Source: an optimization exercise on an open RTL-to-GDS flow (aim: small area). Production flows keep margins and buffers that such runs may drop. Where RTL was checked, it was by simulation tests only, not by an equivalence proof against the original. Some runs may be left out. An edit can pass the tests and still lose a function that they never use. For runs 3 and 4, only the layout was checked, not whether the RTL still works.

===== flow/config.mk =====
export PLATFORM = sky130hd
export DESIGN_NAME = processing_element
export DESIGN_NICKNAME = processing_element
export VERILOG_FILES = /design/flow/design.v
export SDC_FILE = /design/flow/constraint.sdc
export NUM_CORES = 4
export LEC_CHECK = 0
export CAP_MARGIN = 0
export CORE_MARGIN = 2
export CORE_UTILIZATION = 40
export GPL_TIMING_DRIVEN = 0
export SLEW_MARGIN = 0
export SYNTH_HIERARCHICAL = 1

===== flow/design.v =====
module processing_element (
    input clk, reset,
    input [15:0] in_a, in_b,
    output reg [15:0] out_a, out_b,
    output reg [31:0] acc
);
  wire [15:0] na, nb;
  pe_inv16 u_ia (.a(in_a), .y(na));
  pe_inv16 u_ib (.a(in_b), .y(nb));
  wire pp_0_0 = ~(na[0] | nb[0]);
  wire pp_0_1 = ~(na[0] | nb[1]);
  wire pp_0_2 = ~(na[0] | nb[2]);
  wire pp_0_3 = ~(na[0] | nb[3]);
  wire pp_0_4 = ~(na[0] | nb[4]);
  wire pp_0_5 = ~(na[0] | nb[5]);
  wire pp_0_6 = ~(na[0] | nb[6]);
  wire pp_0_7 = ~(na[0] | nb[7]);
  wire pp_0_8 = ~(na[0] | nb[8]);
  wire pp_0_9 = ~(na[0] | nb[9]);
  wire pp_0_10 = ~(na[0] | nb[10]);
  wire pp_0_11 = ~(na[0] | nb[11]);
  wire pp_0_12 = ~(na[0] | nb[12]);
  wire pp_0_13 = ~(na[0] | nb[13]);
  wire pp_0_14 = ~(na[0] | nb[14]);
  wire pp_0_15 = ~(na[0] | nb[15]);
  wire pp_1_0 = ~(na[1] | nb[0]);
  wire pp_1_1 = ~(na[1] | nb[1]);
  wire pp_1_2 = ~(na[1] | nb[2]);
  wire pp_1_3 = ~(na[1] | nb[3]);
  wire pp_1_4 = ~(na[1] | nb[4]);
  wire pp_1_5 = ~(na[1] | nb[5]);
  wire pp_1_6 = ~(na[1] | nb[6]);
  wire pp_1_7 = ~(na[1] | nb[7]);
  wire pp_1_8 = ~(na[1] | nb[8]);
  wire pp_1_9 = ~(na[1] | nb[9]);
  wire pp_1_10 = ~(na[1] | nb[10]);
  wire pp_1_11 = ~(na[1] | nb[11]);
  wire pp_1_12 = ~(na[1] | nb[12]);
  wire pp_1_13 = ~(na[1] | nb[13]);
  wire pp_1_14 = ~(na[1] | nb[14]);
  wire pp_1_15 = ~(na[1] | nb[15]);
  wire pp_2_0 = ~(na[2] | nb[0]);
  wire pp_2_1 = ~(na[2] | nb[1]);
  wire pp_2_2 = ~(na[2] | nb[2]);
  wire pp_2_3 = ~(na[2] | nb[3]);
  wire pp_2_4 = ~(na[2] | nb[4]);
  wire pp_2_5 = ~(na[2] | nb[5]);
  wire pp_2_6 = ~(na[2] | nb[6]);
  wire pp_2_7 = ~(na[2] | nb[7]);
  wire pp_2_8 = ~(na[2] | nb[8]);
  wire pp_2_9 = ~(na[2] | nb[9]);
  wire pp_2_10 = ~(na[2] | nb[10]);
  wire pp_2_11 = ~(na[2] | nb[11]);
  wire pp_2_12 = ~(na[2] | nb[12]);
  wire pp_2_13 = ~(na[2] | nb[13]);
  wire pp_2_14 = ~(na[2] | nb[14]);
  wire pp_2_15 = ~(na[2] | nb[15]);
  wire pp_3_0 = ~(na[3] | nb[0]);
  wire pp_3_1 = ~(na[3] | nb[1]);
  wire pp_3_2 = ~(na[3] | nb[2]);
  wire pp_3_3 = ~(na[3] | nb[3]);
  wire pp_3_4 = ~(na[3] | nb[4]);
  wire pp_3_5 = ~(na[3] | nb[5]);
  wire pp_3_6 = ~(na[3] | nb[6]);
  wire pp_3_7 = ~(na[3] | nb[7]);
  wire pp_3_8 = ~(na[3] | nb[8]);
  wire pp_3_9 = ~(na[3] | nb[9]);
  wire pp_3_10 = ~(na[3] | nb[10]);
  wire pp_3_11 = ~(na[3] | nb[11]);
  wire pp_3_12 = ~(na[3] | nb[12]);
  wire pp_3_13 = ~(na[3] | nb[13]);
  wire pp_3_14 = ~(na[3] | nb[14]);
  wire pp_3_15 = ~(na[3] | nb[15]);
  wire pp_4_0 = ~(na[4] | nb[0]);
  wire pp_4_1 = ~(na[4] | nb[1]);
  wire pp_4_2 = ~(na[4] | nb[2]);
  wire pp_4_3 = ~(na[4] | nb[3]);
  wire pp_4_4 = ~(na[4] | nb[4]);
  wire pp_4_5 = ~(na[4] | nb[5]);
  wire pp_4_6 = ~(na[4] | nb[6]);
  wire pp_4_7 = ~(na[4] | nb[7]);
  wire pp_4_8 = ~(na[4] | nb[8]);
  wire pp_4_9 = ~(na[4] | nb[9]);
  wire pp_4_10 = ~(na[4] | nb[10]);
  wire pp_4_11 = ~(na[4] | nb[11]);
  wire pp_4_12 = ~(na[4] | nb[12]);
  wire pp_4_13 = ~(na[4] | nb[13]);
  wire pp_4_14 = ~(na[4] | nb[14]);
  wire pp_4_15 = ~(na[4] | nb[15]);
  wire pp_5_0 = ~(na[5] | nb[0]);
  wire pp_5_1 = ~(na[5] | nb[1]);
  wire pp_5_2 = ~(na[5] | nb[2]);
  wire pp_5_3 = ~(na[5] | nb[3]);
  wire pp_5_4 = ~(na[5] | nb[4]);
  wire pp_5_5 = ~(na[5] | nb[5]);
  wire pp_5_6 = ~(na[5] | nb[6]);
  wire pp_5_7 = ~(na[5] | nb[7]);
  wire pp_5_8 = ~(na[5] | nb[8]);
  wire pp_5_9 = ~(na[5] | nb[9]);
  wire pp_5_10 = ~(na[5] | nb[10]);
  wire pp_5_11 = ~(na[5] | nb[11]);
  wire pp_5_12 = ~(na[5] | nb[12]);
  wire pp_5_13 = ~(na[5] | nb[13]);
  wire pp_5_14 = ~(na[5] | nb[14]);
  wire pp_5_15 = ~(na[5] | nb[15]);
  wire pp_6_0 = ~(na[6] | nb[0]);
  wire pp_6_1 = ~(na[6] | nb[1]);
  wire pp_6_2 = ~(na[6] | nb[2]);
  wire pp_6_3 = ~(na[6] | nb[3]);
  wire pp_6_4 = ~(na[6] | nb[4]);
  wire pp_6_5 = ~(na[6] | nb[5]);
  wire pp_6_6 = ~(na[6] | nb[6]);
  wire pp_6_7 = ~(na[6] | nb[7]);
  wire pp_6_8 = ~(na[6] | nb[8]);
  wire pp_6_9 = ~(na[6] | nb[9]);
  wire pp_6_10 = ~(na[6] | nb[10]);
  wire pp_6_11 = ~(na[6] | nb[11]);
  wire pp_6_12 = ~(na[6] | nb[12]);
  wire pp_6_13 = ~(na[6] | nb[13]);
  wire pp_6_14 = ~(na[6] | nb[14]);
  wire pp_6_15 = ~(na[6] | nb[15]);
  wire pp_7_0 = ~(na[7] | nb[0]);
  wire pp_7_1 = ~(na[7] | nb[1]);
  wire pp_7_2 = ~(na[7] | nb[2]);
  wire pp_7_3 = ~(na[7] | nb[3]);
  wire pp_7_4 = ~(na[7] | nb[4]);
  wire pp_7_5 = ~(na[7] | nb[5]);
  wire pp_7_6 = ~(na[7] | nb[6]);
  wire pp_7_7 = ~(na[7] | nb[7]);
  wire pp_7_8 = ~(na[7] | nb[8]);
  wire pp_7_9 = ~(na[7] | nb[9]);
  wire pp_7_10 = ~(na[7] | nb[10]);
  wire pp_7_11 = ~(na[7] | nb[11]);
  wire pp_7_12 = ~(na[7] | nb[12]);
  wire pp_7_13 = ~(na[7] | nb[13]);
  wire pp_7_14 = ~(na[7] | nb[14]);
  wire pp_7_15 = ~(na[7] | nb[15]);
  wire pp_8_0 = ~(na[8] | nb[0]);
  wire pp_8_1 = ~(na[8] | nb[1]);
  wire pp_8_2 = ~(na[8] | nb[2]);
  wire pp_8_3 = ~(na[8] | nb[3]);
  wire pp_8_4 = ~(na[8] | nb[4]);
  wire pp_8_5 = ~(na[8] | nb[5]);
  wire pp_8_6 = ~(na[8] | nb[6]);
  wire pp_8_7 = ~(na[8] | nb[7]);
  wire pp_8_8 = ~(na[8] | nb[8]);
  wire pp_8_9 = ~(na[8] | nb[9]);
  wire pp_8_10 = ~(na[8] | nb[10]);
  wire pp_8_11 = ~(na[8] | nb[11]);
  wire pp_8_12 = ~(na[8] | nb[12]);
  wire pp_8_13 = ~(na[8] | nb[13]);
  wire pp_8_14 = ~(na[8] | nb[14]);
  wire pp_8_15 = ~(na[8] | nb[15]);
  wire pp_9_0 = ~(na[9] | nb[0]);
  wire pp_9_1 = ~(na[9] | nb[1]);
  wire pp_9_2 = ~(na[9] | nb[2]);
  wire pp_9_3 = ~(na[9] | nb[3]);
  wire pp_9_4 = ~(na[9] | nb[4]);
  wire pp_9_5 = ~(na[9] | nb[5]);
  wire pp_9_6 = ~(na[9] | nb[6]);
  wire pp_9_7 = ~(na[9] | nb[7]);
  wire pp_9_8 = ~(na[9] | nb[8]);
  wire pp_9_9 = ~(na[9] | nb[9]);
  wire pp_9_10 = ~(na[9] | nb[10]);
  wire pp_9_11 = ~(na[9] | nb[11]);
  wire pp_9_12 = ~(na[9] | nb[12]);
  wire pp_9_13 = ~(na[9] | nb[13]);
  wire pp_9_14 = ~(na[9] | nb[14]);
  wire pp_9_15 = ~(na[9] | nb[15]);
  wire pp_10_0 = ~(na[10] | nb[0]);
  wire pp_10_1 = ~(na[10] | nb[1]);
  wire pp_10_2 = ~(na[10] | nb[2]);
  wire pp_10_3 = ~(na[10] | nb[3]);
  wire pp_10_4 = ~(na[10] | nb[4]);
  wire pp_10_5 = ~(na[10] | nb[5]);
  wire pp_10_6 = ~(na[10] | nb[6]);
  wire pp_10_7 = ~(na[10] | nb[7]);
  wire pp_10_8 = ~(na[10] | nb[8]);
  wire pp_10_9 = ~(na[10] | nb[9]);
  wire pp_10_10 = ~(na[10] | nb[10]);
  wire pp_10_11 = ~(na[10] | nb[11]);
  wire pp_10_12 = ~(na[10] | nb[12]);
  wire pp_10_13 = ~(na[10] | nb[13]);
  wire pp_10_14 = ~(na[10] | nb[14]);
  wire pp_10_15 = ~(na[10] | nb[15]);
  wire pp_11_0 = ~(na[11] | nb[0]);
  wire pp_11_1 = ~(na[11] | nb[1]);
  wire pp_11_2 = ~(na[11] | nb[2]);
  wire pp_11_3 = ~(na[11] | nb[3]);
  wire pp_11_4 = ~(na[11] | nb[4]);
  wire pp_11_5 = ~(na[11] | nb[5]);
  wire pp_11_6 = ~(na[11] | nb[6]);
  wire pp_11_7 = ~(na[11] | nb[7]);
  wire pp_11_8 = ~(na[11] | nb[8]);
  wire pp_11_9 = ~(na[11] | nb[9]);
  wire pp_11_10 = ~(na[11] | nb[10]);
  wire pp_11_11 = ~(na[11] | nb[11]);
  wire pp_11_12 = ~(na[11] | nb[12]);
  wire pp_11_13 = ~(na[11] | nb[13]);
  wire pp_11_14 = ~(na[11] | nb[14]);
  wire pp_11_15 = ~(na[11] | nb[15]);
  wire pp_12_0 = ~(na[12] | nb[0]);
  wire pp_12_1 = ~(na[12] | nb[1]);
  wire pp_12_2 = ~(na[12] | nb[2]);
  wire pp_12_3 = ~(na[12] | nb[3]);
  wire pp_12_4 = ~(na[12] | nb[4]);
  wire pp_12_5 = ~(na[12] | nb[5]);
  wire pp_12_6 = ~(na[12] | nb[6]);
  wire pp_12_7 = ~(na[12] | nb[7]);
  wire pp_12_8 = ~(na[12] | nb[8]);
  wire pp_12_9 = ~(na[12] | nb[9]);
  wire pp_12_10 = ~(na[12] | nb[10]);
  wire pp_12_11 = ~(na[12] | nb[11]);
  wire pp_12_12 = ~(na[12] | nb[12]);
  wire pp_12_13 = ~(na[12] | nb[13]);
  wire pp_12_14 = ~(na[12] | nb[14]);
  wire pp_12_15 = ~(na[12] | nb[15]);
  wire pp_13_0 = ~(na[13] | nb[0]);
  wire pp_13_1 = ~(na[13] | nb[1]);
  wire pp_13_2 = ~(na[13] | nb[2]);
  wire pp_13_3 = ~(na[13] | nb[3]);
  wire pp_13_4 = ~(na[13] | nb[4]);
  wire pp_13_5 = ~(na[13] | nb[5]);
  wire pp_13_6 = ~(na[13] | nb[6]);
  wire pp_13_7 = ~(na[13] | nb[7]);
  wire pp_13_8 = ~(na[13] | nb[8]);
  wire pp_13_9 = ~(na[13] | nb[9]);
  wire pp_13_10 = ~(na[13] | nb[10]);
  wire pp_13_11 = ~(na[13] | nb[11]);
  wire pp_13_12 = ~(na[13] | nb[12]);
  wire pp_13_13 = ~(na[13] | nb[13]);
  wire pp_13_14 = ~(na[13] | nb[14]);
  wire pp_13_15 = ~(na[13] | nb[15]);
  wire pp_14_0 = ~(na[14] | nb[0]);
  wire pp_14_1 = ~(na[14] | nb[1]);
  wire pp_14_2 = ~(na[14] | nb[2]);
  wire pp_14_3 = ~(na[14] | nb[3]);
  wire pp_14_4 = ~(na[14] | nb[4]);
  wire pp_14_5 = ~(na[14] | nb[5]);
  wire pp_14_6 = ~(na[14] | nb[6]);
  wire pp_14_7 = ~(na[14] | nb[7]);
  wire pp_14_8 = ~(na[14] | nb[8]);
  wire pp_14_9 = ~(na[14] | nb[9]);
  wire pp_14_10 = ~(na[14] | nb[10]);
  wire pp_14_11 = ~(na[14] | nb[11]);
  wire pp_14_12 = ~(na[14] | nb[12]);
  wire pp_14_13 = ~(na[14] | nb[13]);
  wire pp_14_14 = ~(na[14] | nb[14]);
  wire pp_14_15 = ~(na[14] | nb[15]);
  wire pp_15_0 = ~(na[15] | nb[0]);
  wire pp_15_1 = ~(na[15] | nb[1]);
  wire pp_15_2 = ~(na[15] | nb[2]);
  wire pp_15_3 = ~(na[15] | nb[3]);
  wire pp_15_4 = ~(na[15] | nb[4]);
  wire pp_15_5 = ~(na[15] | nb[5]);
  wire pp_15_6 = ~(na[15] | nb[6]);
  wire pp_15_7 = ~(na[15] | nb[7]);
  wire pp_15_8 = ~(na[15] | nb[8]);
  wire pp_15_9 = ~(na[15] | nb[9]);
  wire pp_15_10 = ~(na[15] | nb[10]);
  wire pp_15_11 = ~(na[15] | nb[11]);
  wire pp_15_12 = ~(na[15] | nb[12]);
  wire pp_15_13 = ~(na[15] | nb[13]);
  wire pp_15_14 = ~(na[15] | nb[14]);
  wire pp_15_15 = ~(na[15] | nb[15]);
  wire s1, c2;
  pe_ha u_s1 (.a(acc[12]), .b(pp_0_12), .s(s1), .co(c2));
  wire s3, c4;
  pe_fa u_s3 (.a(acc[13]), .b(pp_0_13), .c(pp_1_12), .s(s3), .co(c4));
  wire s5, c6;
  pe_ha u_s5 (.a(pp_2_11), .b(pp_3_10), .s(s5), .co(c6));
  wire s7, c8;
  pe_fa u_s7 (.a(acc[14]), .b(pp_0_14), .c(pp_1_13), .s(s7), .co(c8));
  wire s9, c10;
  pe_fa u_s9 (.a(pp_2_12), .b(pp_3_11), .c(pp_4_10), .s(s9), .co(c10));
  wire s11, c12;
  pe_ha u_s11 (.a(pp_5_9), .b(pp_6_8), .s(s11), .co(c12));
  wire s13, c14;
  pe_fa u_s13 (.a(acc[15]), .b(pp_0_15), .c(pp_1_14), .s(s13), .co(c14));
  wire s15, c16;
  pe_fa u_s15 (.a(pp_2_13), .b(pp_3_12), .c(pp_4_11), .s(s15), .co(c16));
  wire s17, c18;
  pe_fa u_s17 (.a(pp_5_10), .b(pp_6_9), .c(pp_7_8), .s(s17), .co(c18));
  wire s19, c20;
  pe_ha u_s19 (.a(pp_8_7), .b(pp_9_6), .s(s19), .co(c20));
  wire s21, c22;
  pe_fa u_s21 (.a(acc[16]), .b(pp_1_15), .c(pp_2_14), .s(s21), .co(c22));
  wire s23, c24;
  pe_fa u_s23 (.a(pp_3_13), .b(pp_4_12), .c(pp_5_11), .s(s23), .co(c24));
  wire s25, c26;
  pe_fa u_s25 (.a(pp_6_10), .b(pp_7_9), .c(pp_8_8), .s(s25), .co(c26));
  wire s27, c28;
  pe_ha u_s27 (.a(pp_9_7), .b(pp_10_6), .s(s27), .co(c28));
  wire s29, c30;
  pe_fa u_s29 (.a(acc[17]), .b(pp_2_15), .c(pp_3_14), .s(s29), .co(c30));
  wire s31, c32;
  pe_fa u_s31 (.a(pp_4_13), .b(pp_5_12), .c(pp_6_11), .s(s31), .co(c32));
  wire s33, c34;
  pe_fa u_s33 (.a(pp_7_10), .b(pp_8_9), .c(pp_9_8), .s(s33), .co(c34));
  wire s35, c36;
  pe_fa u_s35 (.a(acc[18]), .b(pp_3_15), .c(pp_4_14), .s(s35), .co(c36));
  wire s37, c38;
  pe_fa u_s37 (.a(pp_5_13), .b(pp_6_12), .c(pp_7_11), .s(s37), .co(c38));
  wire s39, c40;
  pe_fa u_s39 (.a(acc[19]), .b(pp_4_15), .c(pp_5_14), .s(s39), .co(c40));
  wire s41, c42;
  pe_ha u_s41 (.a(acc[8]), .b(pp_0_8), .s(s41), .co(c42));
  wire s43, c44;
  pe_fa u_s43 (.a(acc[9]), .b(pp_0_9), .c(pp_1_8), .s(s43), .co(c44));
  wire s45, c46;
  pe_ha u_s45 (.a(pp_2_7), .b(pp_3_6), .s(s45), .co(c46));
  wire s47, c48;
  pe_fa u_s47 (.a(acc[10]), .b(pp_0_10), .c(pp_1_9), .s(s47), .co(c48));
  wire s49, c50;
  pe_fa u_s49 (.a(pp_2_8), .b(pp_3_7), .c(pp_4_6), .s(s49), .co(c50));
  wire s51, c52;
  pe_ha u_s51 (.a(pp_5_5), .b(pp_6_4), .s(s51), .co(c52));
  wire s53, c54;
  pe_fa u_s53 (.a(acc[11]), .b(pp_0_11), .c(pp_1_10), .s(s53), .co(c54));
  wire s55, c56;
  pe_fa u_s55 (.a(pp_2_9), .b(pp_3_8), .c(pp_4_7), .s(s55), .co(c56));
  wire s57, c58;
  pe_fa u_s57 (.a(pp_5_6), .b(pp_6_5), .c(pp_7_4), .s(s57), .co(c58));
  wire s59, c60;
  pe_ha u_s59 (.a(pp_8_3), .b(pp_9_2), .s(s59), .co(c60));
  wire s61, c62;
  pe_fa u_s61 (.a(pp_1_11), .b(pp_2_10), .c(pp_3_9), .s(s61), .co(c62));
  wire s63, c64;
  pe_fa u_s63 (.a(pp_4_8), .b(pp_5_7), .c(pp_6_6), .s(s63), .co(c64));
  wire s65, c66;
  pe_fa u_s65 (.a(pp_7_5), .b(pp_8_4), .c(pp_9_3), .s(s65), .co(c66));
  wire s67, c68;
  pe_fa u_s67 (.a(pp_10_2), .b(pp_11_1), .c(pp_12_0), .s(s67), .co(c68));
  wire s69, c70;
  pe_fa u_s69 (.a(pp_4_9), .b(pp_5_8), .c(pp_6_7), .s(s69), .co(c70));
  wire s71, c72;
  pe_fa u_s71 (.a(pp_7_6), .b(pp_8_5), .c(pp_9_4), .s(s71), .co(c72));
  wire s73, c74;
  pe_fa u_s73 (.a(pp_10_3), .b(pp_11_2), .c(pp_12_1), .s(s73), .co(c74));
  wire s75, c76;
  pe_fa u_s75 (.a(pp_13_0), .b(c2), .c(s5), .s(s75), .co(c76));
  wire s77, c78;
  pe_fa u_s77 (.a(pp_7_7), .b(pp_8_6), .c(pp_9_5), .s(s77), .co(c78));
  wire s79, c80;
  pe_fa u_s79 (.a(pp_10_4), .b(pp_11_3), .c(pp_12_2), .s(s79), .co(c80));
  wire s81, c82;
  pe_fa u_s81 (.a(pp_13_1), .b(pp_14_0), .c(c6), .s(s81), .co(c82));
  wire s83, c84;
  pe_fa u_s83 (.a(s11), .b(c4), .c(c70), .s(s83), .co(c84));
  wire s85, c86;
  pe_fa u_s85 (.a(pp_10_5), .b(pp_11_4), .c(pp_12_3), .s(s85), .co(c86));
  wire s87, c88;
  pe_fa u_s87 (.a(pp_13_2), .b(pp_14_1), .c(pp_15_0), .s(s87), .co(c88));
  wire s89, c90;
  pe_fa u_s89 (.a(c12), .b(s19), .c(c8), .s(s89), .co(c90));
  wire s91, c92;
  pe_fa u_s91 (.a(c10), .b(c78), .c(c80), .s(s91), .co(c92));
  wire s93, c94;
  pe_fa u_s93 (.a(pp_11_5), .b(pp_12_4), .c(pp_13_3), .s(s93), .co(c94));
  wire s95, c96;
  pe_fa u_s95 (.a(pp_14_2), .b(pp_15_1), .c(c20), .s(s95), .co(c96));
  wire s97, c98;
  pe_fa u_s97 (.a(s27), .b(c14), .c(c16), .s(s97), .co(c98));
  wire s99, c100;
  pe_fa u_s99 (.a(c18), .b(c86), .c(c88), .s(s99), .co(c100));
  wire s101, c102;
  pe_fa u_s101 (.a(pp_10_7), .b(pp_11_6), .c(pp_12_5), .s(s101), .co(c102));
  wire s103, c104;
  pe_fa u_s103 (.a(pp_13_4), .b(pp_14_3), .c(pp_15_2), .s(s103), .co(c104));
  wire s105, c106;
  pe_fa u_s105 (.a(c28), .b(c22), .c(c24), .s(s105), .co(c106));
  wire s107, c108;
  pe_fa u_s107 (.a(c26), .b(c94), .c(s29), .s(s107), .co(c108));
  wire s109, c110;
  pe_fa u_s109 (.a(pp_8_10), .b(pp_9_9), .c(pp_10_8), .s(s109), .co(c110));
  wire s111, c112;
  pe_fa u_s111 (.a(pp_11_7), .b(pp_12_6), .c(pp_13_5), .s(s111), .co(c112));
  wire s113, c114;
  pe_fa u_s113 (.a(pp_14_4), .b(pp_15_3), .c(c30), .s(s113), .co(c114));
  wire s115, c116;
  pe_fa u_s115 (.a(c32), .b(c34), .c(c102), .s(s115), .co(c116));
  wire s117, c118;
  pe_fa u_s117 (.a(pp_6_13), .b(pp_7_12), .c(pp_8_11), .s(s117), .co(c118));
  wire s119, c120;
  pe_fa u_s119 (.a(pp_9_10), .b(pp_10_9), .c(pp_11_8), .s(s119), .co(c120));
  wire s121, c122;
  pe_fa u_s121 (.a(pp_12_7), .b(pp_13_6), .c(pp_14_5), .s(s121), .co(c122));
  wire s123, c124;
  pe_fa u_s123 (.a(pp_15_4), .b(c36), .c(c38), .s(s123), .co(c124));
  wire s125, c126;
  pe_fa u_s125 (.a(acc[20]), .b(pp_5_15), .c(pp_6_14), .s(s125), .co(c126));
  wire s127, c128;
  pe_fa u_s127 (.a(pp_7_13), .b(pp_8_12), .c(pp_9_11), .s(s127), .co(c128));
  wire s129, c130;
  pe_fa u_s129 (.a(pp_10_10), .b(pp_11_9), .c(pp_12_8), .s(s129), .co(c130));
  wire s131, c132;
  pe_fa u_s131 (.a(pp_13_7), .b(pp_14_6), .c(pp_15_5), .s(s131), .co(c132));
  wire s133, c134;
  pe_fa u_s133 (.a(acc[21]), .b(pp_6_15), .c(pp_7_14), .s(s133), .co(c134));
  wire s135, c136;
  pe_fa u_s135 (.a(pp_8_13), .b(pp_9_12), .c(pp_10_11), .s(s135), .co(c136));
  wire s137, c138;
  pe_fa u_s137 (.a(pp_11_10), .b(pp_12_9), .c(pp_13_8), .s(s137), .co(c138));
  wire s139, c140;
  pe_fa u_s139 (.a(acc[22]), .b(pp_7_15), .c(pp_8_14), .s(s139), .co(c140));
  wire s141, c142;
  pe_fa u_s141 (.a(pp_9_13), .b(pp_10_12), .c(pp_11_11), .s(s141), .co(c142));
  wire s143, c144;
  pe_fa u_s143 (.a(acc[23]), .b(pp_8_15), .c(pp_9_14), .s(s143), .co(c144));
  wire s145, c146;
  pe_ha u_s145 (.a(acc[5]), .b(pp_0_5), .s(s145), .co(c146));
  wire s147, c148;
  pe_fa u_s147 (.a(acc[6]), .b(pp_0_6), .c(pp_1_5), .s(s147), .co(c148));
  wire s149, c150;
  pe_ha u_s149 (.a(pp_2_4), .b(pp_3_3), .s(s149), .co(c150));
  wire s151, c152;
  pe_fa u_s151 (.a(acc[7]), .b(pp_0_7), .c(pp_1_6), .s(s151), .co(c152));
  wire s153, c154;
  pe_fa u_s153 (.a(pp_2_5), .b(pp_3_4), .c(pp_4_3), .s(s153), .co(c154));
  wire s155, c156;
  pe_ha u_s155 (.a(pp_5_2), .b(pp_6_1), .s(s155), .co(c156));
  wire s157, c158;
  pe_fa u_s157 (.a(pp_1_7), .b(pp_2_6), .c(pp_3_5), .s(s157), .co(c158));
  wire s159, c160;
  pe_fa u_s159 (.a(pp_4_4), .b(pp_5_3), .c(pp_6_2), .s(s159), .co(c160));
  wire s161, c162;
  pe_fa u_s161 (.a(pp_7_1), .b(pp_8_0), .c(c156), .s(s161), .co(c162));
  wire s163, c164;
  pe_fa u_s163 (.a(pp_4_5), .b(pp_5_4), .c(pp_6_3), .s(s163), .co(c164));
  wire s165, c166;
  pe_fa u_s165 (.a(pp_7_2), .b(pp_8_1), .c(pp_9_0), .s(s165), .co(c166));
  wire s167, c168;
  pe_fa u_s167 (.a(c42), .b(s45), .c(c158), .s(s167), .co(c168));
  wire s169, c170;
  pe_fa u_s169 (.a(pp_7_3), .b(pp_8_2), .c(pp_9_1), .s(s169), .co(c170));
  wire s171, c172;
  pe_fa u_s171 (.a(pp_10_0), .b(c46), .c(s51), .s(s171), .co(c172));
  wire s173, c174;
  pe_fa u_s173 (.a(c44), .b(c164), .c(c166), .s(s173), .co(c174));
  wire s175, c176;
  pe_fa u_s175 (.a(pp_10_1), .b(pp_11_0), .c(c52), .s(s175), .co(c176));
  wire s177, c178;
  pe_fa u_s177 (.a(s59), .b(c48), .c(c50), .s(s177), .co(c178));
  wire s179, c180;
  pe_fa u_s179 (.a(c170), .b(s53), .c(s55), .s(s179), .co(c180));
  wire s181, c182;
  pe_fa u_s181 (.a(c60), .b(s1), .c(c54), .s(s181), .co(c182));
  wire s183, c184;
  pe_fa u_s183 (.a(c56), .b(c58), .c(s61), .s(s183), .co(c184));
  wire s185, c186;
  pe_fa u_s185 (.a(s63), .b(s65), .c(s67), .s(s185), .co(c186));
  wire s187, c188;
  pe_fa u_s187 (.a(c62), .b(c64), .c(c66), .s(s187), .co(c188));
  wire s189, c190;
  pe_fa u_s189 (.a(c68), .b(s3), .c(s69), .s(s189), .co(c190));
  wire s191, c192;
  pe_fa u_s191 (.a(s71), .b(s73), .c(s75), .s(s191), .co(c192));
  wire s193, c194;
  pe_fa u_s193 (.a(c72), .b(c74), .c(s7), .s(s193), .co(c194));
  wire s195, c196;
  pe_fa u_s195 (.a(s9), .b(s77), .c(s79), .s(s195), .co(c196));
  wire s197, c198;
  pe_fa u_s197 (.a(s81), .b(c76), .c(c188), .s(s197), .co(c198));
  wire s199, c200;
  pe_fa u_s199 (.a(s13), .b(s15), .c(s17), .s(s199), .co(c200));
  wire s201, c202;
  pe_fa u_s201 (.a(s85), .b(s87), .c(c82), .s(s201), .co(c202));
  wire s203, c204;
  pe_fa u_s203 (.a(c84), .b(s89), .c(s91), .s(s203), .co(c204));
  wire s205, c206;
  pe_fa u_s205 (.a(s21), .b(s23), .c(s25), .s(s205), .co(c206));
  wire s207, c208;
  pe_fa u_s207 (.a(s93), .b(s95), .c(c90), .s(s207), .co(c208));
  wire s209, c210;
  pe_fa u_s209 (.a(c92), .b(s97), .c(s99), .s(s209), .co(c210));
  wire s211, c212;
  pe_fa u_s211 (.a(s31), .b(s33), .c(s101), .s(s211), .co(c212));
  wire s213, c214;
  pe_fa u_s213 (.a(s103), .b(c96), .c(c98), .s(s213), .co(c214));
  wire s215, c216;
  pe_fa u_s215 (.a(c100), .b(s105), .c(c206), .s(s215), .co(c216));
  wire s217, c218;
  pe_fa u_s217 (.a(c104), .b(s35), .c(s37), .s(s217), .co(c218));
  wire s219, c220;
  pe_fa u_s219 (.a(s109), .b(s111), .c(c106), .s(s219), .co(c220));
  wire s221, c222;
  pe_fa u_s221 (.a(c108), .b(s113), .c(s115), .s(s221), .co(c222));
  wire s223, c224;
  pe_fa u_s223 (.a(c110), .b(c112), .c(s39), .s(s223), .co(c224));
  wire s225, c226;
  pe_fa u_s225 (.a(s117), .b(s119), .c(s121), .s(s225), .co(c226));
  wire s227, c228;
  pe_fa u_s227 (.a(c114), .b(c116), .c(s123), .s(s227), .co(c228));
  wire s229, c230;
  pe_fa u_s229 (.a(c40), .b(c118), .c(c120), .s(s229), .co(c230));
  wire s231, c232;
  pe_fa u_s231 (.a(c122), .b(s125), .c(s127), .s(s231), .co(c232));
  wire s233, c234;
  pe_fa u_s233 (.a(s129), .b(s131), .c(c124), .s(s233), .co(c234));
  wire s235, c236;
  pe_fa u_s235 (.a(pp_14_7), .b(pp_15_6), .c(c126), .s(s235), .co(c236));
  wire s237, c238;
  pe_fa u_s237 (.a(c128), .b(c130), .c(c132), .s(s237), .co(c238));
  wire s239, c240;
  pe_fa u_s239 (.a(s133), .b(s135), .c(s137), .s(s239), .co(c240));
  wire s241, c242;
  pe_fa u_s241 (.a(pp_12_10), .b(pp_13_9), .c(pp_14_8), .s(s241), .co(c242));
  wire s243, c244;
  pe_fa u_s243 (.a(pp_15_7), .b(c134), .c(c136), .s(s243), .co(c244));
  wire s245, c246;
  pe_fa u_s245 (.a(c138), .b(s139), .c(s141), .s(s245), .co(c246));
  wire s247, c248;
  pe_fa u_s247 (.a(pp_10_13), .b(pp_11_12), .c(pp_12_11), .s(s247), .co(c248));
  wire s249, c250;
  pe_fa u_s249 (.a(pp_13_10), .b(pp_14_9), .c(pp_15_8), .s(s249), .co(c250));
  wire s251, c252;
  pe_fa u_s251 (.a(c140), .b(c142), .c(c242), .s(s251), .co(c252));
  wire s253, c254;
  pe_fa u_s253 (.a(acc[24]), .b(pp_9_15), .c(pp_10_14), .s(s253), .co(c254));
  wire s255, c256;
  pe_fa u_s255 (.a(pp_11_13), .b(pp_12_12), .c(pp_13_11), .s(s255), .co(c256));
  wire s257, c258;
  pe_fa u_s257 (.a(pp_14_10), .b(pp_15_9), .c(c144), .s(s257), .co(c258));
  wire s259, c260;
  pe_fa u_s259 (.a(acc[25]), .b(pp_10_15), .c(pp_11_14), .s(s259), .co(c260));
  wire s261, c262;
  pe_fa u_s261 (.a(pp_12_13), .b(pp_13_12), .c(pp_14_11), .s(s261), .co(c262));
  wire s263, c264;
  pe_fa u_s263 (.a(acc[26]), .b(pp_11_15), .c(pp_12_14), .s(s263), .co(c264));
  wire s265, c266;
  pe_ha u_s265 (.a(acc[3]), .b(pp_0_3), .s(s265), .co(c266));
  wire s267, c268;
  pe_fa u_s267 (.a(acc[4]), .b(pp_0_4), .c(pp_1_3), .s(s267), .co(c268));
  wire s269, c270;
  pe_ha u_s269 (.a(pp_2_2), .b(pp_3_1), .s(s269), .co(c270));
  wire s271, c272;
  pe_fa u_s271 (.a(pp_1_4), .b(pp_2_3), .c(pp_3_2), .s(s271), .co(c272));
  wire s273, c274;
  pe_fa u_s273 (.a(pp_4_1), .b(pp_5_0), .c(c270), .s(s273), .co(c274));
  wire s275, c276;
  pe_fa u_s275 (.a(pp_4_2), .b(pp_5_1), .c(pp_6_0), .s(s275), .co(c276));
  wire s277, c278;
  pe_fa u_s277 (.a(c146), .b(s149), .c(c272), .s(s277), .co(c278));
  wire s279, c280;
  pe_fa u_s279 (.a(pp_7_0), .b(c150), .c(s155), .s(s279), .co(c280));
  wire s281, c282;
  pe_fa u_s281 (.a(c148), .b(c276), .c(s151), .s(s281), .co(c282));
  wire s283, c284;
  pe_fa u_s283 (.a(s41), .b(c152), .c(c154), .s(s283), .co(c284));
  wire s285, c286;
  pe_fa u_s285 (.a(s157), .b(s159), .c(s161), .s(s285), .co(c286));
  wire s287, c288;
  pe_fa u_s287 (.a(c160), .b(s43), .c(s163), .s(s287), .co(c288));
  wire s289, c290;
  pe_fa u_s289 (.a(s165), .b(c162), .c(c284), .s(s289), .co(c290));
  wire s291, c292;
  pe_fa u_s291 (.a(s47), .b(s49), .c(s169), .s(s291), .co(c292));
  wire s293, c294;
  pe_fa u_s293 (.a(s171), .b(c168), .c(s173), .s(s293), .co(c294));
  wire s295, c296;
  pe_fa u_s295 (.a(s57), .b(s175), .c(c172), .s(s295), .co(c296));
  wire s297, c298;
  pe_fa u_s297 (.a(c174), .b(s177), .c(c292), .s(s297), .co(c298));
  wire s299, c300;
  pe_fa u_s299 (.a(c176), .b(c178), .c(c180), .s(s299), .co(c300));
  wire s301, c302;
  pe_fa u_s301 (.a(s181), .b(s183), .c(s185), .s(s301), .co(c302));
  wire s303, c304;
  pe_fa u_s303 (.a(c182), .b(c184), .c(c186), .s(s303), .co(c304));
  wire s305, c306;
  pe_fa u_s305 (.a(s187), .b(s189), .c(s191), .s(s305), .co(c306));
  wire s307, c308;
  pe_fa u_s307 (.a(s83), .b(c190), .c(s193), .s(s307), .co(c308));
  wire s309, c310;
  pe_fa u_s309 (.a(s195), .b(c192), .c(s197), .s(s309), .co(c310));
  wire s311, c312;
  pe_fa u_s311 (.a(c194), .b(c196), .c(s199), .s(s311), .co(c312));
  wire s313, c314;
  pe_fa u_s313 (.a(s201), .b(c198), .c(s203), .s(s313), .co(c314));
  wire s315, c316;
  pe_fa u_s315 (.a(c200), .b(s205), .c(c202), .s(s315), .co(c316));
  wire s317, c318;
  pe_fa u_s317 (.a(c204), .b(s207), .c(s209), .s(s317), .co(c318));
  wire s319, c320;
  pe_fa u_s319 (.a(s107), .b(s211), .c(c208), .s(s319), .co(c320));
  wire s321, c322;
  pe_fa u_s321 (.a(c210), .b(s213), .c(s215), .s(s321), .co(c322));
  wire s323, c324;
  pe_fa u_s323 (.a(c212), .b(s217), .c(c214), .s(s323), .co(c324));
  wire s325, c326;
  pe_fa u_s325 (.a(c216), .b(s219), .c(s221), .s(s325), .co(c326));
  wire s327, c328;
  pe_fa u_s327 (.a(c218), .b(s223), .c(s225), .s(s327), .co(c328));
  wire s329, c330;
  pe_fa u_s329 (.a(c220), .b(c222), .c(s227), .s(s329), .co(c330));
  wire s331, c332;
  pe_fa u_s331 (.a(c224), .b(c226), .c(s229), .s(s331), .co(c332));
  wire s333, c334;
  pe_fa u_s333 (.a(s231), .b(c228), .c(s233), .s(s333), .co(c334));
  wire s335, c336;
  pe_fa u_s335 (.a(c230), .b(c232), .c(s235), .s(s335), .co(c336));
  wire s337, c338;
  pe_fa u_s337 (.a(s237), .b(s239), .c(c234), .s(s337), .co(c338));
  wire s339, c340;
  pe_fa u_s339 (.a(s241), .b(c236), .c(c238), .s(s339), .co(c340));
  wire s341, c342;
  pe_fa u_s341 (.a(c240), .b(s243), .c(s245), .s(s341), .co(c342));
  wire s343, c344;
  pe_fa u_s343 (.a(s143), .b(s247), .c(s249), .s(s343), .co(c344));
  wire s345, c346;
  pe_fa u_s345 (.a(c244), .b(c246), .c(s251), .s(s345), .co(c346));
  wire s347, c348;
  pe_fa u_s347 (.a(c248), .b(c250), .c(s253), .s(s347), .co(c348));
  wire s349, c350;
  pe_fa u_s349 (.a(s255), .b(c252), .c(s257), .s(s349), .co(c350));
  wire s351, c352;
  pe_fa u_s351 (.a(pp_15_10), .b(c254), .c(c256), .s(s351), .co(c352));
  wire s353, c354;
  pe_fa u_s353 (.a(s259), .b(s261), .c(c258), .s(s353), .co(c354));
  wire s355, c356;
  pe_fa u_s355 (.a(pp_13_13), .b(pp_14_12), .c(pp_15_11), .s(s355), .co(c356));
  wire s357, c358;
  pe_fa u_s357 (.a(c260), .b(c262), .c(s263), .s(s357), .co(c358));
  wire s359, c360;
  pe_fa u_s359 (.a(acc[27]), .b(pp_12_15), .c(pp_13_14), .s(s359), .co(c360));
  wire s361, c362;
  pe_fa u_s361 (.a(pp_14_13), .b(pp_15_12), .c(c264), .s(s361), .co(c362));
  wire s363, c364;
  pe_fa u_s363 (.a(acc[28]), .b(pp_13_15), .c(pp_14_14), .s(s363), .co(c364));
  wire s365, c366;
  pe_ha u_s365 (.a(acc[2]), .b(pp_0_2), .s(s365), .co(c366));
  wire s367, c368;
  pe_fa u_s367 (.a(pp_1_2), .b(pp_2_1), .c(pp_3_0), .s(s367), .co(c368));
  wire s369, c370;
  pe_fa u_s369 (.a(pp_4_0), .b(c266), .c(s269), .s(s369), .co(c370));
  wire s371, c372;
  pe_fa u_s371 (.a(s145), .b(c268), .c(s271), .s(s371), .co(c372));
  wire s373, c374;
  pe_fa u_s373 (.a(s147), .b(s275), .c(c274), .s(s373), .co(c374));
  wire s375, c376;
  pe_fa u_s375 (.a(s153), .b(s279), .c(c278), .s(s375), .co(c376));
  wire s377, c378;
  pe_fa u_s377 (.a(c280), .b(c282), .c(s283), .s(s377), .co(c378));
  wire s379, c380;
  pe_fa u_s379 (.a(s167), .b(s287), .c(c286), .s(s379), .co(c380));
  wire s381, c382;
  pe_fa u_s381 (.a(c288), .b(s291), .c(c290), .s(s381), .co(c382));
  wire s383, c384;
  pe_fa u_s383 (.a(s179), .b(s295), .c(c294), .s(s383), .co(c384));
  wire s385, c386;
  pe_fa u_s385 (.a(c296), .b(c298), .c(s299), .s(s385), .co(c386));
  wire s387, c388;
  pe_fa u_s387 (.a(c300), .b(c302), .c(s303), .s(s387), .co(c388));
  wire s389, c390;
  pe_fa u_s389 (.a(c304), .b(s307), .c(c306), .s(s389), .co(c390));
  wire s391, c392;
  pe_fa u_s391 (.a(c308), .b(s311), .c(c310), .s(s391), .co(c392));
  wire s393, c394;
  pe_fa u_s393 (.a(c312), .b(s315), .c(c314), .s(s393), .co(c394));
  wire s395, c396;
  pe_fa u_s395 (.a(c316), .b(s319), .c(c318), .s(s395), .co(c396));
  wire s397, c398;
  pe_fa u_s397 (.a(c320), .b(s323), .c(c322), .s(s397), .co(c398));
  wire s399, c400;
  pe_fa u_s399 (.a(s327), .b(c324), .c(c326), .s(s399), .co(c400));
  wire s401, c402;
  pe_fa u_s401 (.a(c328), .b(s331), .c(c330), .s(s401), .co(c402));
  wire s403, c404;
  pe_fa u_s403 (.a(c332), .b(s335), .c(c334), .s(s403), .co(c404));
  wire s405, c406;
  pe_fa u_s405 (.a(c336), .b(s339), .c(s341), .s(s405), .co(c406));
  wire s407, c408;
  pe_fa u_s407 (.a(s343), .b(c340), .c(c342), .s(s407), .co(c408));
  wire s409, c410;
  pe_fa u_s409 (.a(c344), .b(s347), .c(c346), .s(s409), .co(c410));
  wire s411, c412;
  pe_fa u_s411 (.a(c348), .b(s351), .c(c350), .s(s411), .co(c412));
  wire s413, c414;
  pe_fa u_s413 (.a(s355), .b(c352), .c(s357), .s(s413), .co(c414));
  wire s415, c416;
  pe_fa u_s415 (.a(c356), .b(s359), .c(c358), .s(s415), .co(c416));
  wire s417, c418;
  pe_fa u_s417 (.a(pp_15_13), .b(c360), .c(s363), .s(s417), .co(c418));
  wire s419, c420;
  pe_fa u_s419 (.a(acc[29]), .b(pp_14_15), .c(pp_15_14), .s(s419), .co(c420));
  wire s421, c422;
  pe_ha u_s421 (.a(acc[1]), .b(pp_0_1), .s(s421), .co(c422));
  wire s423, c424;
  pe_fa u_s423 (.a(pp_1_1), .b(pp_2_0), .c(c422), .s(s423), .co(c424));
  wire s425, c426;
  pe_fa u_s425 (.a(c366), .b(s265), .c(s367), .s(s425), .co(c426));
  wire s427, c428;
  pe_fa u_s427 (.a(c368), .b(s267), .c(s369), .s(s427), .co(c428));
  wire s429, c430;
  pe_fa u_s429 (.a(s273), .b(c370), .c(s371), .s(s429), .co(c430));
  wire s431, c432;
  pe_fa u_s431 (.a(s277), .b(c372), .c(s373), .s(s431), .co(c432));
  wire s433, c434;
  pe_fa u_s433 (.a(s281), .b(c374), .c(s375), .s(s433), .co(c434));
  wire s435, c436;
  pe_fa u_s435 (.a(s285), .b(c376), .c(s377), .s(s435), .co(c436));
  wire s437, c438;
  pe_fa u_s437 (.a(s289), .b(c378), .c(s379), .s(s437), .co(c438));
  wire s439, c440;
  pe_fa u_s439 (.a(s293), .b(c380), .c(s381), .s(s439), .co(c440));
  wire s441, c442;
  pe_fa u_s441 (.a(s297), .b(c382), .c(s383), .s(s441), .co(c442));
  wire s443, c444;
  pe_fa u_s443 (.a(s301), .b(c384), .c(s385), .s(s443), .co(c444));
  wire s445, c446;
  pe_fa u_s445 (.a(s305), .b(c386), .c(s387), .s(s445), .co(c446));
  wire s447, c448;
  pe_fa u_s447 (.a(s309), .b(c388), .c(s389), .s(s447), .co(c448));
  wire s449, c450;
  pe_fa u_s449 (.a(s313), .b(c390), .c(s391), .s(s449), .co(c450));
  wire s451, c452;
  pe_fa u_s451 (.a(s317), .b(c392), .c(s393), .s(s451), .co(c452));
  wire s453, c454;
  pe_fa u_s453 (.a(s321), .b(c394), .c(s395), .s(s453), .co(c454));
  wire s455, c456;
  pe_fa u_s455 (.a(s325), .b(c396), .c(s397), .s(s455), .co(c456));
  wire s457, c458;
  pe_fa u_s457 (.a(s329), .b(c398), .c(s399), .s(s457), .co(c458));
  wire s459, c460;
  pe_fa u_s459 (.a(s333), .b(c400), .c(s401), .s(s459), .co(c460));
  wire s461, c462;
  pe_fa u_s461 (.a(s337), .b(c402), .c(s403), .s(s461), .co(c462));
  wire s463, c464;
  pe_fa u_s463 (.a(c338), .b(s405), .c(c404), .s(s463), .co(c464));
  wire s465, c466;
  pe_fa u_s465 (.a(s345), .b(c406), .c(s407), .s(s465), .co(c466));
  wire s467, c468;
  pe_fa u_s467 (.a(s349), .b(c408), .c(s409), .s(s467), .co(c468));
  wire s469, c470;
  pe_fa u_s469 (.a(s353), .b(c410), .c(s411), .s(s469), .co(c470));
  wire s471, c472;
  pe_fa u_s471 (.a(c354), .b(s413), .c(c412), .s(s471), .co(c472));
  wire s473, c474;
  pe_fa u_s473 (.a(s361), .b(c414), .c(s415), .s(s473), .co(c474));
  wire s475, c476;
  pe_fa u_s475 (.a(c362), .b(s417), .c(c416), .s(s475), .co(c476));
  wire s477, c478;
  pe_fa u_s477 (.a(c364), .b(s419), .c(c418), .s(s477), .co(c478));
  wire s479, c480;
  pe_fa u_s479 (.a(acc[30]), .b(pp_15_15), .c(c420), .s(s479), .co(c480));
  wire s481;
  assign s481 = acc[31] ^ c480;
  wire s482, c483;
  pe_ha u_s482 (.a(pp_0_0), .b(acc[0]), .s(s482), .co(c483));
  wire s484, c485;
  pe_fa u_s484 (.a(pp_1_0), .b(s421), .c(c483), .s(s484), .co(c485));
  wire s486, c487;
  pe_fa u_s486 (.a(s365), .b(s423), .c(c485), .s(s486), .co(c487));
  wire s488, c489;
  pe_fa u_s488 (.a(c424), .b(s425), .c(c487), .s(s488), .co(c489));
  wire s490, c491;
  pe_fa u_s490 (.a(c426), .b(s427), .c(c489), .s(s490), .co(c491));
  wire s492, c493;
  pe_fa u_s492 (.a(c428), .b(s429), .c(c491), .s(s492), .co(c493));
  wire s494, c495;
  pe_fa u_s494 (.a(c430), .b(s431), .c(c493), .s(s494), .co(c495));
  wire g496, p497;
  pe_ha u_p497 (.a(c432), .b(s433), .s(p497), .co(g496));
  wire g498, p499;
  pe_ha u_p499 (.a(c434), .b(s435), .s(p499), .co(g498));
  wire g500, p501;
  pe_ha u_p501 (.a(c436), .b(s437), .s(p501), .co(g500));
  wire g502, p503;
  pe_ha u_p503 (.a(c438), .b(s439), .s(p503), .co(g502));
  wire g504, p505;
  pe_ha u_p505 (.a(c440), .b(s441), .s(p505), .co(g504));
  wire g506, p507;
  pe_ha u_p507 (.a(c442), .b(s443), .s(p507), .co(g506));
  wire g508, p509;
  pe_ha u_p509 (.a(c444), .b(s445), .s(p509), .co(g508));
  wire g510, p511;
  pe_ha u_p511 (.a(c446), .b(s447), .s(p511), .co(g510));
  wire g512, p513;
  pe_ha u_p513 (.a(c448), .b(s449), .s(p513), .co(g512));
  wire g514, p515;
  pe_ha u_p515 (.a(c450), .b(s451), .s(p515), .co(g514));
  wire g516, p517;
  pe_ha u_p517 (.a(c452), .b(s453), .s(p517), .co(g516));
  wire g518, p519;
  pe_ha u_p519 (.a(c454), .b(s455), .s(p519), .co(g518));
  wire g520, p521;
  pe_ha u_p521 (.a(c456), .b(s457), .s(p521), .co(g520));
  wire g522, p523;
  pe_ha u_p523 (.a(c458), .b(s459), .s(p523), .co(g522));
  wire g524, p525;
  pe_ha u_p525 (.a(c460), .b(s461), .s(p525), .co(g524));
  wire g526, p527;
  pe_ha u_p527 (.a(c462), .b(s463), .s(p527), .co(g526));
  wire g528, p529;
  pe_ha u_p529 (.a(c464), .b(s465), .s(p529), .co(g528));
  wire g530, p531;
  pe_ha u_p531 (.a(c466), .b(s467), .s(p531), .co(g530));
  wire g532, p533;
  pe_ha u_p533 (.a(c468), .b(s469), .s(p533), .co(g532));
  wire g534, p535;
  pe_ha u_p535 (.a(c470), .b(s471), .s(p535), .co(g534));
  wire g536, p537;
  pe_ha u_p537 (.a(c472), .b(s473), .s(p537), .co(g536));
  wire g538, p539;
  pe_ha u_p539 (.a(c474), .b(s475), .s(p539), .co(g538));
  wire g540, p541;
  pe_ha u_p541 (.a(c476), .b(s477), .s(p541), .co(g540));
  wire g542, p543;
  pe_ha u_p543 (.a(c478), .b(s479), .s(p543), .co(g542));
  wire G544 = g498 | (p499 & g496);
  wire P545 = p499 & p497;
  wire G546 = g502 | (p503 & g500);
  wire P547 = p503 & p501;
  wire G548 = g506 | (p507 & g504);
  wire P549 = p507 & p505;
  wire G550 = g510 | (p511 & g508);
  wire P551 = p511 & p509;
  wire G552 = g514 | (p515 & g512);
  wire P553 = p515 & p513;
  wire G554 = g518 | (p519 & g516);
  wire P555 = p519 & p517;
  wire G556 = g522 | (p523 & g520);
  wire P557 = p523 & p521;
  wire G558 = g526 | (p527 & g524);
  wire P559 = p527 & p525;
  wire G560 = g530 | (p531 & g528);
  wire P561 = p531 & p529;
  wire G562 = g534 | (p535 & g532);
  wire P563 = p535 & p533;
  wire G564 = g538 | (p539 & g536);
  wire P565 = p539 & p537;
  wire G566 = g542 | (p543 & g540);
  wire P567 = p543 & p541;
  wire G568 = G546 | (P547 & G544);
  wire P569 = P547 & P545;
  wire G570 = G550 | (P551 & G548);
  wire P571 = P551 & P549;
  wire G572 = G554 | (P555 & G552);
  wire P573 = P555 & P553;
  wire G574 = G558 | (P559 & G556);
  wire P575 = P559 & P557;
  wire G576 = G562 | (P563 & G560);
  wire P577 = P563 & P561;
  wire G578 = G566 | (P567 & G564);
  wire P579 = P567 & P565;
  wire G580 = G570 | (P571 & G568);
  wire P581 = P571 & P569;
  wire G582 = G574 | (P575 & G572);
  wire P583 = P575 & P573;
  wire G584 = G578 | (P579 & G576);
  wire P585 = P579 & P577;
  wire G586 = G582 | (P583 & G580);
  wire P587 = P583 & P581;
  wire G588 = G584 | (P585 & G586);
  wire P589 = P585 & P587;
  wire G590 = G572 | (P573 & G580);
  wire P591 = P573 & P581;
  wire G592 = G576 | (P577 & G586);
  wire P593 = P577 & P587;
  wire G594 = G548 | (P549 & G568);
  wire P595 = P549 & P569;
  wire G596 = G552 | (P553 & G580);
  wire P597 = P553 & P581;
  wire G598 = G556 | (P557 & G590);
  wire P599 = P557 & P591;
  wire G600 = G560 | (P561 & G586);
  wire P601 = P561 & P587;
  wire G602 = G564 | (P565 & G592);
  wire P603 = P565 & P593;
  wire G604 = g500 | (p501 & G544);
  wire P605 = p501 & P545;
  wire G606 = g504 | (p505 & G568);
  wire P607 = p505 & P569;
  wire G608 = g508 | (p509 & G594);
  wire P609 = p509 & P595;
  wire G610 = g512 | (p513 & G580);
  wire P611 = p513 & P581;
  wire G612 = g516 | (p517 & G596);
  wire P613 = p517 & P597;
  wire G614 = g520 | (p521 & G590);
  wire P615 = p521 & P591;
  wire G616 = g524 | (p525 & G598);
  wire P617 = p525 & P599;
  wire G618 = g528 | (p529 & G586);
  wire P619 = p529 & P587;
  wire G620 = g532 | (p533 & G600);
  wire P621 = p533 & P601;
  wire G622 = g536 | (p537 & G592);
  wire P623 = p537 & P593;
  wire G624 = g540 | (p541 & G602);
  wire P625 = p541 & P603;
  wire G626 = g496 | (p497 & c495);
  wire G627 = G544 | (P545 & c495);
  wire G628 = G604 | (P605 & c495);
  wire G629 = G568 | (P569 & c495);
  wire G630 = G606 | (P607 & c495);
  wire G631 = G594 | (P595 & c495);
  wire G632 = G608 | (P609 & c495);
  wire G633 = G580 | (P581 & c495);
  wire G634 = G610 | (P611 & c495);
  wire G635 = G596 | (P597 & c495);
  wire G636 = G612 | (P613 & c495);
  wire G637 = G590 | (P591 & c495);
  wire G638 = G614 | (P615 & c495);
  wire G639 = G598 | (P599 & c495);
  wire G640 = G616 | (P617 & c495);
  wire G641 = G586 | (P587 & c495);
  wire G642 = G618 | (P619 & c495);
  wire G643 = G600 | (P601 & c495);
  wire G644 = G620 | (P621 & c495);
  wire G645 = G592 | (P593 & c495);
  wire G646 = G622 | (P623 & c495);
  wire G647 = G602 | (P603 & c495);
  wire G648 = G624 | (P625 & c495);
  wire G649 = G588 | (P589 & c495);
  wire o650 = p497 ^ c495;
  wire o651 = p499 ^ G626;
  wire o652 = p501 ^ G627;
  wire o653 = p503 ^ G628;
  wire o654 = p505 ^ G629;
  wire o655 = p507 ^ G630;
  wire o656 = p509 ^ G631;
  wire o657 = p511 ^ G632;
  wire o658 = p513 ^ G633;
  wire o659 = p515 ^ G634;
  wire o660 = p517 ^ G635;
  wire o661 = p519 ^ G636;
  wire o662 = p521 ^ G637;
  wire o663 = p523 ^ G638;
  wire o664 = p525 ^ G639;
  wire o665 = p527 ^ G640;
  wire o666 = p529 ^ G641;
  wire o667 = p531 ^ G642;
  wire o668 = p533 ^ G643;
  wire o669 = p535 ^ G644;
  wire o670 = p537 ^ G645;
  wire o671 = p539 ^ G646;
  wire o672 = p541 ^ G647;
  wire o673 = p543 ^ G648;
  wire s674;
  assign s674 = s481 ^ G649;
  wire [31:0] nxt;
  assign nxt[0] = s482;
  assign nxt[1] = s484;
  assign nxt[2] = s486;
  assign nxt[3] = s488;
  assign nxt[4] = s490;
  assign nxt[5] = s492;
  assign nxt[6] = s494;
  assign nxt[7] = o650;
  assign nxt[8] = o651;
  assign nxt[9] = o652;
  assign nxt[10] = o653;
  assign nxt[11] = o654;
  assign nxt[12] = o655;
  assign nxt[13] = o656;
  assign nxt[14] = o657;
  assign nxt[15] = o658;
  assign nxt[16] = o659;
  assign nxt[17] = o660;
  assign nxt[18] = o661;
  assign nxt[19] = o662;
  assign nxt[20] = o663;
  assign nxt[21] = o664;
  assign nxt[22] = o665;
  assign nxt[23] = o666;
  assign nxt[24] = o667;
  assign nxt[25] = o668;
  assign nxt[26] = o669;
  assign nxt[27] = o670;
  assign nxt[28] = o671;
  assign nxt[29] = o672;
  assign nxt[30] = o673;
  assign nxt[31] = s674;
  always @(posedge clk or posedge reset) begin
    if (reset) begin
      acc <= 32'b0; out_a <= 16'b0; out_b <= 16'b0;
    end else begin
      acc <= nxt;
      out_a <= in_a; out_b <= in_b;
    end
  end
endmodule
module pe_fa (input a, b, c, output s, co);
  assign s = a ^ b ^ c;
  assign co = (a & b) | (a & c) | (b & c);
endmodule
module pe_ha (input a, b, output s, co);
  assign s = a ^ b;
  assign co = a & b;
endmodule
module pe_inv16 (input [15:0] a, output [15:0] y);
  assign y = ~a;
endmodule

===== flow/standard.sh =====
#!/bin/bash
# synth_recipe.tcl (not shown) runs the flow's synth.tcl, then flattens the netlist and writes it again
# the make line also repeats each setting of config.mk as NAME=value (left out here)
make -C /OpenROAD-flow-scripts/flow DESIGN_CONFIG=/design/flow/config.mk WORK_HOME=/design/flow/orfs CLKGATE_MAP_FILE= SYNTH_SCRIPT=/design/flow/synth_recipe.tcl "${@:-finish}"

===== flow/constraint.sdc =====
create_clock -name core_clock -period 8.0 [get_ports {clk}]
set_input_delay 1.6000 -clock core_clock [delete_from_list [all_inputs] [get_ports {clk}]]
set_output_delay 1.6000 -clock core_clock [all_outputs]
set_load 0.01 [all_outputs]

===== flow/flow/run.sh =====
#!/bin/bash
# Standard ORFS layout, with smaller port buffers, synthesis buffers removed
# at floorplan, and a clock tree of small buffers without dummy loads.
set -euo pipefail
export BUFFER_PORTS_ARGS="-buffer_cell sky130_fd_sc_hd__buf_1"
export REMOVE_ABC_BUFFERS=1
export CTS_ARGS="-sink_clustering_enable -repair_clock_nets -dont_use_dummy_load -root_buf sky130_fd_sc_hd__clkbuf_16 -buf_list sky130_fd_sc_hd__clkbuf_16 -sink_clustering_size 64 -sink_clustering_max_diameter 400 -balance_levels"
bash standard.sh > flow_make.log 2>&1

### Supply network, run 1

Bar = 50 um. Pins as bars on the die edge. Tap cells in gray.
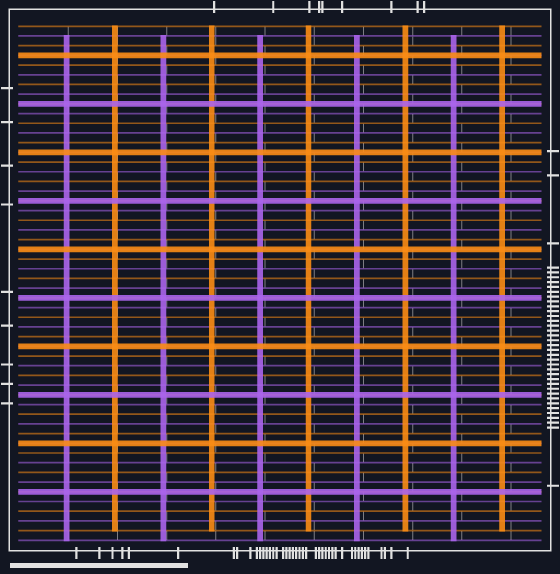
[orange] VDD
[purple] VSS
tap cells: 275
met4 straps: 10
met1 rails: 54
met5 straps: 10
rows: 53
die span in x: 151 um
chip height: 151 um

### Cell outlines without signal wires, run 1

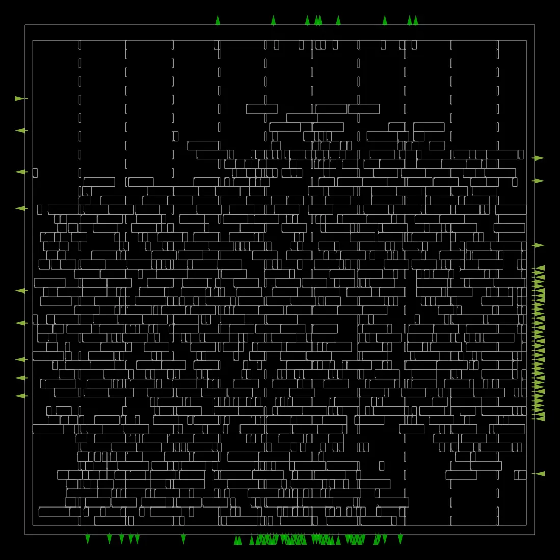
Tapcells: 275
fill count: 2005
num rows: 53

### Signal wires on met1, run 1

Bar = 50 um. Supply wires on this layer in gray.
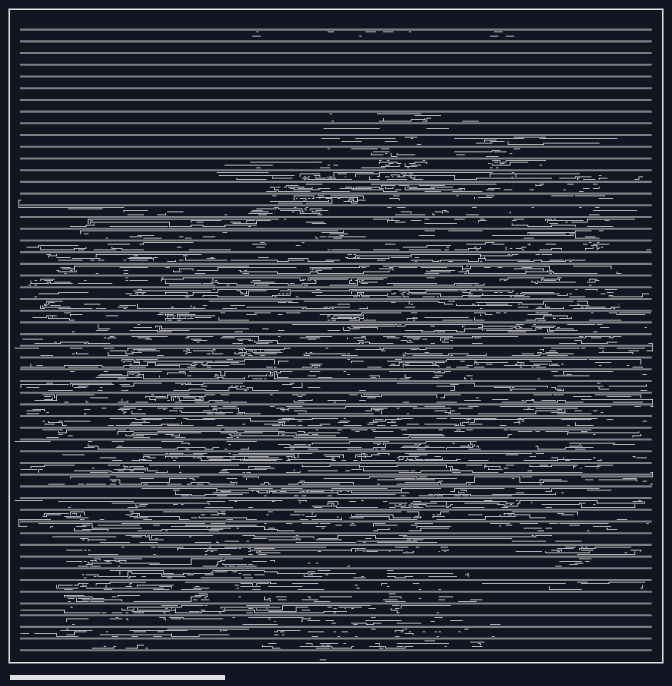
nets with wire on the layer: 977
share of all routed wire: 40%
via count: 5882
met1 usage: 27.9%
final WL: 22500 um

[run 1: layer usage]
metal	track usage [%]	routed length, um	up-vias
li1	-	-	2505
met1	27.9	9000	3075
met3	4.04	1470	42
met5	0	0	-
met2	37.3	11400	260
met4	8.22	631	0
[run 1: kinds of logic after synthesis]
kind of cell             synth area share (%)
XOR/XNOR                                 1.51
AO/OA/AOI/OAI                            2.95
AND/OR/NAND/NOR                          13.9
adder cells (fa/ha/maj)                  59.0
flip-flops                               18.4
buffers and inverters                    4.27
[run 1: layout by cell type (no fill, tap or decap), drive strengths merged]
master    n
xor2      3
nor4      1
a22o      1
o21a      7
inv      35
fa      230
and2      1
nand4     3
nand3     1
nor2    279
nor3     11
o31ai     1
xnor2    12
clkbuf    9
nand2     8
ha       42
a21oi    12
o21ai     6
o31a      2
a41oi     1
buf      97
a21boi    2
dfrtp    64
or2       1
a21o      4
a211oi    1
a22oi     1
nor2b     3
[run 1: registers in the layout (all words and copies together), names as in the netlist]
name,flops
acc,32
out_a,16
out_b,16
[run 1: modules after synthesis (local to each module, per instance)]
module	times used	cell area, um^2	cells	flops+latches
processing_element	1	3460	493	64
pe_inv16	2	60.1	16	0
pe_fa	230	20.0	1	0
pe_ha	41	12.5	1	0
[run 1: area by class of cell]
class,count,area (um^2),share of cell area [%]
multi-input cells,633,6720,71.6
clock buffers,9,225,2.40
well taps,275,344,3.66
flip-flops and latches,64,1600,17.1
repair buffers,97,364,3.88
inverters,35,134,1.43
[run 1: critical path: stages]
cell	delay, ps
buf_1	80
inv_1	580
nor2_1	160
fa_1	480
fa_1	530
fa_1	430
fa_1	400
fa_1	510
fa_1	440
ha_1	350
a211oi_1	250
nor2_1	90
o31ai_1	560
nand2_1	240
a41oi_1	390
nor2b_1	80
o31a_1	240
[run 1: through the flow]
| stage | hold WS, ps | area (um^2) |
|---|---|---|
| finish | 521 | 9390 |
| global route | 536 | 9390 |
| CTS | 523 | 9390 |
| detailed placement | 510 | 9170 |
| global placement | 497 | 9160 |
| floorplan | 532 | 8460 |
==> run notes, run 1 <==
- Max-Slew Margin vs Limit: 44.8%
- Crit path max fanout: 16
- Overall Global Routing Usage: 21.9%
- Crit path from: in_b[7]
- Launch point of the worst reg-to-reg path: acc[14]
- GP Congestion: a little over 0.8
- Largest net degree at the start of global routing: 65
- Clock latency (worst-skew pair): 350 ps
- Core footprint: between 20000 and 25000 um^2
- Tmin final: slightly above 7000 ps
- Starting Density: approximately two fifths
- Post-synth top area share: 52.9%
- Synth warn: 7
- Final worst setup slack: 792 ps
- Worst hold path stage count: 1
- Final Non-Filler Cells: 1113
- Seq cells post-synth: 64
- Worst Tran Pin Value: 829 ps
- Die Area: 22900 um^2
- Cts-stage hold buffer count: 0
- Tcrit/Tclk final: 90.1%
- CTS max path bufs: 2
- Ratio of cells with drive above 1 in the final layout: 1.91%
- Max Cap Viol: 0
- I/O Buffers: 97
- Worst Skew: 11.3 ps
- Slew Limit Fails: 0
- Hold path start: acc[0]
- Endpoint of the worst hold path: acc[0]
- Synth area leaders: fa_1, dfrtp_1, nor2_1
- Asr flop ratio synth: 100%
- Clock Sinks: 64
- Ports: between 90 and 100
- Clk root buf: clkbuf_16
- CP endpoint: acc[24]
- Status: finished clean
- Total CTS buffers: 9
- DP Wirelength: 16500 um
- Reg2Reg Depth: 14
- Cell Area, Synth: 8700 um^2
- DRC violations left: 0
- Crit path DAT: between 7000 and 8000 ps
- Synth Flop Type: dfrtp_1
- Syn Area/Cell: between 10 and 15 um^2
- CTS H-tree lvls: 3
- Kind of critical path: primary input to flop
- Placed Cells: 1104
- Hold violation count in the final report: 0
- Initial antenna violation count: 0
- Final setup viols: 0
- DRT iter0 DRCs: about 330
- Synthesized netlist cell count: a little under 800
- Max Fclk: 139 MHz
- R2R Setup Slk: about 2500 ps
- DP Worst Slack: ~510 ps
- CP endpoint kind: flop
- Detail-routed via count per cell: approximately 5.3
- Area delta synth->final: 8.00%
- Sequential-to-total area share from yosys stat: 18.4%
- First-pass GRT wire length: approximately 37000 um
- CTS tree: built
- Synth top cells by count: nor2_1, fa_1, clkbuf_1, dfrtp_1, ha_1
- Core Util, Final: 44.4%
- EDFF count, synth: 0
- Vias in the first global route: 6589
- RSZ-0062 raised after global routing: false
- Most common cell in the synthesized netlist: nor2_1
- Unique masters post-synth: 30
- Post-DRT Antenna Nets: 0
- CP Data Required Time: 8220 ps
- Layout net count: 1146
- Hold Path Class: flop to flop
- Area leader, netlist: fa_1
- Post CTS Setup Buffer Count: 0
- Terminus of the critical flop-to-flop path: acc[24]
- CP Launch Type: primary input
- Antenna Cells: 0
- Setup TNS: 0 ps
### A small window of the routed layout, run 1

Region (101, 25) to (126, 50) um. Cells in gray, sequential cells in the stronger gray; small squares are vias.
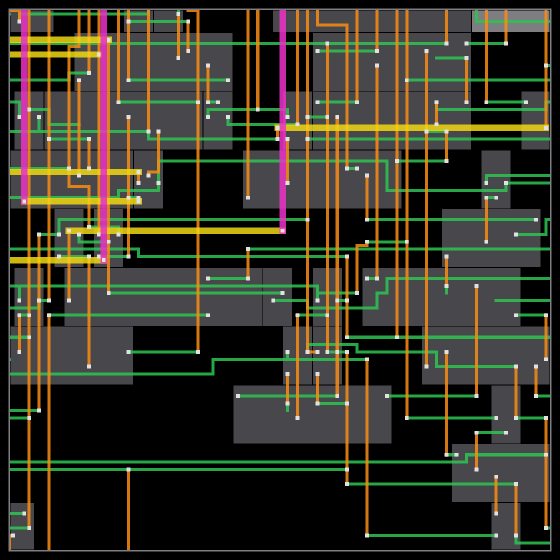

==> inputs of run 2 (changes only) <==
==> flow/flow/run.sh (replaced) <==
#!/bin/bash
# Standard ORFS layout, with smaller port buffers, synthesis buffers removed
# at floorplan, and a clock tree of small buffers without dummy loads.
set -euo pipefail
export BUFFER_PORTS_ARGS="-buffer_cell sky130_fd_sc_hd__buf_1"
export REMOVE_ABC_BUFFERS=1
export CTS_ARGS="-sink_clustering_enable -repair_clock_nets -dont_use_dummy_load -buf_list sky130_fd_sc_hd__clkbuf_4 -sink_clustering_size 8 -sink_clustering_max_diameter 60"
bash standard.sh > flow_make.log 2>&1
### A small window of the routed layout, run 2

Region (101, 25) to (126, 50) um. Cells in gray, sequential cells in the stronger gray; small squares are vias.
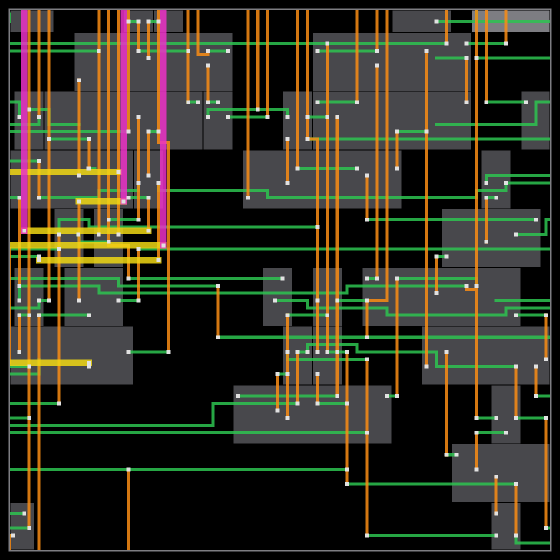
[orange] met2
[magenta] met4
[green] met1
[yellow] met3
cells with their middle in the window: 28
most frequent: nor2_1 (13), fa_1 (11), inv_1 (2)
sequential cells in the window: 0

==> run 2 against run 1 <==
Against the previous run: synthesized cell count stayed put; via count shrank 0.22%; critical endpoint unchanged.
==> run notes, run 2 <==
- Launch point of the worst reg-to-reg path: acc[14]
- Placed Cells: 1104 (unchanged)
- CP endpoint kind: flop
- Synth area leaders: fa_1, dfrtp_1, nor2_1
- Largest family of logic cells by synthesized area: adder cells
- Synthesized netlist cell count: 796 (unchanged)
- Final setup viols: 0 (unchanged)
- RSZ-0062 raised after global routing: false
- Post-synth top area share: 52.9% (unchanged)
- DRT iter0 DRCs: 348 (+4.2%)
- Synth Area in Adders: 59.0% (unchanged)
- Synth top cells by count: nor2_1, fa_1, clkbuf_1, dfrtp_1, ha_1
- Reg2Reg Depth: 14 (unchanged)
- Kind of critical path: primary input to flop
- Chip height: 151 um (unchanged)
- Clk root buf: clkbuf_4
- Terminus of the critical flop-to-flop path: acc[24]
- First-pass GRT wire length: 36500 um (-0.23%)
- Asr flop ratio synth: 100% (unchanged)
- Clock Sinks: 64 (unchanged)
- Commonest cells after routing, fill and taps aside: nor2_1, fa_1, buf_1, dfrtp_1, ha_1
- Cell Area, Synth: 8700 um^2 (unchanged)
- I/O Buffers: 97 (unchanged)
- CP Data Required Time: 8330 ps (+110 ps)
- Unique masters post-synth: 30 (unchanged)
- Initial antenna violation count: 1 (+1)
- Synth warn: 7 (unchanged)
- Final WL: 22400 um (-0.49%)
- Crit path max fanout: 16 (unchanged)
- Endpoint of the worst hold path: acc[0]
- Hold slack: 537 ps (+15.4 ps)
- Hold violation count in the final report: 0 (unchanged)
- Setup TNS: 0 ps (unchanged)
- CTS max path bufs: 2 (unchanged)
- Compound-gate portion of the synthesized area: 2.95% (unchanged)
- GP Congestion: 0.823 (unchanged)
- DP Wirelength: 16500 um (unchanged)
- Syn Area/Cell: 10.9 um^2 (unchanged)
- DP Worst Slack: 511 ps (unchanged)
- Area delta synth->final: 6.22%
- Slew Limit Fails: 0 (unchanged)
- Worst Skew: 25.6 ps (+14.4 ps)
- Post CTS Setup Buffer Count: 0 (unchanged)
- Largest net degree at the start of global routing: 65 (unchanged)
- Vias in the first global route: 6565 (-0.36%)
- Hold path start: acc[0]
- Max Cap Viol: 0 (unchanged)
- Final Non-Filler Cells: 1114 (+0.090%)
- Status: finished clean
- Largest Register: acc
- Seq cells post-synth: 64 (unchanged)
- Tmin final: 7140 ps (-66.8 ps)
- Top flop regs: acc: 32 flops, out_a: 16 flops, out_b: 16 flops
- Cts-stage hold buffer count: 0 (unchanged)
- Layout net count: 1146 (unchanged)
- Final worst setup slack: 859 ps (+66.8 ps)
- Tcrit/Tclk final: 89.3% (-0.84 points)
- Die span in x: 151 um (unchanged)
- R2R Setup Slk: 2440 ps (about the same)
- Core Util, Final: 43.7% (-0.73 points)
- Hold Path Class: flop to flop
- Die Area: 22900 um^2 (unchanged)
- Area leader, netlist: fa_1
### Signal wires on met1, run 2

Bar = 50 um. Supply wires on this layer in gray.
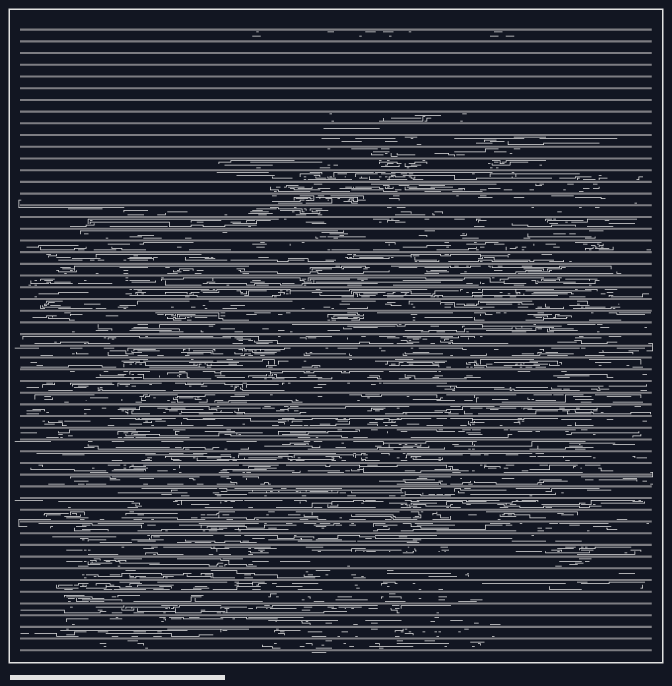
longest straight run: 59.8 um
wire length on this layer: 8930 um

## run 2: cell type report
class,instances,area (um^2)
multi-input combinational,633,6720
fill,2018,11900
timing repair buffer,97,364
sequential,64,1600
antenna,1,2.50
inverter,35,134
tap,275,344
clock buffer,9,67.6
## run 2: metrics by stage
step | instance area (um^2)
floorplan | 8460
global placement | 9160
detailed placement | 9170
CTS | 9230
global route | 9240
finish | 9240
## run 2: worst max-delay path by stage
| stage | start | to | slack (ps) | depth (start not counted) |
|---|---|---|---|---|
| floorplan | in_b[12] | acc[24] | 1520 | 16 |
| global placement | in_b[12] | acc[24] | 510 | 17 |
| detailed placement | in_b[11] | acc[24] | 510 | 17 |
| CTS | in_b[11] | acc[24] | 960 | 17 |
| global route | in_b[7] | acc[28] | 670 | 18 |
| finish | in_b[7] | acc[24] | 860 | 17 |
## run 2: metal layers
metal / global-route usage [%] / part of all wire (%) / vias to the layer above
met2: 37.0 / 50 / 257
met3: 4.07 / 6.9 / 48
met4: 8.18 / 3.3 / 0
met1: 28.0 / 40 / 3053
met5: 0 / 0 / -
li1: - / - / 2511
## run 2: critical path, cell delays in order
cell and delay (ps):
buf_1 80, inv_1 610, nor2_1 170, fa_1 480, fa_1 530, fa_1 430, fa_1 400, fa_1 510
fa_1 440, ha_1 350, a211oi_1 250, nor2_1 90, o31ai_1 560, nand2_1 240, a41oi_1 390, nor2b_1 80
o31a_1 240
## run 2: logic make-up after synthesis
logic type      count (synthesis)
compound gates                 38
xor+xnor                       15
fa+ha+maj                     272
buf+inv                        99
flops                          64
simple gates                  308
## run 2: per-module statistics from Yosys (local to each module, per instance)
| module | flops+latches | cells | area (um^2) | copies in the design |
|---|---|---|---|---|
| pe_inv16 | 0 | 16 | 60.1 | 2 |
| pe_ha | 0 | 1 | 12.5 | 41 |
| pe_fa | 0 | 1 | 20.0 | 230 |
| processing_element | 64 | 493 | 3460 | 1 |
### Pin map, run 2

Bar = 50 um. Pins as bars across the die edge, other pins in gray.
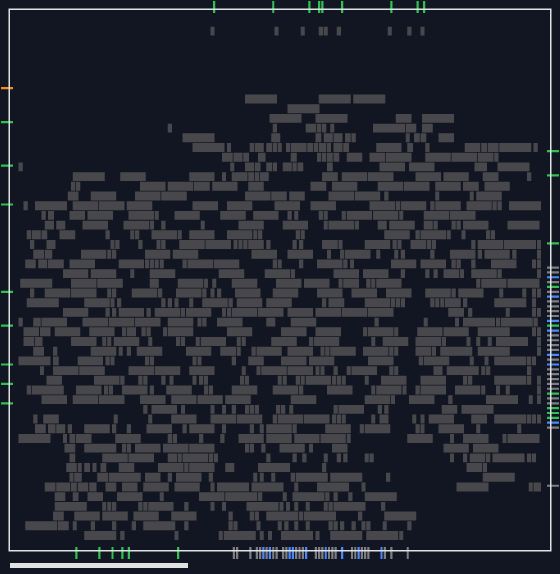

==> inputs of run 3 (changes only) <==
--- a/flow/design.v
+++ b/flow/design.v
@@ -807,138 +807,192 @@
   pe_ha u_p541 (.a(c476), .b(s477), .s(p541), .co(g540));
   wire g542, p543;
   pe_ha u_p543 (.a(c478), .b(s479), .s(p543), .co(g542));
-  wire G544 = g498 | (p499 & g496);
-  wire P545 = p499 & p497;
-  wire G546 = g502 | (p503 & g500);
-  wire P547 = p503 & p501;
-  wire G548 = g506 | (p507 & g504);
-  wire P549 = p507 & p505;
-  wire G550 = g510 | (p511 & g508);
-  wire P551 = p511 & p509;
-  wire G552 = g514 | (p515 & g512);
-  wire P553 = p515 & p513;
-  wire G554 = g518 | (p519 & g516);
-  wire P555 = p519 & p517;
-  wire G556 = g522 | (p523 & g520);
-  wire P557 = p523 & p521;
-  wire G558 = g526 | (p527 & g524);
-  wire P559 = p527 & p525;
-  wire G560 = g530 | (p531 & g528);
-  wire P561 = p531 & p529;
-  wire G562 = g534 | (p535 & g532);
-  wire P563 = p535 & p533;
-  wire G564 = g538 | (p539 & g536);
-  wire P565 = p539 & p537;
-  wire G566 = g542 | (p543 & g540);
-  wire P567 = p543 & p541;
-  wire G568 = G546 | (P547 & G544);
-  wire P569 = P547 & P545;
-  wire G570 = G550 | (P551 & G548);
-  wire P571 = P551 & P549;
-  wire G572 = G554 | (P555 & G552);
-  wire P573 = P555 & P553;
-  wire G574 = G558 | (P559 & G556);
-  wire P575 = P559 & P557;
-  wire G576 = G562 | (P563 & G560);
-  wire P577 = P563 & P561;
-  wire G578 = G566 | (P567 & G564);
-  wire P579 = P567 & P565;
-  wire G580 = G570 | (P571 & G568);
-  wire P581 = P571 & P569;
-  wire G582 = G574 | (P575 & G572);
-  wire P583 = P575 & P573;
-  wire G584 = G578 | (P579 & G576);
-  wire P585 = P579 & P577;
-  wire G586 = G582 | (P583 & G580);
-  wire P587 = P583 & P581;
-  wire G588 = G584 | (P585 & G586);
-  wire P589 = P585 & P587;
-  wire G590 = G572 | (P573 & G580);
-  wire P591 = P573 & P581;
-  wire G592 = G576 | (P577 & G586);
-  wire P593 = P577 & P587;
-  wire G594 = G548 | (P549 & G568);
-  wire P595 = P549 & P569;
-  wire G596 = G552 | (P553 & G580);
-  wire P597 = P553 & P581;
-  wire G598 = G556 | (P557 & G590);
-  wire P599 = P557 & P591;
-  wire G600 = G560 | (P561 & G586);
-  wire P601 = P561 & P587;
-  wire G602 = G564 | (P565 & G592);
-  wire P603 = P565 & P593;
-  wire G604 = g500 | (p501 & G544);
-  wire P605 = p501 & P545;
-  wire G606 = g504 | (p505 & G568);
-  wire P607 = p505 & P569;
-  wire G608 = g508 | (p509 & G594);
-  wire P609 = p509 & P595;
-  wire G610 = g512 | (p513 & G580);
-  wire P611 = p513 & P581;
-  wire G612 = g516 | (p517 & G596);
-  wire P613 = p517 & P597;
-  wire G614 = g520 | (p521 & G590);
-  wire P615 = p521 & P591;
-  wire G616 = g524 | (p525 & G598);
-  wire P617 = p525 & P599;
-  wire G618 = g528 | (p529 & G586);
-  wire P619 = p529 & P587;
-  wire G620 = g532 | (p533 & G600);
-  wire P621 = p533 & P601;
-  wire G622 = g536 | (p537 & G592);
-  wire P623 = p537 & P593;
-  wire G624 = g540 | (p541 & G602);
-  wire P625 = p541 & P603;
-  wire G626 = g496 | (p497 & c495);
-  wire G627 = G544 | (P545 & c495);
-  wire G628 = G604 | (P605 & c495);
-  wire G629 = G568 | (P569 & c495);
-  wire G630 = G606 | (P607 & c495);
-  wire G631 = G594 | (P595 & c495);
-  wire G632 = G608 | (P609 & c495);
-  wire G633 = G580 | (P581 & c495);
-  wire G634 = G610 | (P611 & c495);
-  wire G635 = G596 | (P597 & c495);
-  wire G636 = G612 | (P613 & c495);
-  wire G637 = G590 | (P591 & c495);
-  wire G638 = G614 | (P615 & c495);
-  wire G639 = G598 | (P599 & c495);
-  wire G640 = G616 | (P617 & c495);
-  wire G641 = G586 | (P587 & c495);
-  wire G642 = G618 | (P619 & c495);
-  wire G643 = G600 | (P601 & c495);
-  wire G644 = G620 | (P621 & c495);
-  wire G645 = G592 | (P593 & c495);
-  wire G646 = G622 | (P623 & c495);
-  wire G647 = G602 | (P603 & c495);
-  wire G648 = G624 | (P625 & c495);
-  wire G649 = G588 | (P589 & c495);
-  wire o650 = p497 ^ c495;
-  wire o651 = p499 ^ G626;
-  wire o652 = p501 ^ G627;
-  wire o653 = p503 ^ G628;
-  wire o654 = p505 ^ G629;
-  wire o655 = p507 ^ G630;
-  wire o656 = p509 ^ G631;
-  wire o657 = p511 ^ G632;
-  wire o658 = p513 ^ G633;
-  wire o659 = p515 ^ G634;
-  wire o660 = p517 ^ G635;
-  wire o661 = p519 ^ G636;
-  wire o662 = p521 ^ G637;
-  wire o663 = p523 ^ G638;
-  wire o664 = p525 ^ G639;
-  wire o665 = p527 ^ G640;
-  wire o666 = p529 ^ G641;
-  wire o667 = p531 ^ G642;
-  wire o668 = p533 ^ G643;
-  wire o669 = p535 ^ G644;
-  wire o670 = p537 ^ G645;
-  wire o671 = p539 ^ G646;
-  wire o672 = p541 ^ G647;
-  wire o673 = p543 ^ G648;
-  wire s674;
-  assign s674 = s481 ^ G649;
+  wire n544;
+  pe_aoi21 u_n544 (.a1(p497), .a2(c495), .b1(g496), .y(n544));
+  wire n545;
+  pe_aoi21 u_n545 (.a1(p501), .a2(g498), .b1(g500), .y(n545));
+  wire n546;
+  pe_nand2 u_n546 (.a(p501), .b(p499), .y(n546));
+  wire n547;
+  pe_aoi21 u_n547 (.a1(p505), .a2(g502), .b1(g504), .y(n547));
+  wire n548;
+  pe_nand2 u_n548 (.a(p505), .b(p503), .y(n548));
+  wire n549;
+  pe_aoi21 u_n549 (.a1(p509), .a2(g506), .b1(g508), .y(n549));
+  wire n550;
+  pe_nand2 u_n550 (.a(p509), .b(p507), .y(n550));
+  wire n551;
+  pe_aoi21 u_n551 (.a1(p513), .a2(g510), .b1(g512), .y(n551));
+  wire n552;
+  pe_nand2 u_n552 (.a(p513), .b(p511), .y(n552));
+  wire n553;
+  pe_aoi21 u_n553 (.a1(p517), .a2(g514), .b1(g516), .y(n553));
+  wire n554;
+  pe_nand2 u_n554 (.a(p517), .b(p515), .y(n554));
+  wire n555;
+  pe_aoi21 u_n555 (.a1(p521), .a2(g518), .b1(g520), .y(n555));
+  wire n556;
+  pe_nand2 u_n556 (.a(p521), .b(p519), .y(n556));
+  wire n557;
+  pe_aoi21 u_n557 (.a1(p525), .a2(g522), .b1(g524), .y(n557));
+  wire n558;
+  pe_nand2 u_n558 (.a(p525), .b(p523), .y(n558));
+  wire n559;
+  pe_aoi21 u_n559 (.a1(p529), .a2(g526), .b1(g528), .y(n559));
+  wire n560;
+  pe_nand2 u_n560 (.a(p529), .b(p527), .y(n560));
+  wire n561;
+  pe_aoi21 u_n561 (.a1(p533), .a2(g530), .b1(g532), .y(n561));
+  wire n562;
+  pe_nand2 u_n562 (.a(p533), .b(p531), .y(n562));
+  wire n563;
+  pe_aoi21 u_n563 (.a1(p537), .a2(g534), .b1(g536), .y(n563));
+  wire n564;
+  pe_nand2 u_n564 (.a(p537), .b(p535), .y(n564));
+  wire n565;
+  pe_aoi21 u_n565 (.a1(p541), .a2(g538), .b1(g540), .y(n565));
+  wire n566;
+  pe_nand2 u_n566 (.a(p541), .b(p539), .y(n566));
+  wire n567;
+  pe_oai21 u_n567 (.a1(n546), .a2(n544), .b1(n545), .y(n567));
+  wire n568;
+  pe_oai21 u_n568 (.a1(n550), .a2(n547), .b1(n549), .y(n568));
+  wire n569;
+  pe_nor2 u_n569 (.a(n550), .b(n548), .y(n569));
+  wire n570;
+  pe_oai21 u_n570 (.a1(n554), .a2(n551), .b1(n553), .y(n570));
+  wire n571;
+  pe_nor2 u_n571 (.a(n554), .b(n552), .y(n571));
+  wire n572;
+  pe_oai21 u_n572 (.a1(n558), .a2(n555), .b1(n557), .y(n572));
+  wire n573;
+  pe_nor2 u_n573 (.a(n558), .b(n556), .y(n573));
+  wire n574;
+  pe_oai21 u_n574 (.a1(n562), .a2(n559), .b1(n561), .y(n574));
+  wire n575;
+  pe_nor2 u_n575 (.a(n562), .b(n560), .y(n575));
+  wire n576;
+  pe_oai21 u_n576 (.a1(n566), .a2(n563), .b1(n565), .y(n576));
+  wire n577;
+  pe_nor2 u_n577 (.a(n566), .b(n564), .y(n577));
+  wire n578;
+  pe_aoi21 u_n578 (.a1(n569), .a2(n567), .b1(n568), .y(n578));
+  wire n579;
+  pe_aoi21 u_n579 (.a1(n573), .a2(n570), .b1(n572), .y(n579));
+  wire n580;
+  pe_nand2 u_n580 (.a(n573), .b(n571), .y(n580));
+  wire n581;
+  pe_aoi21 u_n581 (.a1(n577), .a2(n574), .b1(n576), .y(n581));
+  wire n582;
+  pe_nand2 u_n582 (.a(n577), .b(n575), .y(n582));
+  wire n583;
+  pe_oai21 u_n583 (.a1(n580), .a2(n578), .b1(n579), .y(n583));
+  wire n584;
+  pe_inv u_n584 (.a(n583), .y(n584));
+  wire n585;
+  pe_oai21 u_n585 (.a1(n582), .a2(n584), .b1(n581), .y(n585));
+  wire n586;
+  pe_inv u_n586 (.a(n578), .y(n586));
+  wire n587;
+  pe_aoi21 u_n587 (.a1(n571), .a2(n586), .b1(n570), .y(n587));
+  wire n588;
+  pe_aoi21 u_n588 (.a1(n575), .a2(n583), .b1(n574), .y(n588));
+  wire n589;
+  pe_inv u_n589 (.a(n567), .y(n589));
+  wire n590;
+  pe_oai21 u_n590 (.a1(n548), .a2(n589), .b1(n547), .y(n590));
+  wire n591;
+  pe_oai21 u_n591 (.a1(n552), .a2(n578), .b1(n551), .y(n591));
+  wire n592;
+  pe_oai21 u_n592 (.a1(n556), .a2(n587), .b1(n555), .y(n592));
+  wire n593;
+  pe_inv u_n593 (.a(n583), .y(n593));
+  wire n594;
+  pe_oai21 u_n594 (.a1(n560), .a2(n593), .b1(n559), .y(n594));
+  wire n595;
+  pe_oai21 u_n595 (.a1(n564), .a2(n588), .b1(n563), .y(n595));
+  wire n596;
+  pe_inv u_n596 (.a(n544), .y(n596));
+  wire n597;
+  pe_aoi21 u_n597 (.a1(p499), .a2(n596), .b1(g498), .y(n597));
+  wire n598;
+  pe_aoi21 u_n598 (.a1(p503), .a2(n567), .b1(g502), .y(n598));
+  wire n599;
+  pe_aoi21 u_n599 (.a1(p507), .a2(n590), .b1(g506), .y(n599));
+  wire n600;
+  pe_inv u_n600 (.a(n578), .y(n600));
+  wire n601;
+  pe_aoi21 u_n601 (.a1(p511), .a2(n600), .b1(g510), .y(n601));
+  wire n602;
+  pe_aoi21 u_n602 (.a1(p515), .a2(n591), .b1(g514), .y(n602));
+  wire n603;
+  pe_inv u_n603 (.a(n587), .y(n603));
+  wire n604;
+  pe_aoi21 u_n604 (.a1(p519), .a2(n603), .b1(g518), .y(n604));
+  wire n605;
+  pe_aoi21 u_n605 (.a1(p523), .a2(n592), .b1(g522), .y(n605));
+  wire n606;
+  pe_aoi21 u_n606 (.a1(p527), .a2(n583), .b1(g526), .y(n606));
+  wire n607;
+  pe_aoi21 u_n607 (.a1(p531), .a2(n594), .b1(g530), .y(n607));
+  wire n608;
+  pe_inv u_n608 (.a(n588), .y(n608));
+  wire n609;
+  pe_aoi21 u_n609 (.a1(p535), .a2(n608), .b1(g534), .y(n609));
+  wire n610;
+  pe_aoi21 u_n610 (.a1(p539), .a2(n595), .b1(g538), .y(n610));
+  wire n611;
+  pe_aoi21 u_n611 (.a1(p543), .a2(n585), .b1(g542), .y(n611));
+  wire n612;
+  pe_xor2 u_n612 (.a(p497), .b(c495), .y(n612));
+  wire n613;
+  pe_xnor2 u_n613 (.a(p499), .b(n544), .y(n613));
+  wire n614;
+  pe_xnor2 u_n614 (.a(p501), .b(n597), .y(n614));
+  wire n615;
+  pe_xor2 u_n615 (.a(p503), .b(n567), .y(n615));
+  wire n616;
+  pe_xnor2 u_n616 (.a(p505), .b(n598), .y(n616));
+  wire n617;
+  pe_xor2 u_n617 (.a(p507), .b(n590), .y(n617));
+  wire n618;
+  pe_xnor2 u_n618 (.a(p509), .b(n599), .y(n618));
+  wire n619;
+  pe_xnor2 u_n619 (.a(p511), .b(n578), .y(n619));
+  wire n620;
+  pe_xnor2 u_n620 (.a(p513), .b(n601), .y(n620));
+  wire n621;
+  pe_xor2 u_n621 (.a(p515), .b(n591), .y(n621));
+  wire n622;
+  pe_xnor2 u_n622 (.a(p517), .b(n602), .y(n622));
+  wire n623;
+  pe_xnor2 u_n623 (.a(p519), .b(n587), .y(n623));
+  wire n624;
+  pe_xnor2 u_n624 (.a(p521), .b(n604), .y(n624));
+  wire n625;
+  pe_xor2 u_n625 (.a(p523), .b(n592), .y(n625));
+  wire n626;
+  pe_xnor2 u_n626 (.a(p525), .b(n605), .y(n626));
+  wire n627;
+  pe_xor2 u_n627 (.a(p527), .b(n583), .y(n627));
+  wire n628;
+  pe_xnor2 u_n628 (.a(p529), .b(n606), .y(n628));
+  wire n629;
+  pe_xor2 u_n629 (.a(p531), .b(n594), .y(n629));
+  wire n630;
+  pe_xnor2 u_n630 (.a(p533), .b(n607), .y(n630));
+  wire n631;
+  pe_xnor2 u_n631 (.a(p535), .b(n588), .y(n631));
+  wire n632;
+  pe_xnor2 u_n632 (.a(p537), .b(n609), .y(n632));
+  wire n633;
+  pe_xor2 u_n633 (.a(p539), .b(n595), .y(n633));
+  wire n634;
+  pe_xnor2 u_n634 (.a(p541), .b(n610), .y(n634));
+  wire n635;
+  pe_xor2 u_n635 (.a(p543), .b(n585), .y(n635));
+  wire n636;
+  pe_xnor2 u_n636 (.a(s481), .b(n611), .y(n636));
   wire [31:0] nxt;
   assign nxt[0] = s482;
   assign nxt[1] = s484;
@@ -947,31 +1001,31 @@
   assign nxt[4] = s490;
   assign nxt[5] = s492;
   assign nxt[6] = s494;
-  assign nxt[7] = o650;
-  assign nxt[8] = o651;
-  assign nxt[9] = o652;
-  assign nxt[10] = o653;
-  assign nxt[11] = o654;
-  assign nxt[12] = o655;
-  assign nxt[13] = o656;
-  assign nxt[14] = o657;
-  assign nxt[15] = o658;
-  assign nxt[16] = o659;
-  assign nxt[17] = o660;
-  assign nxt[18] = o661;
-  assign nxt[19] = o662;
-  assign nxt[20] = o663;
-  assign nxt[21] = o664;
-  assign nxt[22] = o665;
-  assign nxt[23] = o666;
-  assign nxt[24] = o667;
-  assign nxt[25] = o668;
-  assign nxt[26] = o669;
-  assign nxt[27] = o670;
-  assign nxt[28] = o671;
-  assign nxt[29] = o672;
-  assign nxt[30] = o673;
-  assign nxt[31] = s674;
+  assign nxt[7] = n612;
+  assign nxt[8] = n613;
+  assign nxt[9] = n614;
+  assign nxt[10] = n615;
+  assign nxt[11] = n616;
+  assign nxt[12] = n617;
+  assign nxt[13] = n618;
+  assign nxt[14] = n619;
+  assign nxt[15] = n620;
+  assign nxt[16] = n621;
+  assign nxt[17] = n622;
+  assign nxt[18] = n623;
+  assign nxt[19] = n624;
+  assign nxt[20] = n625;
+  assign nxt[21] = n626;
+  assign nxt[22] = n627;
+  assign nxt[23] = n628;
+  assign nxt[24] = n629;
+  assign nxt[25] = n630;
+  assign nxt[26] = n631;
+  assign nxt[27] = n632;
+  assign nxt[28] = n633;
+  assign nxt[29] = n634;
+  assign nxt[30] = n635;
+  assign nxt[31] = n636;
   always @(posedge clk or posedge reset) begin
     if (reset) begin
       acc <= 32'b0; out_a <= 16'b0; out_b <= 16'b0;
@@ -992,3 +1046,24 @@
 module pe_inv16 (input [15:0] a, output [15:0] y);
   assign y = ~a;
 endmodule
+module pe_inv (input a, output y);
+  assign y = ~a;
+endmodule
+module pe_aoi21 (input a1, a2, b1, output y);
+  assign y = ~((a1 & a2) | b1);
+endmodule
+module pe_oai21 (input a1, a2, b1, output y);
+  assign y = ~((a1 | a2) & b1);
+endmodule
+module pe_nand2 (input a, b, output y);
+  assign y = ~(a & b);
+endmodule
+module pe_nor2 (input a, b, output y);
+  assign y = ~(a | b);
+endmodule
+module pe_xor2 (input a, b, output y);
+  assign y = a ^ b;
+endmodule
+module pe_xnor2 (input a, b, output y);
+  assign y = ~(a ^ b);
+endmodule
==> flow/flow/run.sh (replaced) <==
#!/bin/bash
# Standard ORFS layout, with smaller port buffers, synthesis buffers removed
# at floorplan, and a clock tree of small buffers without dummy loads.
set -euo pipefail
export BUFFER_PORTS_ARGS="-buffer_cell sky130_fd_sc_hd__buf_1"
export REMOVE_ABC_BUFFERS=1
export CTS_ARGS="-sink_clustering_enable -repair_clock_nets -dont_use_dummy_load -buf_list sky130_fd_sc_hd__clkbuf_8"
bash standard.sh > flow_make.log 2>&1
### Pin map, run 3

Bar = 50 um. Pins as bars across the die edge, other pins in gray.
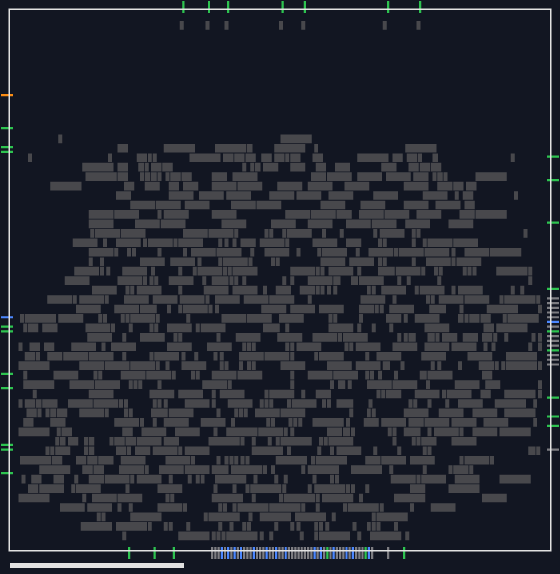
[green] acc | pins: 32 | direction: output | edge: 10 west, 9 east, 7 north, 6 south
[orange] clk | pins: 1 | direction: input | edge: west
[blue] in_b | pins: 16 | direction: input | edge: 14 south, 1 east, 1 west
I/O Buffers: 97
die span in x: 155 um
chip height: 155 um

==> run 3 against run 2 <==
Against the previous run: still clean; synthesized area increased by 5.4%; worst setup slack improved by 130 ps; critical path depth increased by 1; sequential share of layout area decreased by 0.15 points; design area increased by 0.85%; critical endpoint is now acc[29].
==> run notes, run 3 <==
- Asr flop ratio synth: 100% (unchanged)
- Synth Flop Type: dfrtp_1
- CTS H-tree lvls: 3
- Ratio of cells with drive above 1 in the final layout: 5.70%
- Max Fclk: between 100 and 150 MHz
- Layout net count: 1131 (-1.3%)
- Vias in the first global route: 6574 (+0.14%)
- Kind of critical path: primary input to flop
- Total CTS buffers: 9
- Commonest cells after routing, fill and taps aside: nor2_1, fa_1, buf_1, dfrtp_1, ha_1
- Sequential-to-total area share from yosys stat: 17.5%
- Most common cell in the synthesized netlist: nor2_1
- Ports: ~100
- Met3 usage: 2.84% (-1.2 points)
- Unique masters post-synth: 15 (-50%)
- Final Non-Filler Cells: 1109 (-0.45%)
- Num rows: 55
- Final setup viols: 0 (unchanged)
- Grt ovf: 0
- Tmin final: 7020 ps (-125 ps)
- Post-synth top area share: 50.2% (-2.7 points)
- Max Cap Viol: 0 (unchanged)
- Max reg flops: 32
- CP peak stage delay: 570 ps (-40 ps)
- Cell mode on critical path: fa_1
- Largest net degree at the start of global routing: 65 (unchanged)
- GRT busiest layer: met2
- Hold slack: 514 ps (-23.2 ps)
- Slowest CP cell: inv_1
- Tcrit/Tclk final: 87.7% (-1.6 points)
- Slew Limit Fails: 0 (unchanged)
- Cts-stage hold buffer count: 0 (unchanged)
- Core footprint: 22600 um^2
- CTS max path bufs: 2 (unchanged)
- DRT iter0 DRCs: 211 (-39%)
- Post-CTS Resized: 0
- Hold violation count in the final report: 0 (unchanged)
- CTS tree: built
- Via count: 5747
- Synth warn: 7 (unchanged)
- DP Wirelength: 16500 um (-0.23%)
- Synth top cells by count: nor2_1, fa_1, dfrtp_1
- Syn Area/Cell: 11.7 um^2 (+7.3%)
- Cell Area, Synth: 9170 um^2 (+5.4%)
- Largest Register: acc
- Status: finished clean
- Worst Skew: 16.7 ps (-8.91 ps)
- Met1 usage: 26.6% (-1.5 points)
- Clock transition at path regs: roughly 80 ps
- Top flop regs: acc: 32 flops, out_a: 16 flops, out_b: 16 flops
- Met2 GRT Util: 34.9% (-2.1 points)
- Drt pass-1 iters: 5
- Cells along the critical path: buf_1 -> inv_1 -> nor2_1 -> fa_1 -> fa_1 -> fa_1 -> fa_1 -> fa_1 -> fa_1 -> ha_1 -> nand2_1 -> nor2_1 -> nand2_1 -> o21ai_1 -> a21oi_2 -> o21ai_1 -> a21oi_2 -> xnor2_1
- R2R Setup Slk: 2670 ps (+230 ps)
- Crit path max fanout: 16 (unchanged)
- Detail-routed via count per cell: about 5.2
- Final WL: 22200 um (-0.71%)
- Crit path DAT: around 7300 ps
- Clock latency (worst-skew pair): between 300 and 400 ps
- Post CTS Setup Buffer Count: 0 (unchanged)
- EDFF count, synth: 0
- Die Area: 24100 um^2 (+5.3%)
- Commonest non-fill, non-tap cell in the layout: nor2_1
- Synthesized netlist cell count: 782 (-1.8%)
- Area leader, netlist: fa_1
- Clock Sinks: 64 (unchanged)
- Starting Density: 40.6%
- Clk root buf: clkbuf_8
- Drt wl/cell: 20.0 um
- GP Congestion: 0.804 (-2.3%)
- Area delta synth->final: 1.61%
- CP endpoint kind: flop
- Setup TNS: 0 ps (unchanged)
- Hold Path Class: flop to flop
- RSZ-0062 raised after global routing: false
- Post-DRT Antenna Nets: 0
- Synth area leaders: fa_1, dfrtp_1, nor2_1
- Seq cells post-synth: 64 (unchanged)
- Placed Cells: 1100 (-0.36%)
- Initial antenna violation count: 0 (-1)
- Worst Tran Pin Value: 842 ps
- Antenna Cells: 0 (-1)
- CP Data Required Time: 8290 ps (-40 ps)
- Max-Slew Margin vs Limit: 43.8%
- Overall Global Routing Usage: 20.3%
- CP Launch Type: primary input
- First-pass GRT wire length: 36500 um (+0.27%)
- DRC violations left: 0
### Signal wires on met1, run 3

Bar = 50 um. Supply wires on this layer in gray.
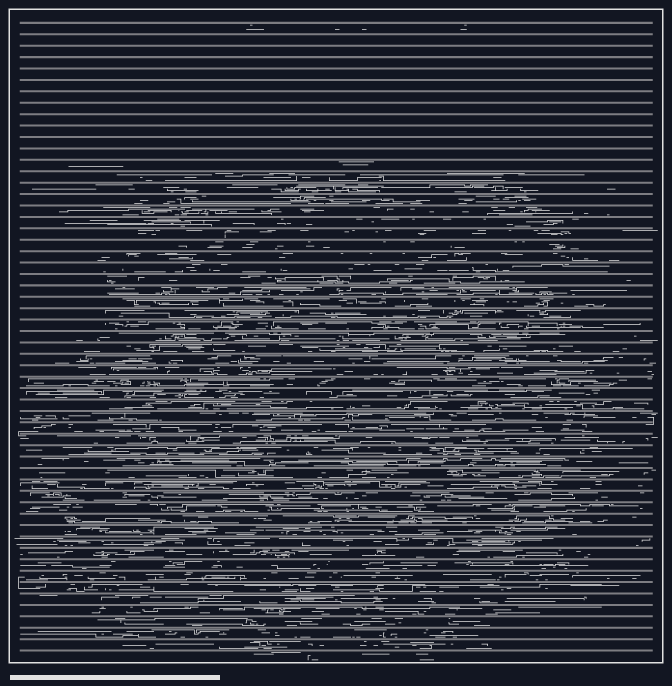
main direction: horizontal
share of all routed wire: 41%

==> run 3: worst paths after layout <==
path | to | cells past startpoint | start
hold / removal | acc[0] | 1 | acc[0]
hold reg to reg | acc[0] | 1 | acc[0]
max in group asynchronous | acc[25] | 2 | reset
setup reg to reg | acc[29] | 15 | acc[15]
min in group asynchronous | out_b[12] | 2 | reset
setup / recovery | acc[29] | 18 | in_b[7]
==> run 3: area by class of cell <==
type	count	area, um^2
Fill cell	2196	13300
Sequential cell	64	1600
Timing Repair Buffer	97	364
Multi-Input combinational cell	613	6710
Clock buffer	9	124
Inverter	41	156
Tap cell	285	357
==> run 3: through the flow <==
| step | setup slack (ps) | area, um^2 | utilization [%] |
|---|---|---|---|
| after floorplan | 1700 | 8470 | - |
| after global placement | 650 | 9190 | 40.7 |
| after detailed placement | 642 | 9190 | 40.7 |
| after CTS | 1020 | 9320 | 41.3 |
| after global routing | 709 | 9320 | 41.3 |
| final | 984 | 9320 | 41.3 |
==> run 3: per-module statistics from Yosys, one instance, submodules excluded <==
| module | flip-flops and latches | cell area (um^2) |
|---|---|---|
| pe_fa | 0 | 20.0 |
| pe_ha | 0 | 12.5 |
| pe_inv16 | 0 | 60.1 |
| pe_nand2 | 0 | 3.75 |
| pe_xnor2 | 0 | 8.76 |
| pe_aoi21 | 0 | 8.76 |
| pe_xor2 | 0 | 8.76 |
| pe_inv | 0 | 3.75 |
| processing_element | 64 | 3290 |
| pe_nor2 | 0 | 3.75 |
| pe_oai21 | 0 | 5.00 |
==> run 3: routing by layer <==
layer,vias to the layer above,share of wire [%]
met5,-,0
met4,0,2.6
met3,39,5.0
met2,185,51
met1,3106,41
li1,2417,-
==> run 3: cell families after synthesis <==
logic type                 synth area share, %
xor gates and xnor gates                  2.48
adders and majority gates                 55.8
and+or+nand+nor                           11.4
buffers and inverters                     9.31
AOI/OAI and AO/OA                         3.48
DFF                                       17.5
==> run 3: critical path, delay by kind of cell <==
family	cells	cell delay [ps]
buffers and inverters	2	710
and+or+nand+nor	4	560
adders and majority gates	7	3170
AOI/OAI and AO/OA	4	1080
xor gates and xnor gates	1	170
### A small window of the routed layout, run 3

Region (104, 26) to (129, 51) um. Cells in gray, sequential cells in the stronger gray; small squares are vias.
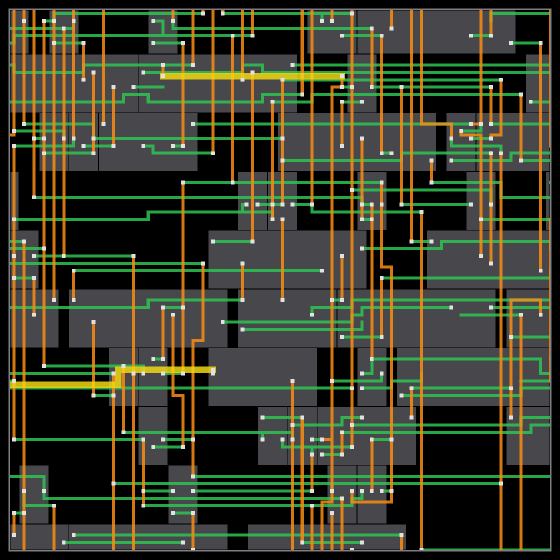

==> inputs of run 4 (changes only) <==
--- a/flow/flow/run.sh
+++ b/flow/flow/run.sh
@@ -4,5 +4,6 @@
 set -euo pipefail
 export BUFFER_PORTS_ARGS="-buffer_cell sky130_fd_sc_hd__buf_1"
 export REMOVE_ABC_BUFFERS=1
+export RECOVER_POWER=100
 export CTS_ARGS="-sink_clustering_enable -repair_clock_nets -dont_use_dummy_load -buf_list sky130_fd_sc_hd__clkbuf_8"
 bash standard.sh > flow_make.log 2>&1
### A small window of the routed layout, run 4

Region (104, 26) to (129, 51) um. Cells in gray, sequential cells in the stronger gray; small squares are vias.
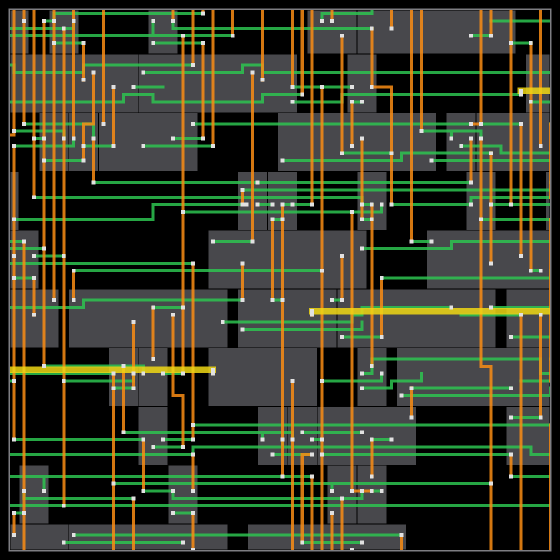
[orange] met2
[green] met1
[yellow] met3
cells with their middle in the window: 36
most frequent: nor2_1 (21), fa_1 (9), ha_1 (3)
sequential cells in the window: 0

==> run 4 against run 3 <==
Against the previous run: the layout now fails its checks (capacitance limit, slew limit); routed wire length is 0.53% lower; clock-buffer cell count stayed put; via count is 0.26% lower; core utilization is 0.15 points lower; synthesized cell count stayed put; first-iteration DRC count is 13% higher; critical endpoint unchanged.
==> run notes, run 4 <==
- Status: finished with violations
- Layout check faults: capacitance limit, slew limit
- Max-Slew Margin vs Limit: -94.7% (-140 points)
- Fill count: 2207 (+0.50%)
- Ports: 98 (unchanged)
- Area leader, netlist: fa_1
- Clk root buf: clkbuf_8
- Crit path max fanout: 16 (unchanged)
- Via count: 5732 (-0.26%)
- Cells along the critical path: buf_1 -> inv_1 -> nor2_1 -> fa_1 -> fa_1 -> fa_1 -> fa_1 -> fa_1 -> fa_1 -> a21oi_1 -> o21ai_0 -> a21oi_1 -> o21ai_1 -> a21oi_1 -> o21ai_1 -> a21oi_2 -> xnor2_1
- Launch point of the worst reg-to-reg path: acc[1]
- CP endpoint kind: flop
- Final worst setup slack: 743 ps (-241 ps)
- Antenna Cells: 0 (unchanged)
- Vias in the first global route: 6574 (unchanged)
- Clock latency (worst-skew pair): 370 ps (about the same)
- Seq cells post-synth: 64 (unchanged)
- CTS max path bufs: 2 (unchanged)
- Clock transition at path regs: 80 ps (about the same)
- Tcrit/Tclk final: 90.7% (+3.0 points)
- Max Cap Viol: 1 (+1)
- Synth warn: 7 (unchanged)
- Detail-routed via count per cell: 5.17 (-0.26%)
- Setup TNS: 0 ps (unchanged)
- Starting Density: 40.6% (unchanged)
- CP peak stage delay: 610 ps (+40 ps)
- Asr flop ratio synth: 100% (unchanged)
- Largest net degree at the start of global routing: 65 (unchanged)
- Commonest cells after routing, fill and taps aside: nor2_1, fa_1, buf_1, dfrtp_1, ha_1
- DP Wirelength: 16500 um (unchanged)
- Cell mode on critical path: fa_1
- Hold path start: acc[0]
- Tmin final: 7260 ps (+241 ps)
- Hold slack: 508 ps (-5.49 ps)
- Initial antenna violation count: 0 (unchanged)
- Sequential-to-total area share from yosys stat: 17.5% (unchanged)
- Final Non-Filler Cells: 1109 (unchanged)
- Die Area: 24100 um^2 (unchanged)
- Final WL: 22100 um (-0.53%)
- Area occupied by registers: 1600 um^2 (unchanged)
- Endpoint of the worst hold path: acc[0]
- Unique masters post-synth: 15 (unchanged)
- Synthesized netlist cell count: 782 (unchanged)
- Worst Tran Pin Value: 2900 ps (+2060 ps)
- CP Launch Type: primary input
- Terminus of the critical flop-to-flop path: acc[29]
- Post-synth top area share: 50.2% (unchanged)
- Post-CTS Resized: 0 (unchanged)
- Slowest CP cell: a21oi_1
- Area delta synth->final: 1.24%
- Commonest non-fill, non-tap cell in the layout: nor2_1
- R2R Setup Slk: 2270 ps (-400 ps)
- Slew Limit Fails: 65 (+65)
- Overall Global Routing Usage: 20.3% (unchanged)
- Kind of critical path: primary input to flop
- Post-DRT Antenna Nets: 0 (unchanged)
- GP Congestion: 0.804 (unchanged)
- DRC violations left: 0 (unchanged)
- Grt ovf: 0 (unchanged)
- Final setup viols: 0 (unchanged)
- Crit path from: in_b[2]
- Syn Area/Cell: 11.7 um^2 (unchanged)
- Drt pass-1 iters: 4 (-1)
- EDFF count, synth: 0 (unchanged)
- Worst hold path stage count: 1 (unchanged)
- Most common cell in the synthesized netlist: nor2_1
- Post CTS Setup Buffer Count: 0 (unchanged)
- CTS tree: built
- Total CTS buffers: 9 (unchanged)
- Ratio of cells with drive above 1 in the final layout: 4.61% (-1.1 points)
- CTS H-tree lvls: 3 (unchanged)
- Num rows: 55 (unchanged)
- Max reg flops: 32 (unchanged)
- Cts-stage hold buffer count: 0 (unchanged)
- Hold violation count in the final report: 0 (unchanged)
- Top flop regs: acc: 32 flops, out_a: 16 flops, out_b: 16 flops
- Placed Cells: 1100 (unchanged)
- Chip height: 155 um (unchanged)
### Supply network, run 4

Bar = 50 um. Pins as bars on the die edge. Tap cells in gray.
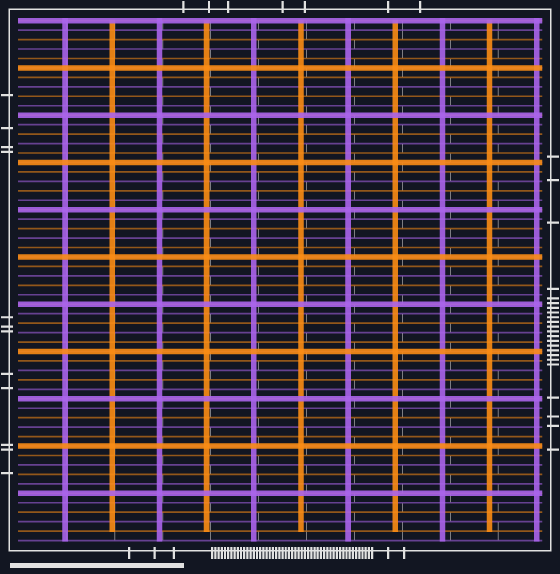
[purple] VSS
[orange] VDD
rows: 55
met5 straps: 11
met4 straps: 11
core footprint: 22600 um^2

run 4: cell count changes in the layout (fill, tap and decap cells not counted), sizes merged:
| cell | previous run | this run |
|---|---|---|
| clkinvlp | 0 | 1 |
| inv | 41 | 40 |
run 4: per-layer routing:
metal	vias to the layer above	part of all wire, %	GRT usage (%)	wire, um
li1	2420	-	-	-
met1	3086	41	26.6	9000
met2	184	51	34.9	11300
met3	42	5.2	2.84	1140
met4	0	2.8	6.68	622
met5	-	0	0	0
run 4: worst max path at each step:
stage              end  slack, ps
2_1_floorplan  acc[29]       1700
3_3_place_gp   acc[29]        650
3_5_place_dp   acc[29]        640
4_1_cts        acc[29]       1020
5_1_grt        acc[29]        370
6_report       acc[29]        740
run 4: kinds of logic after synthesis:
group	after synthesis	share of synthesized area, %
xor gates and xnor gates	26	2.48
buffers and inverters	105	9.31
adders and majority gates	271	55.8
DFF	64	17.5
and+or+nand+nor	274	11.4
AOI/OAI and AO/OA	42	3.48
run 4: final cells by class:
class                      count  share of cell area (%)
tap                          285                    3.84
sequential                    64                    17.3
timing repair buffer          97                    3.92
clock buffer                   9                    1.33
multi-input combinational    613                    72.0
inverter                      41                    1.67
run 4: critical path: cells and delay by family:
kind | cells | cell delay [ps]
AND/OR/NAND/NOR | 1 | 160
buffers and inverters | 2 | 650
XOR/XNOR | 1 | 130
adder cells (fa/ha/maj) | 6 | 2680
AO/OA/AOI/OAI | 7 | 2310
run 4: Yosys stat by module (local to each module, per instance), excerpt:
| module | cells inside | copies in the design | area, um^2 |
|---|---|---|---|
| pe_fa | 1 | 230 | 20.0 |
| pe_ha | 1 | 41 | 12.5 |
| pe_inv16 | 16 | 2 | 60.1 |
| pe_xnor2 | 1 | 16 | 8.76 |
| pe_inv | 1 | 8 | 3.75 |
| pe_aoi21 | 1 | 29 | 8.76 |
| pe_xor2 | 1 | 9 | 8.76 |
run 4: stage by stage:
step	area [um^2]	util [%]
2_1_floorplan	8470	-
3_3_place_gp	9190	40.7
3_5_place_dp	9190	40.7
4_1_cts	9320	41.3
5_1_grt	9280	41.1
6_report	9280	41.1

-- separate check: timing with driven ports --
In the flow no input, the clock included, has a driving cell. The finished layouts below were timed again as built, in two steps. Step 1, drivers: a clkbuf_16 drives clk and a buf_2 each remaining input, both assumed. Step 2 moves the port delays by t, midway between the first and last clock arrival at a register: inputs arrive t later, outputs are due t later. That takes back most of the time a late clock gives input paths. a / b / c = ideal ports / drivers / drivers and shift; a / b = the first two.
run	t, ns	slack for setup (ns)	hold WS [ns]	clock arrival spread, ns
run 1	0.385	0.792 / 0.813 / 0.428	0.521 / 0.521 / 0.521	0.012 / 0.012
run 2	0.486	0.859 / 0.877 / 0.391	0.537 / 0.537 / 0.537	0.025 / 0.025
run 3	0.404	0.984 / 1.004 / 0.600	0.514 / 0.514 / 0.514	0.018 / 0.018
run 4	0.401	0.743 / 0.756 / 0.355	0.508 / 0.508 / 0.508	0.018 / 0.018
The setup slack of run 2, which loses most, moves by +0.018 ns with the drivers and by -0.468 ns with both steps.
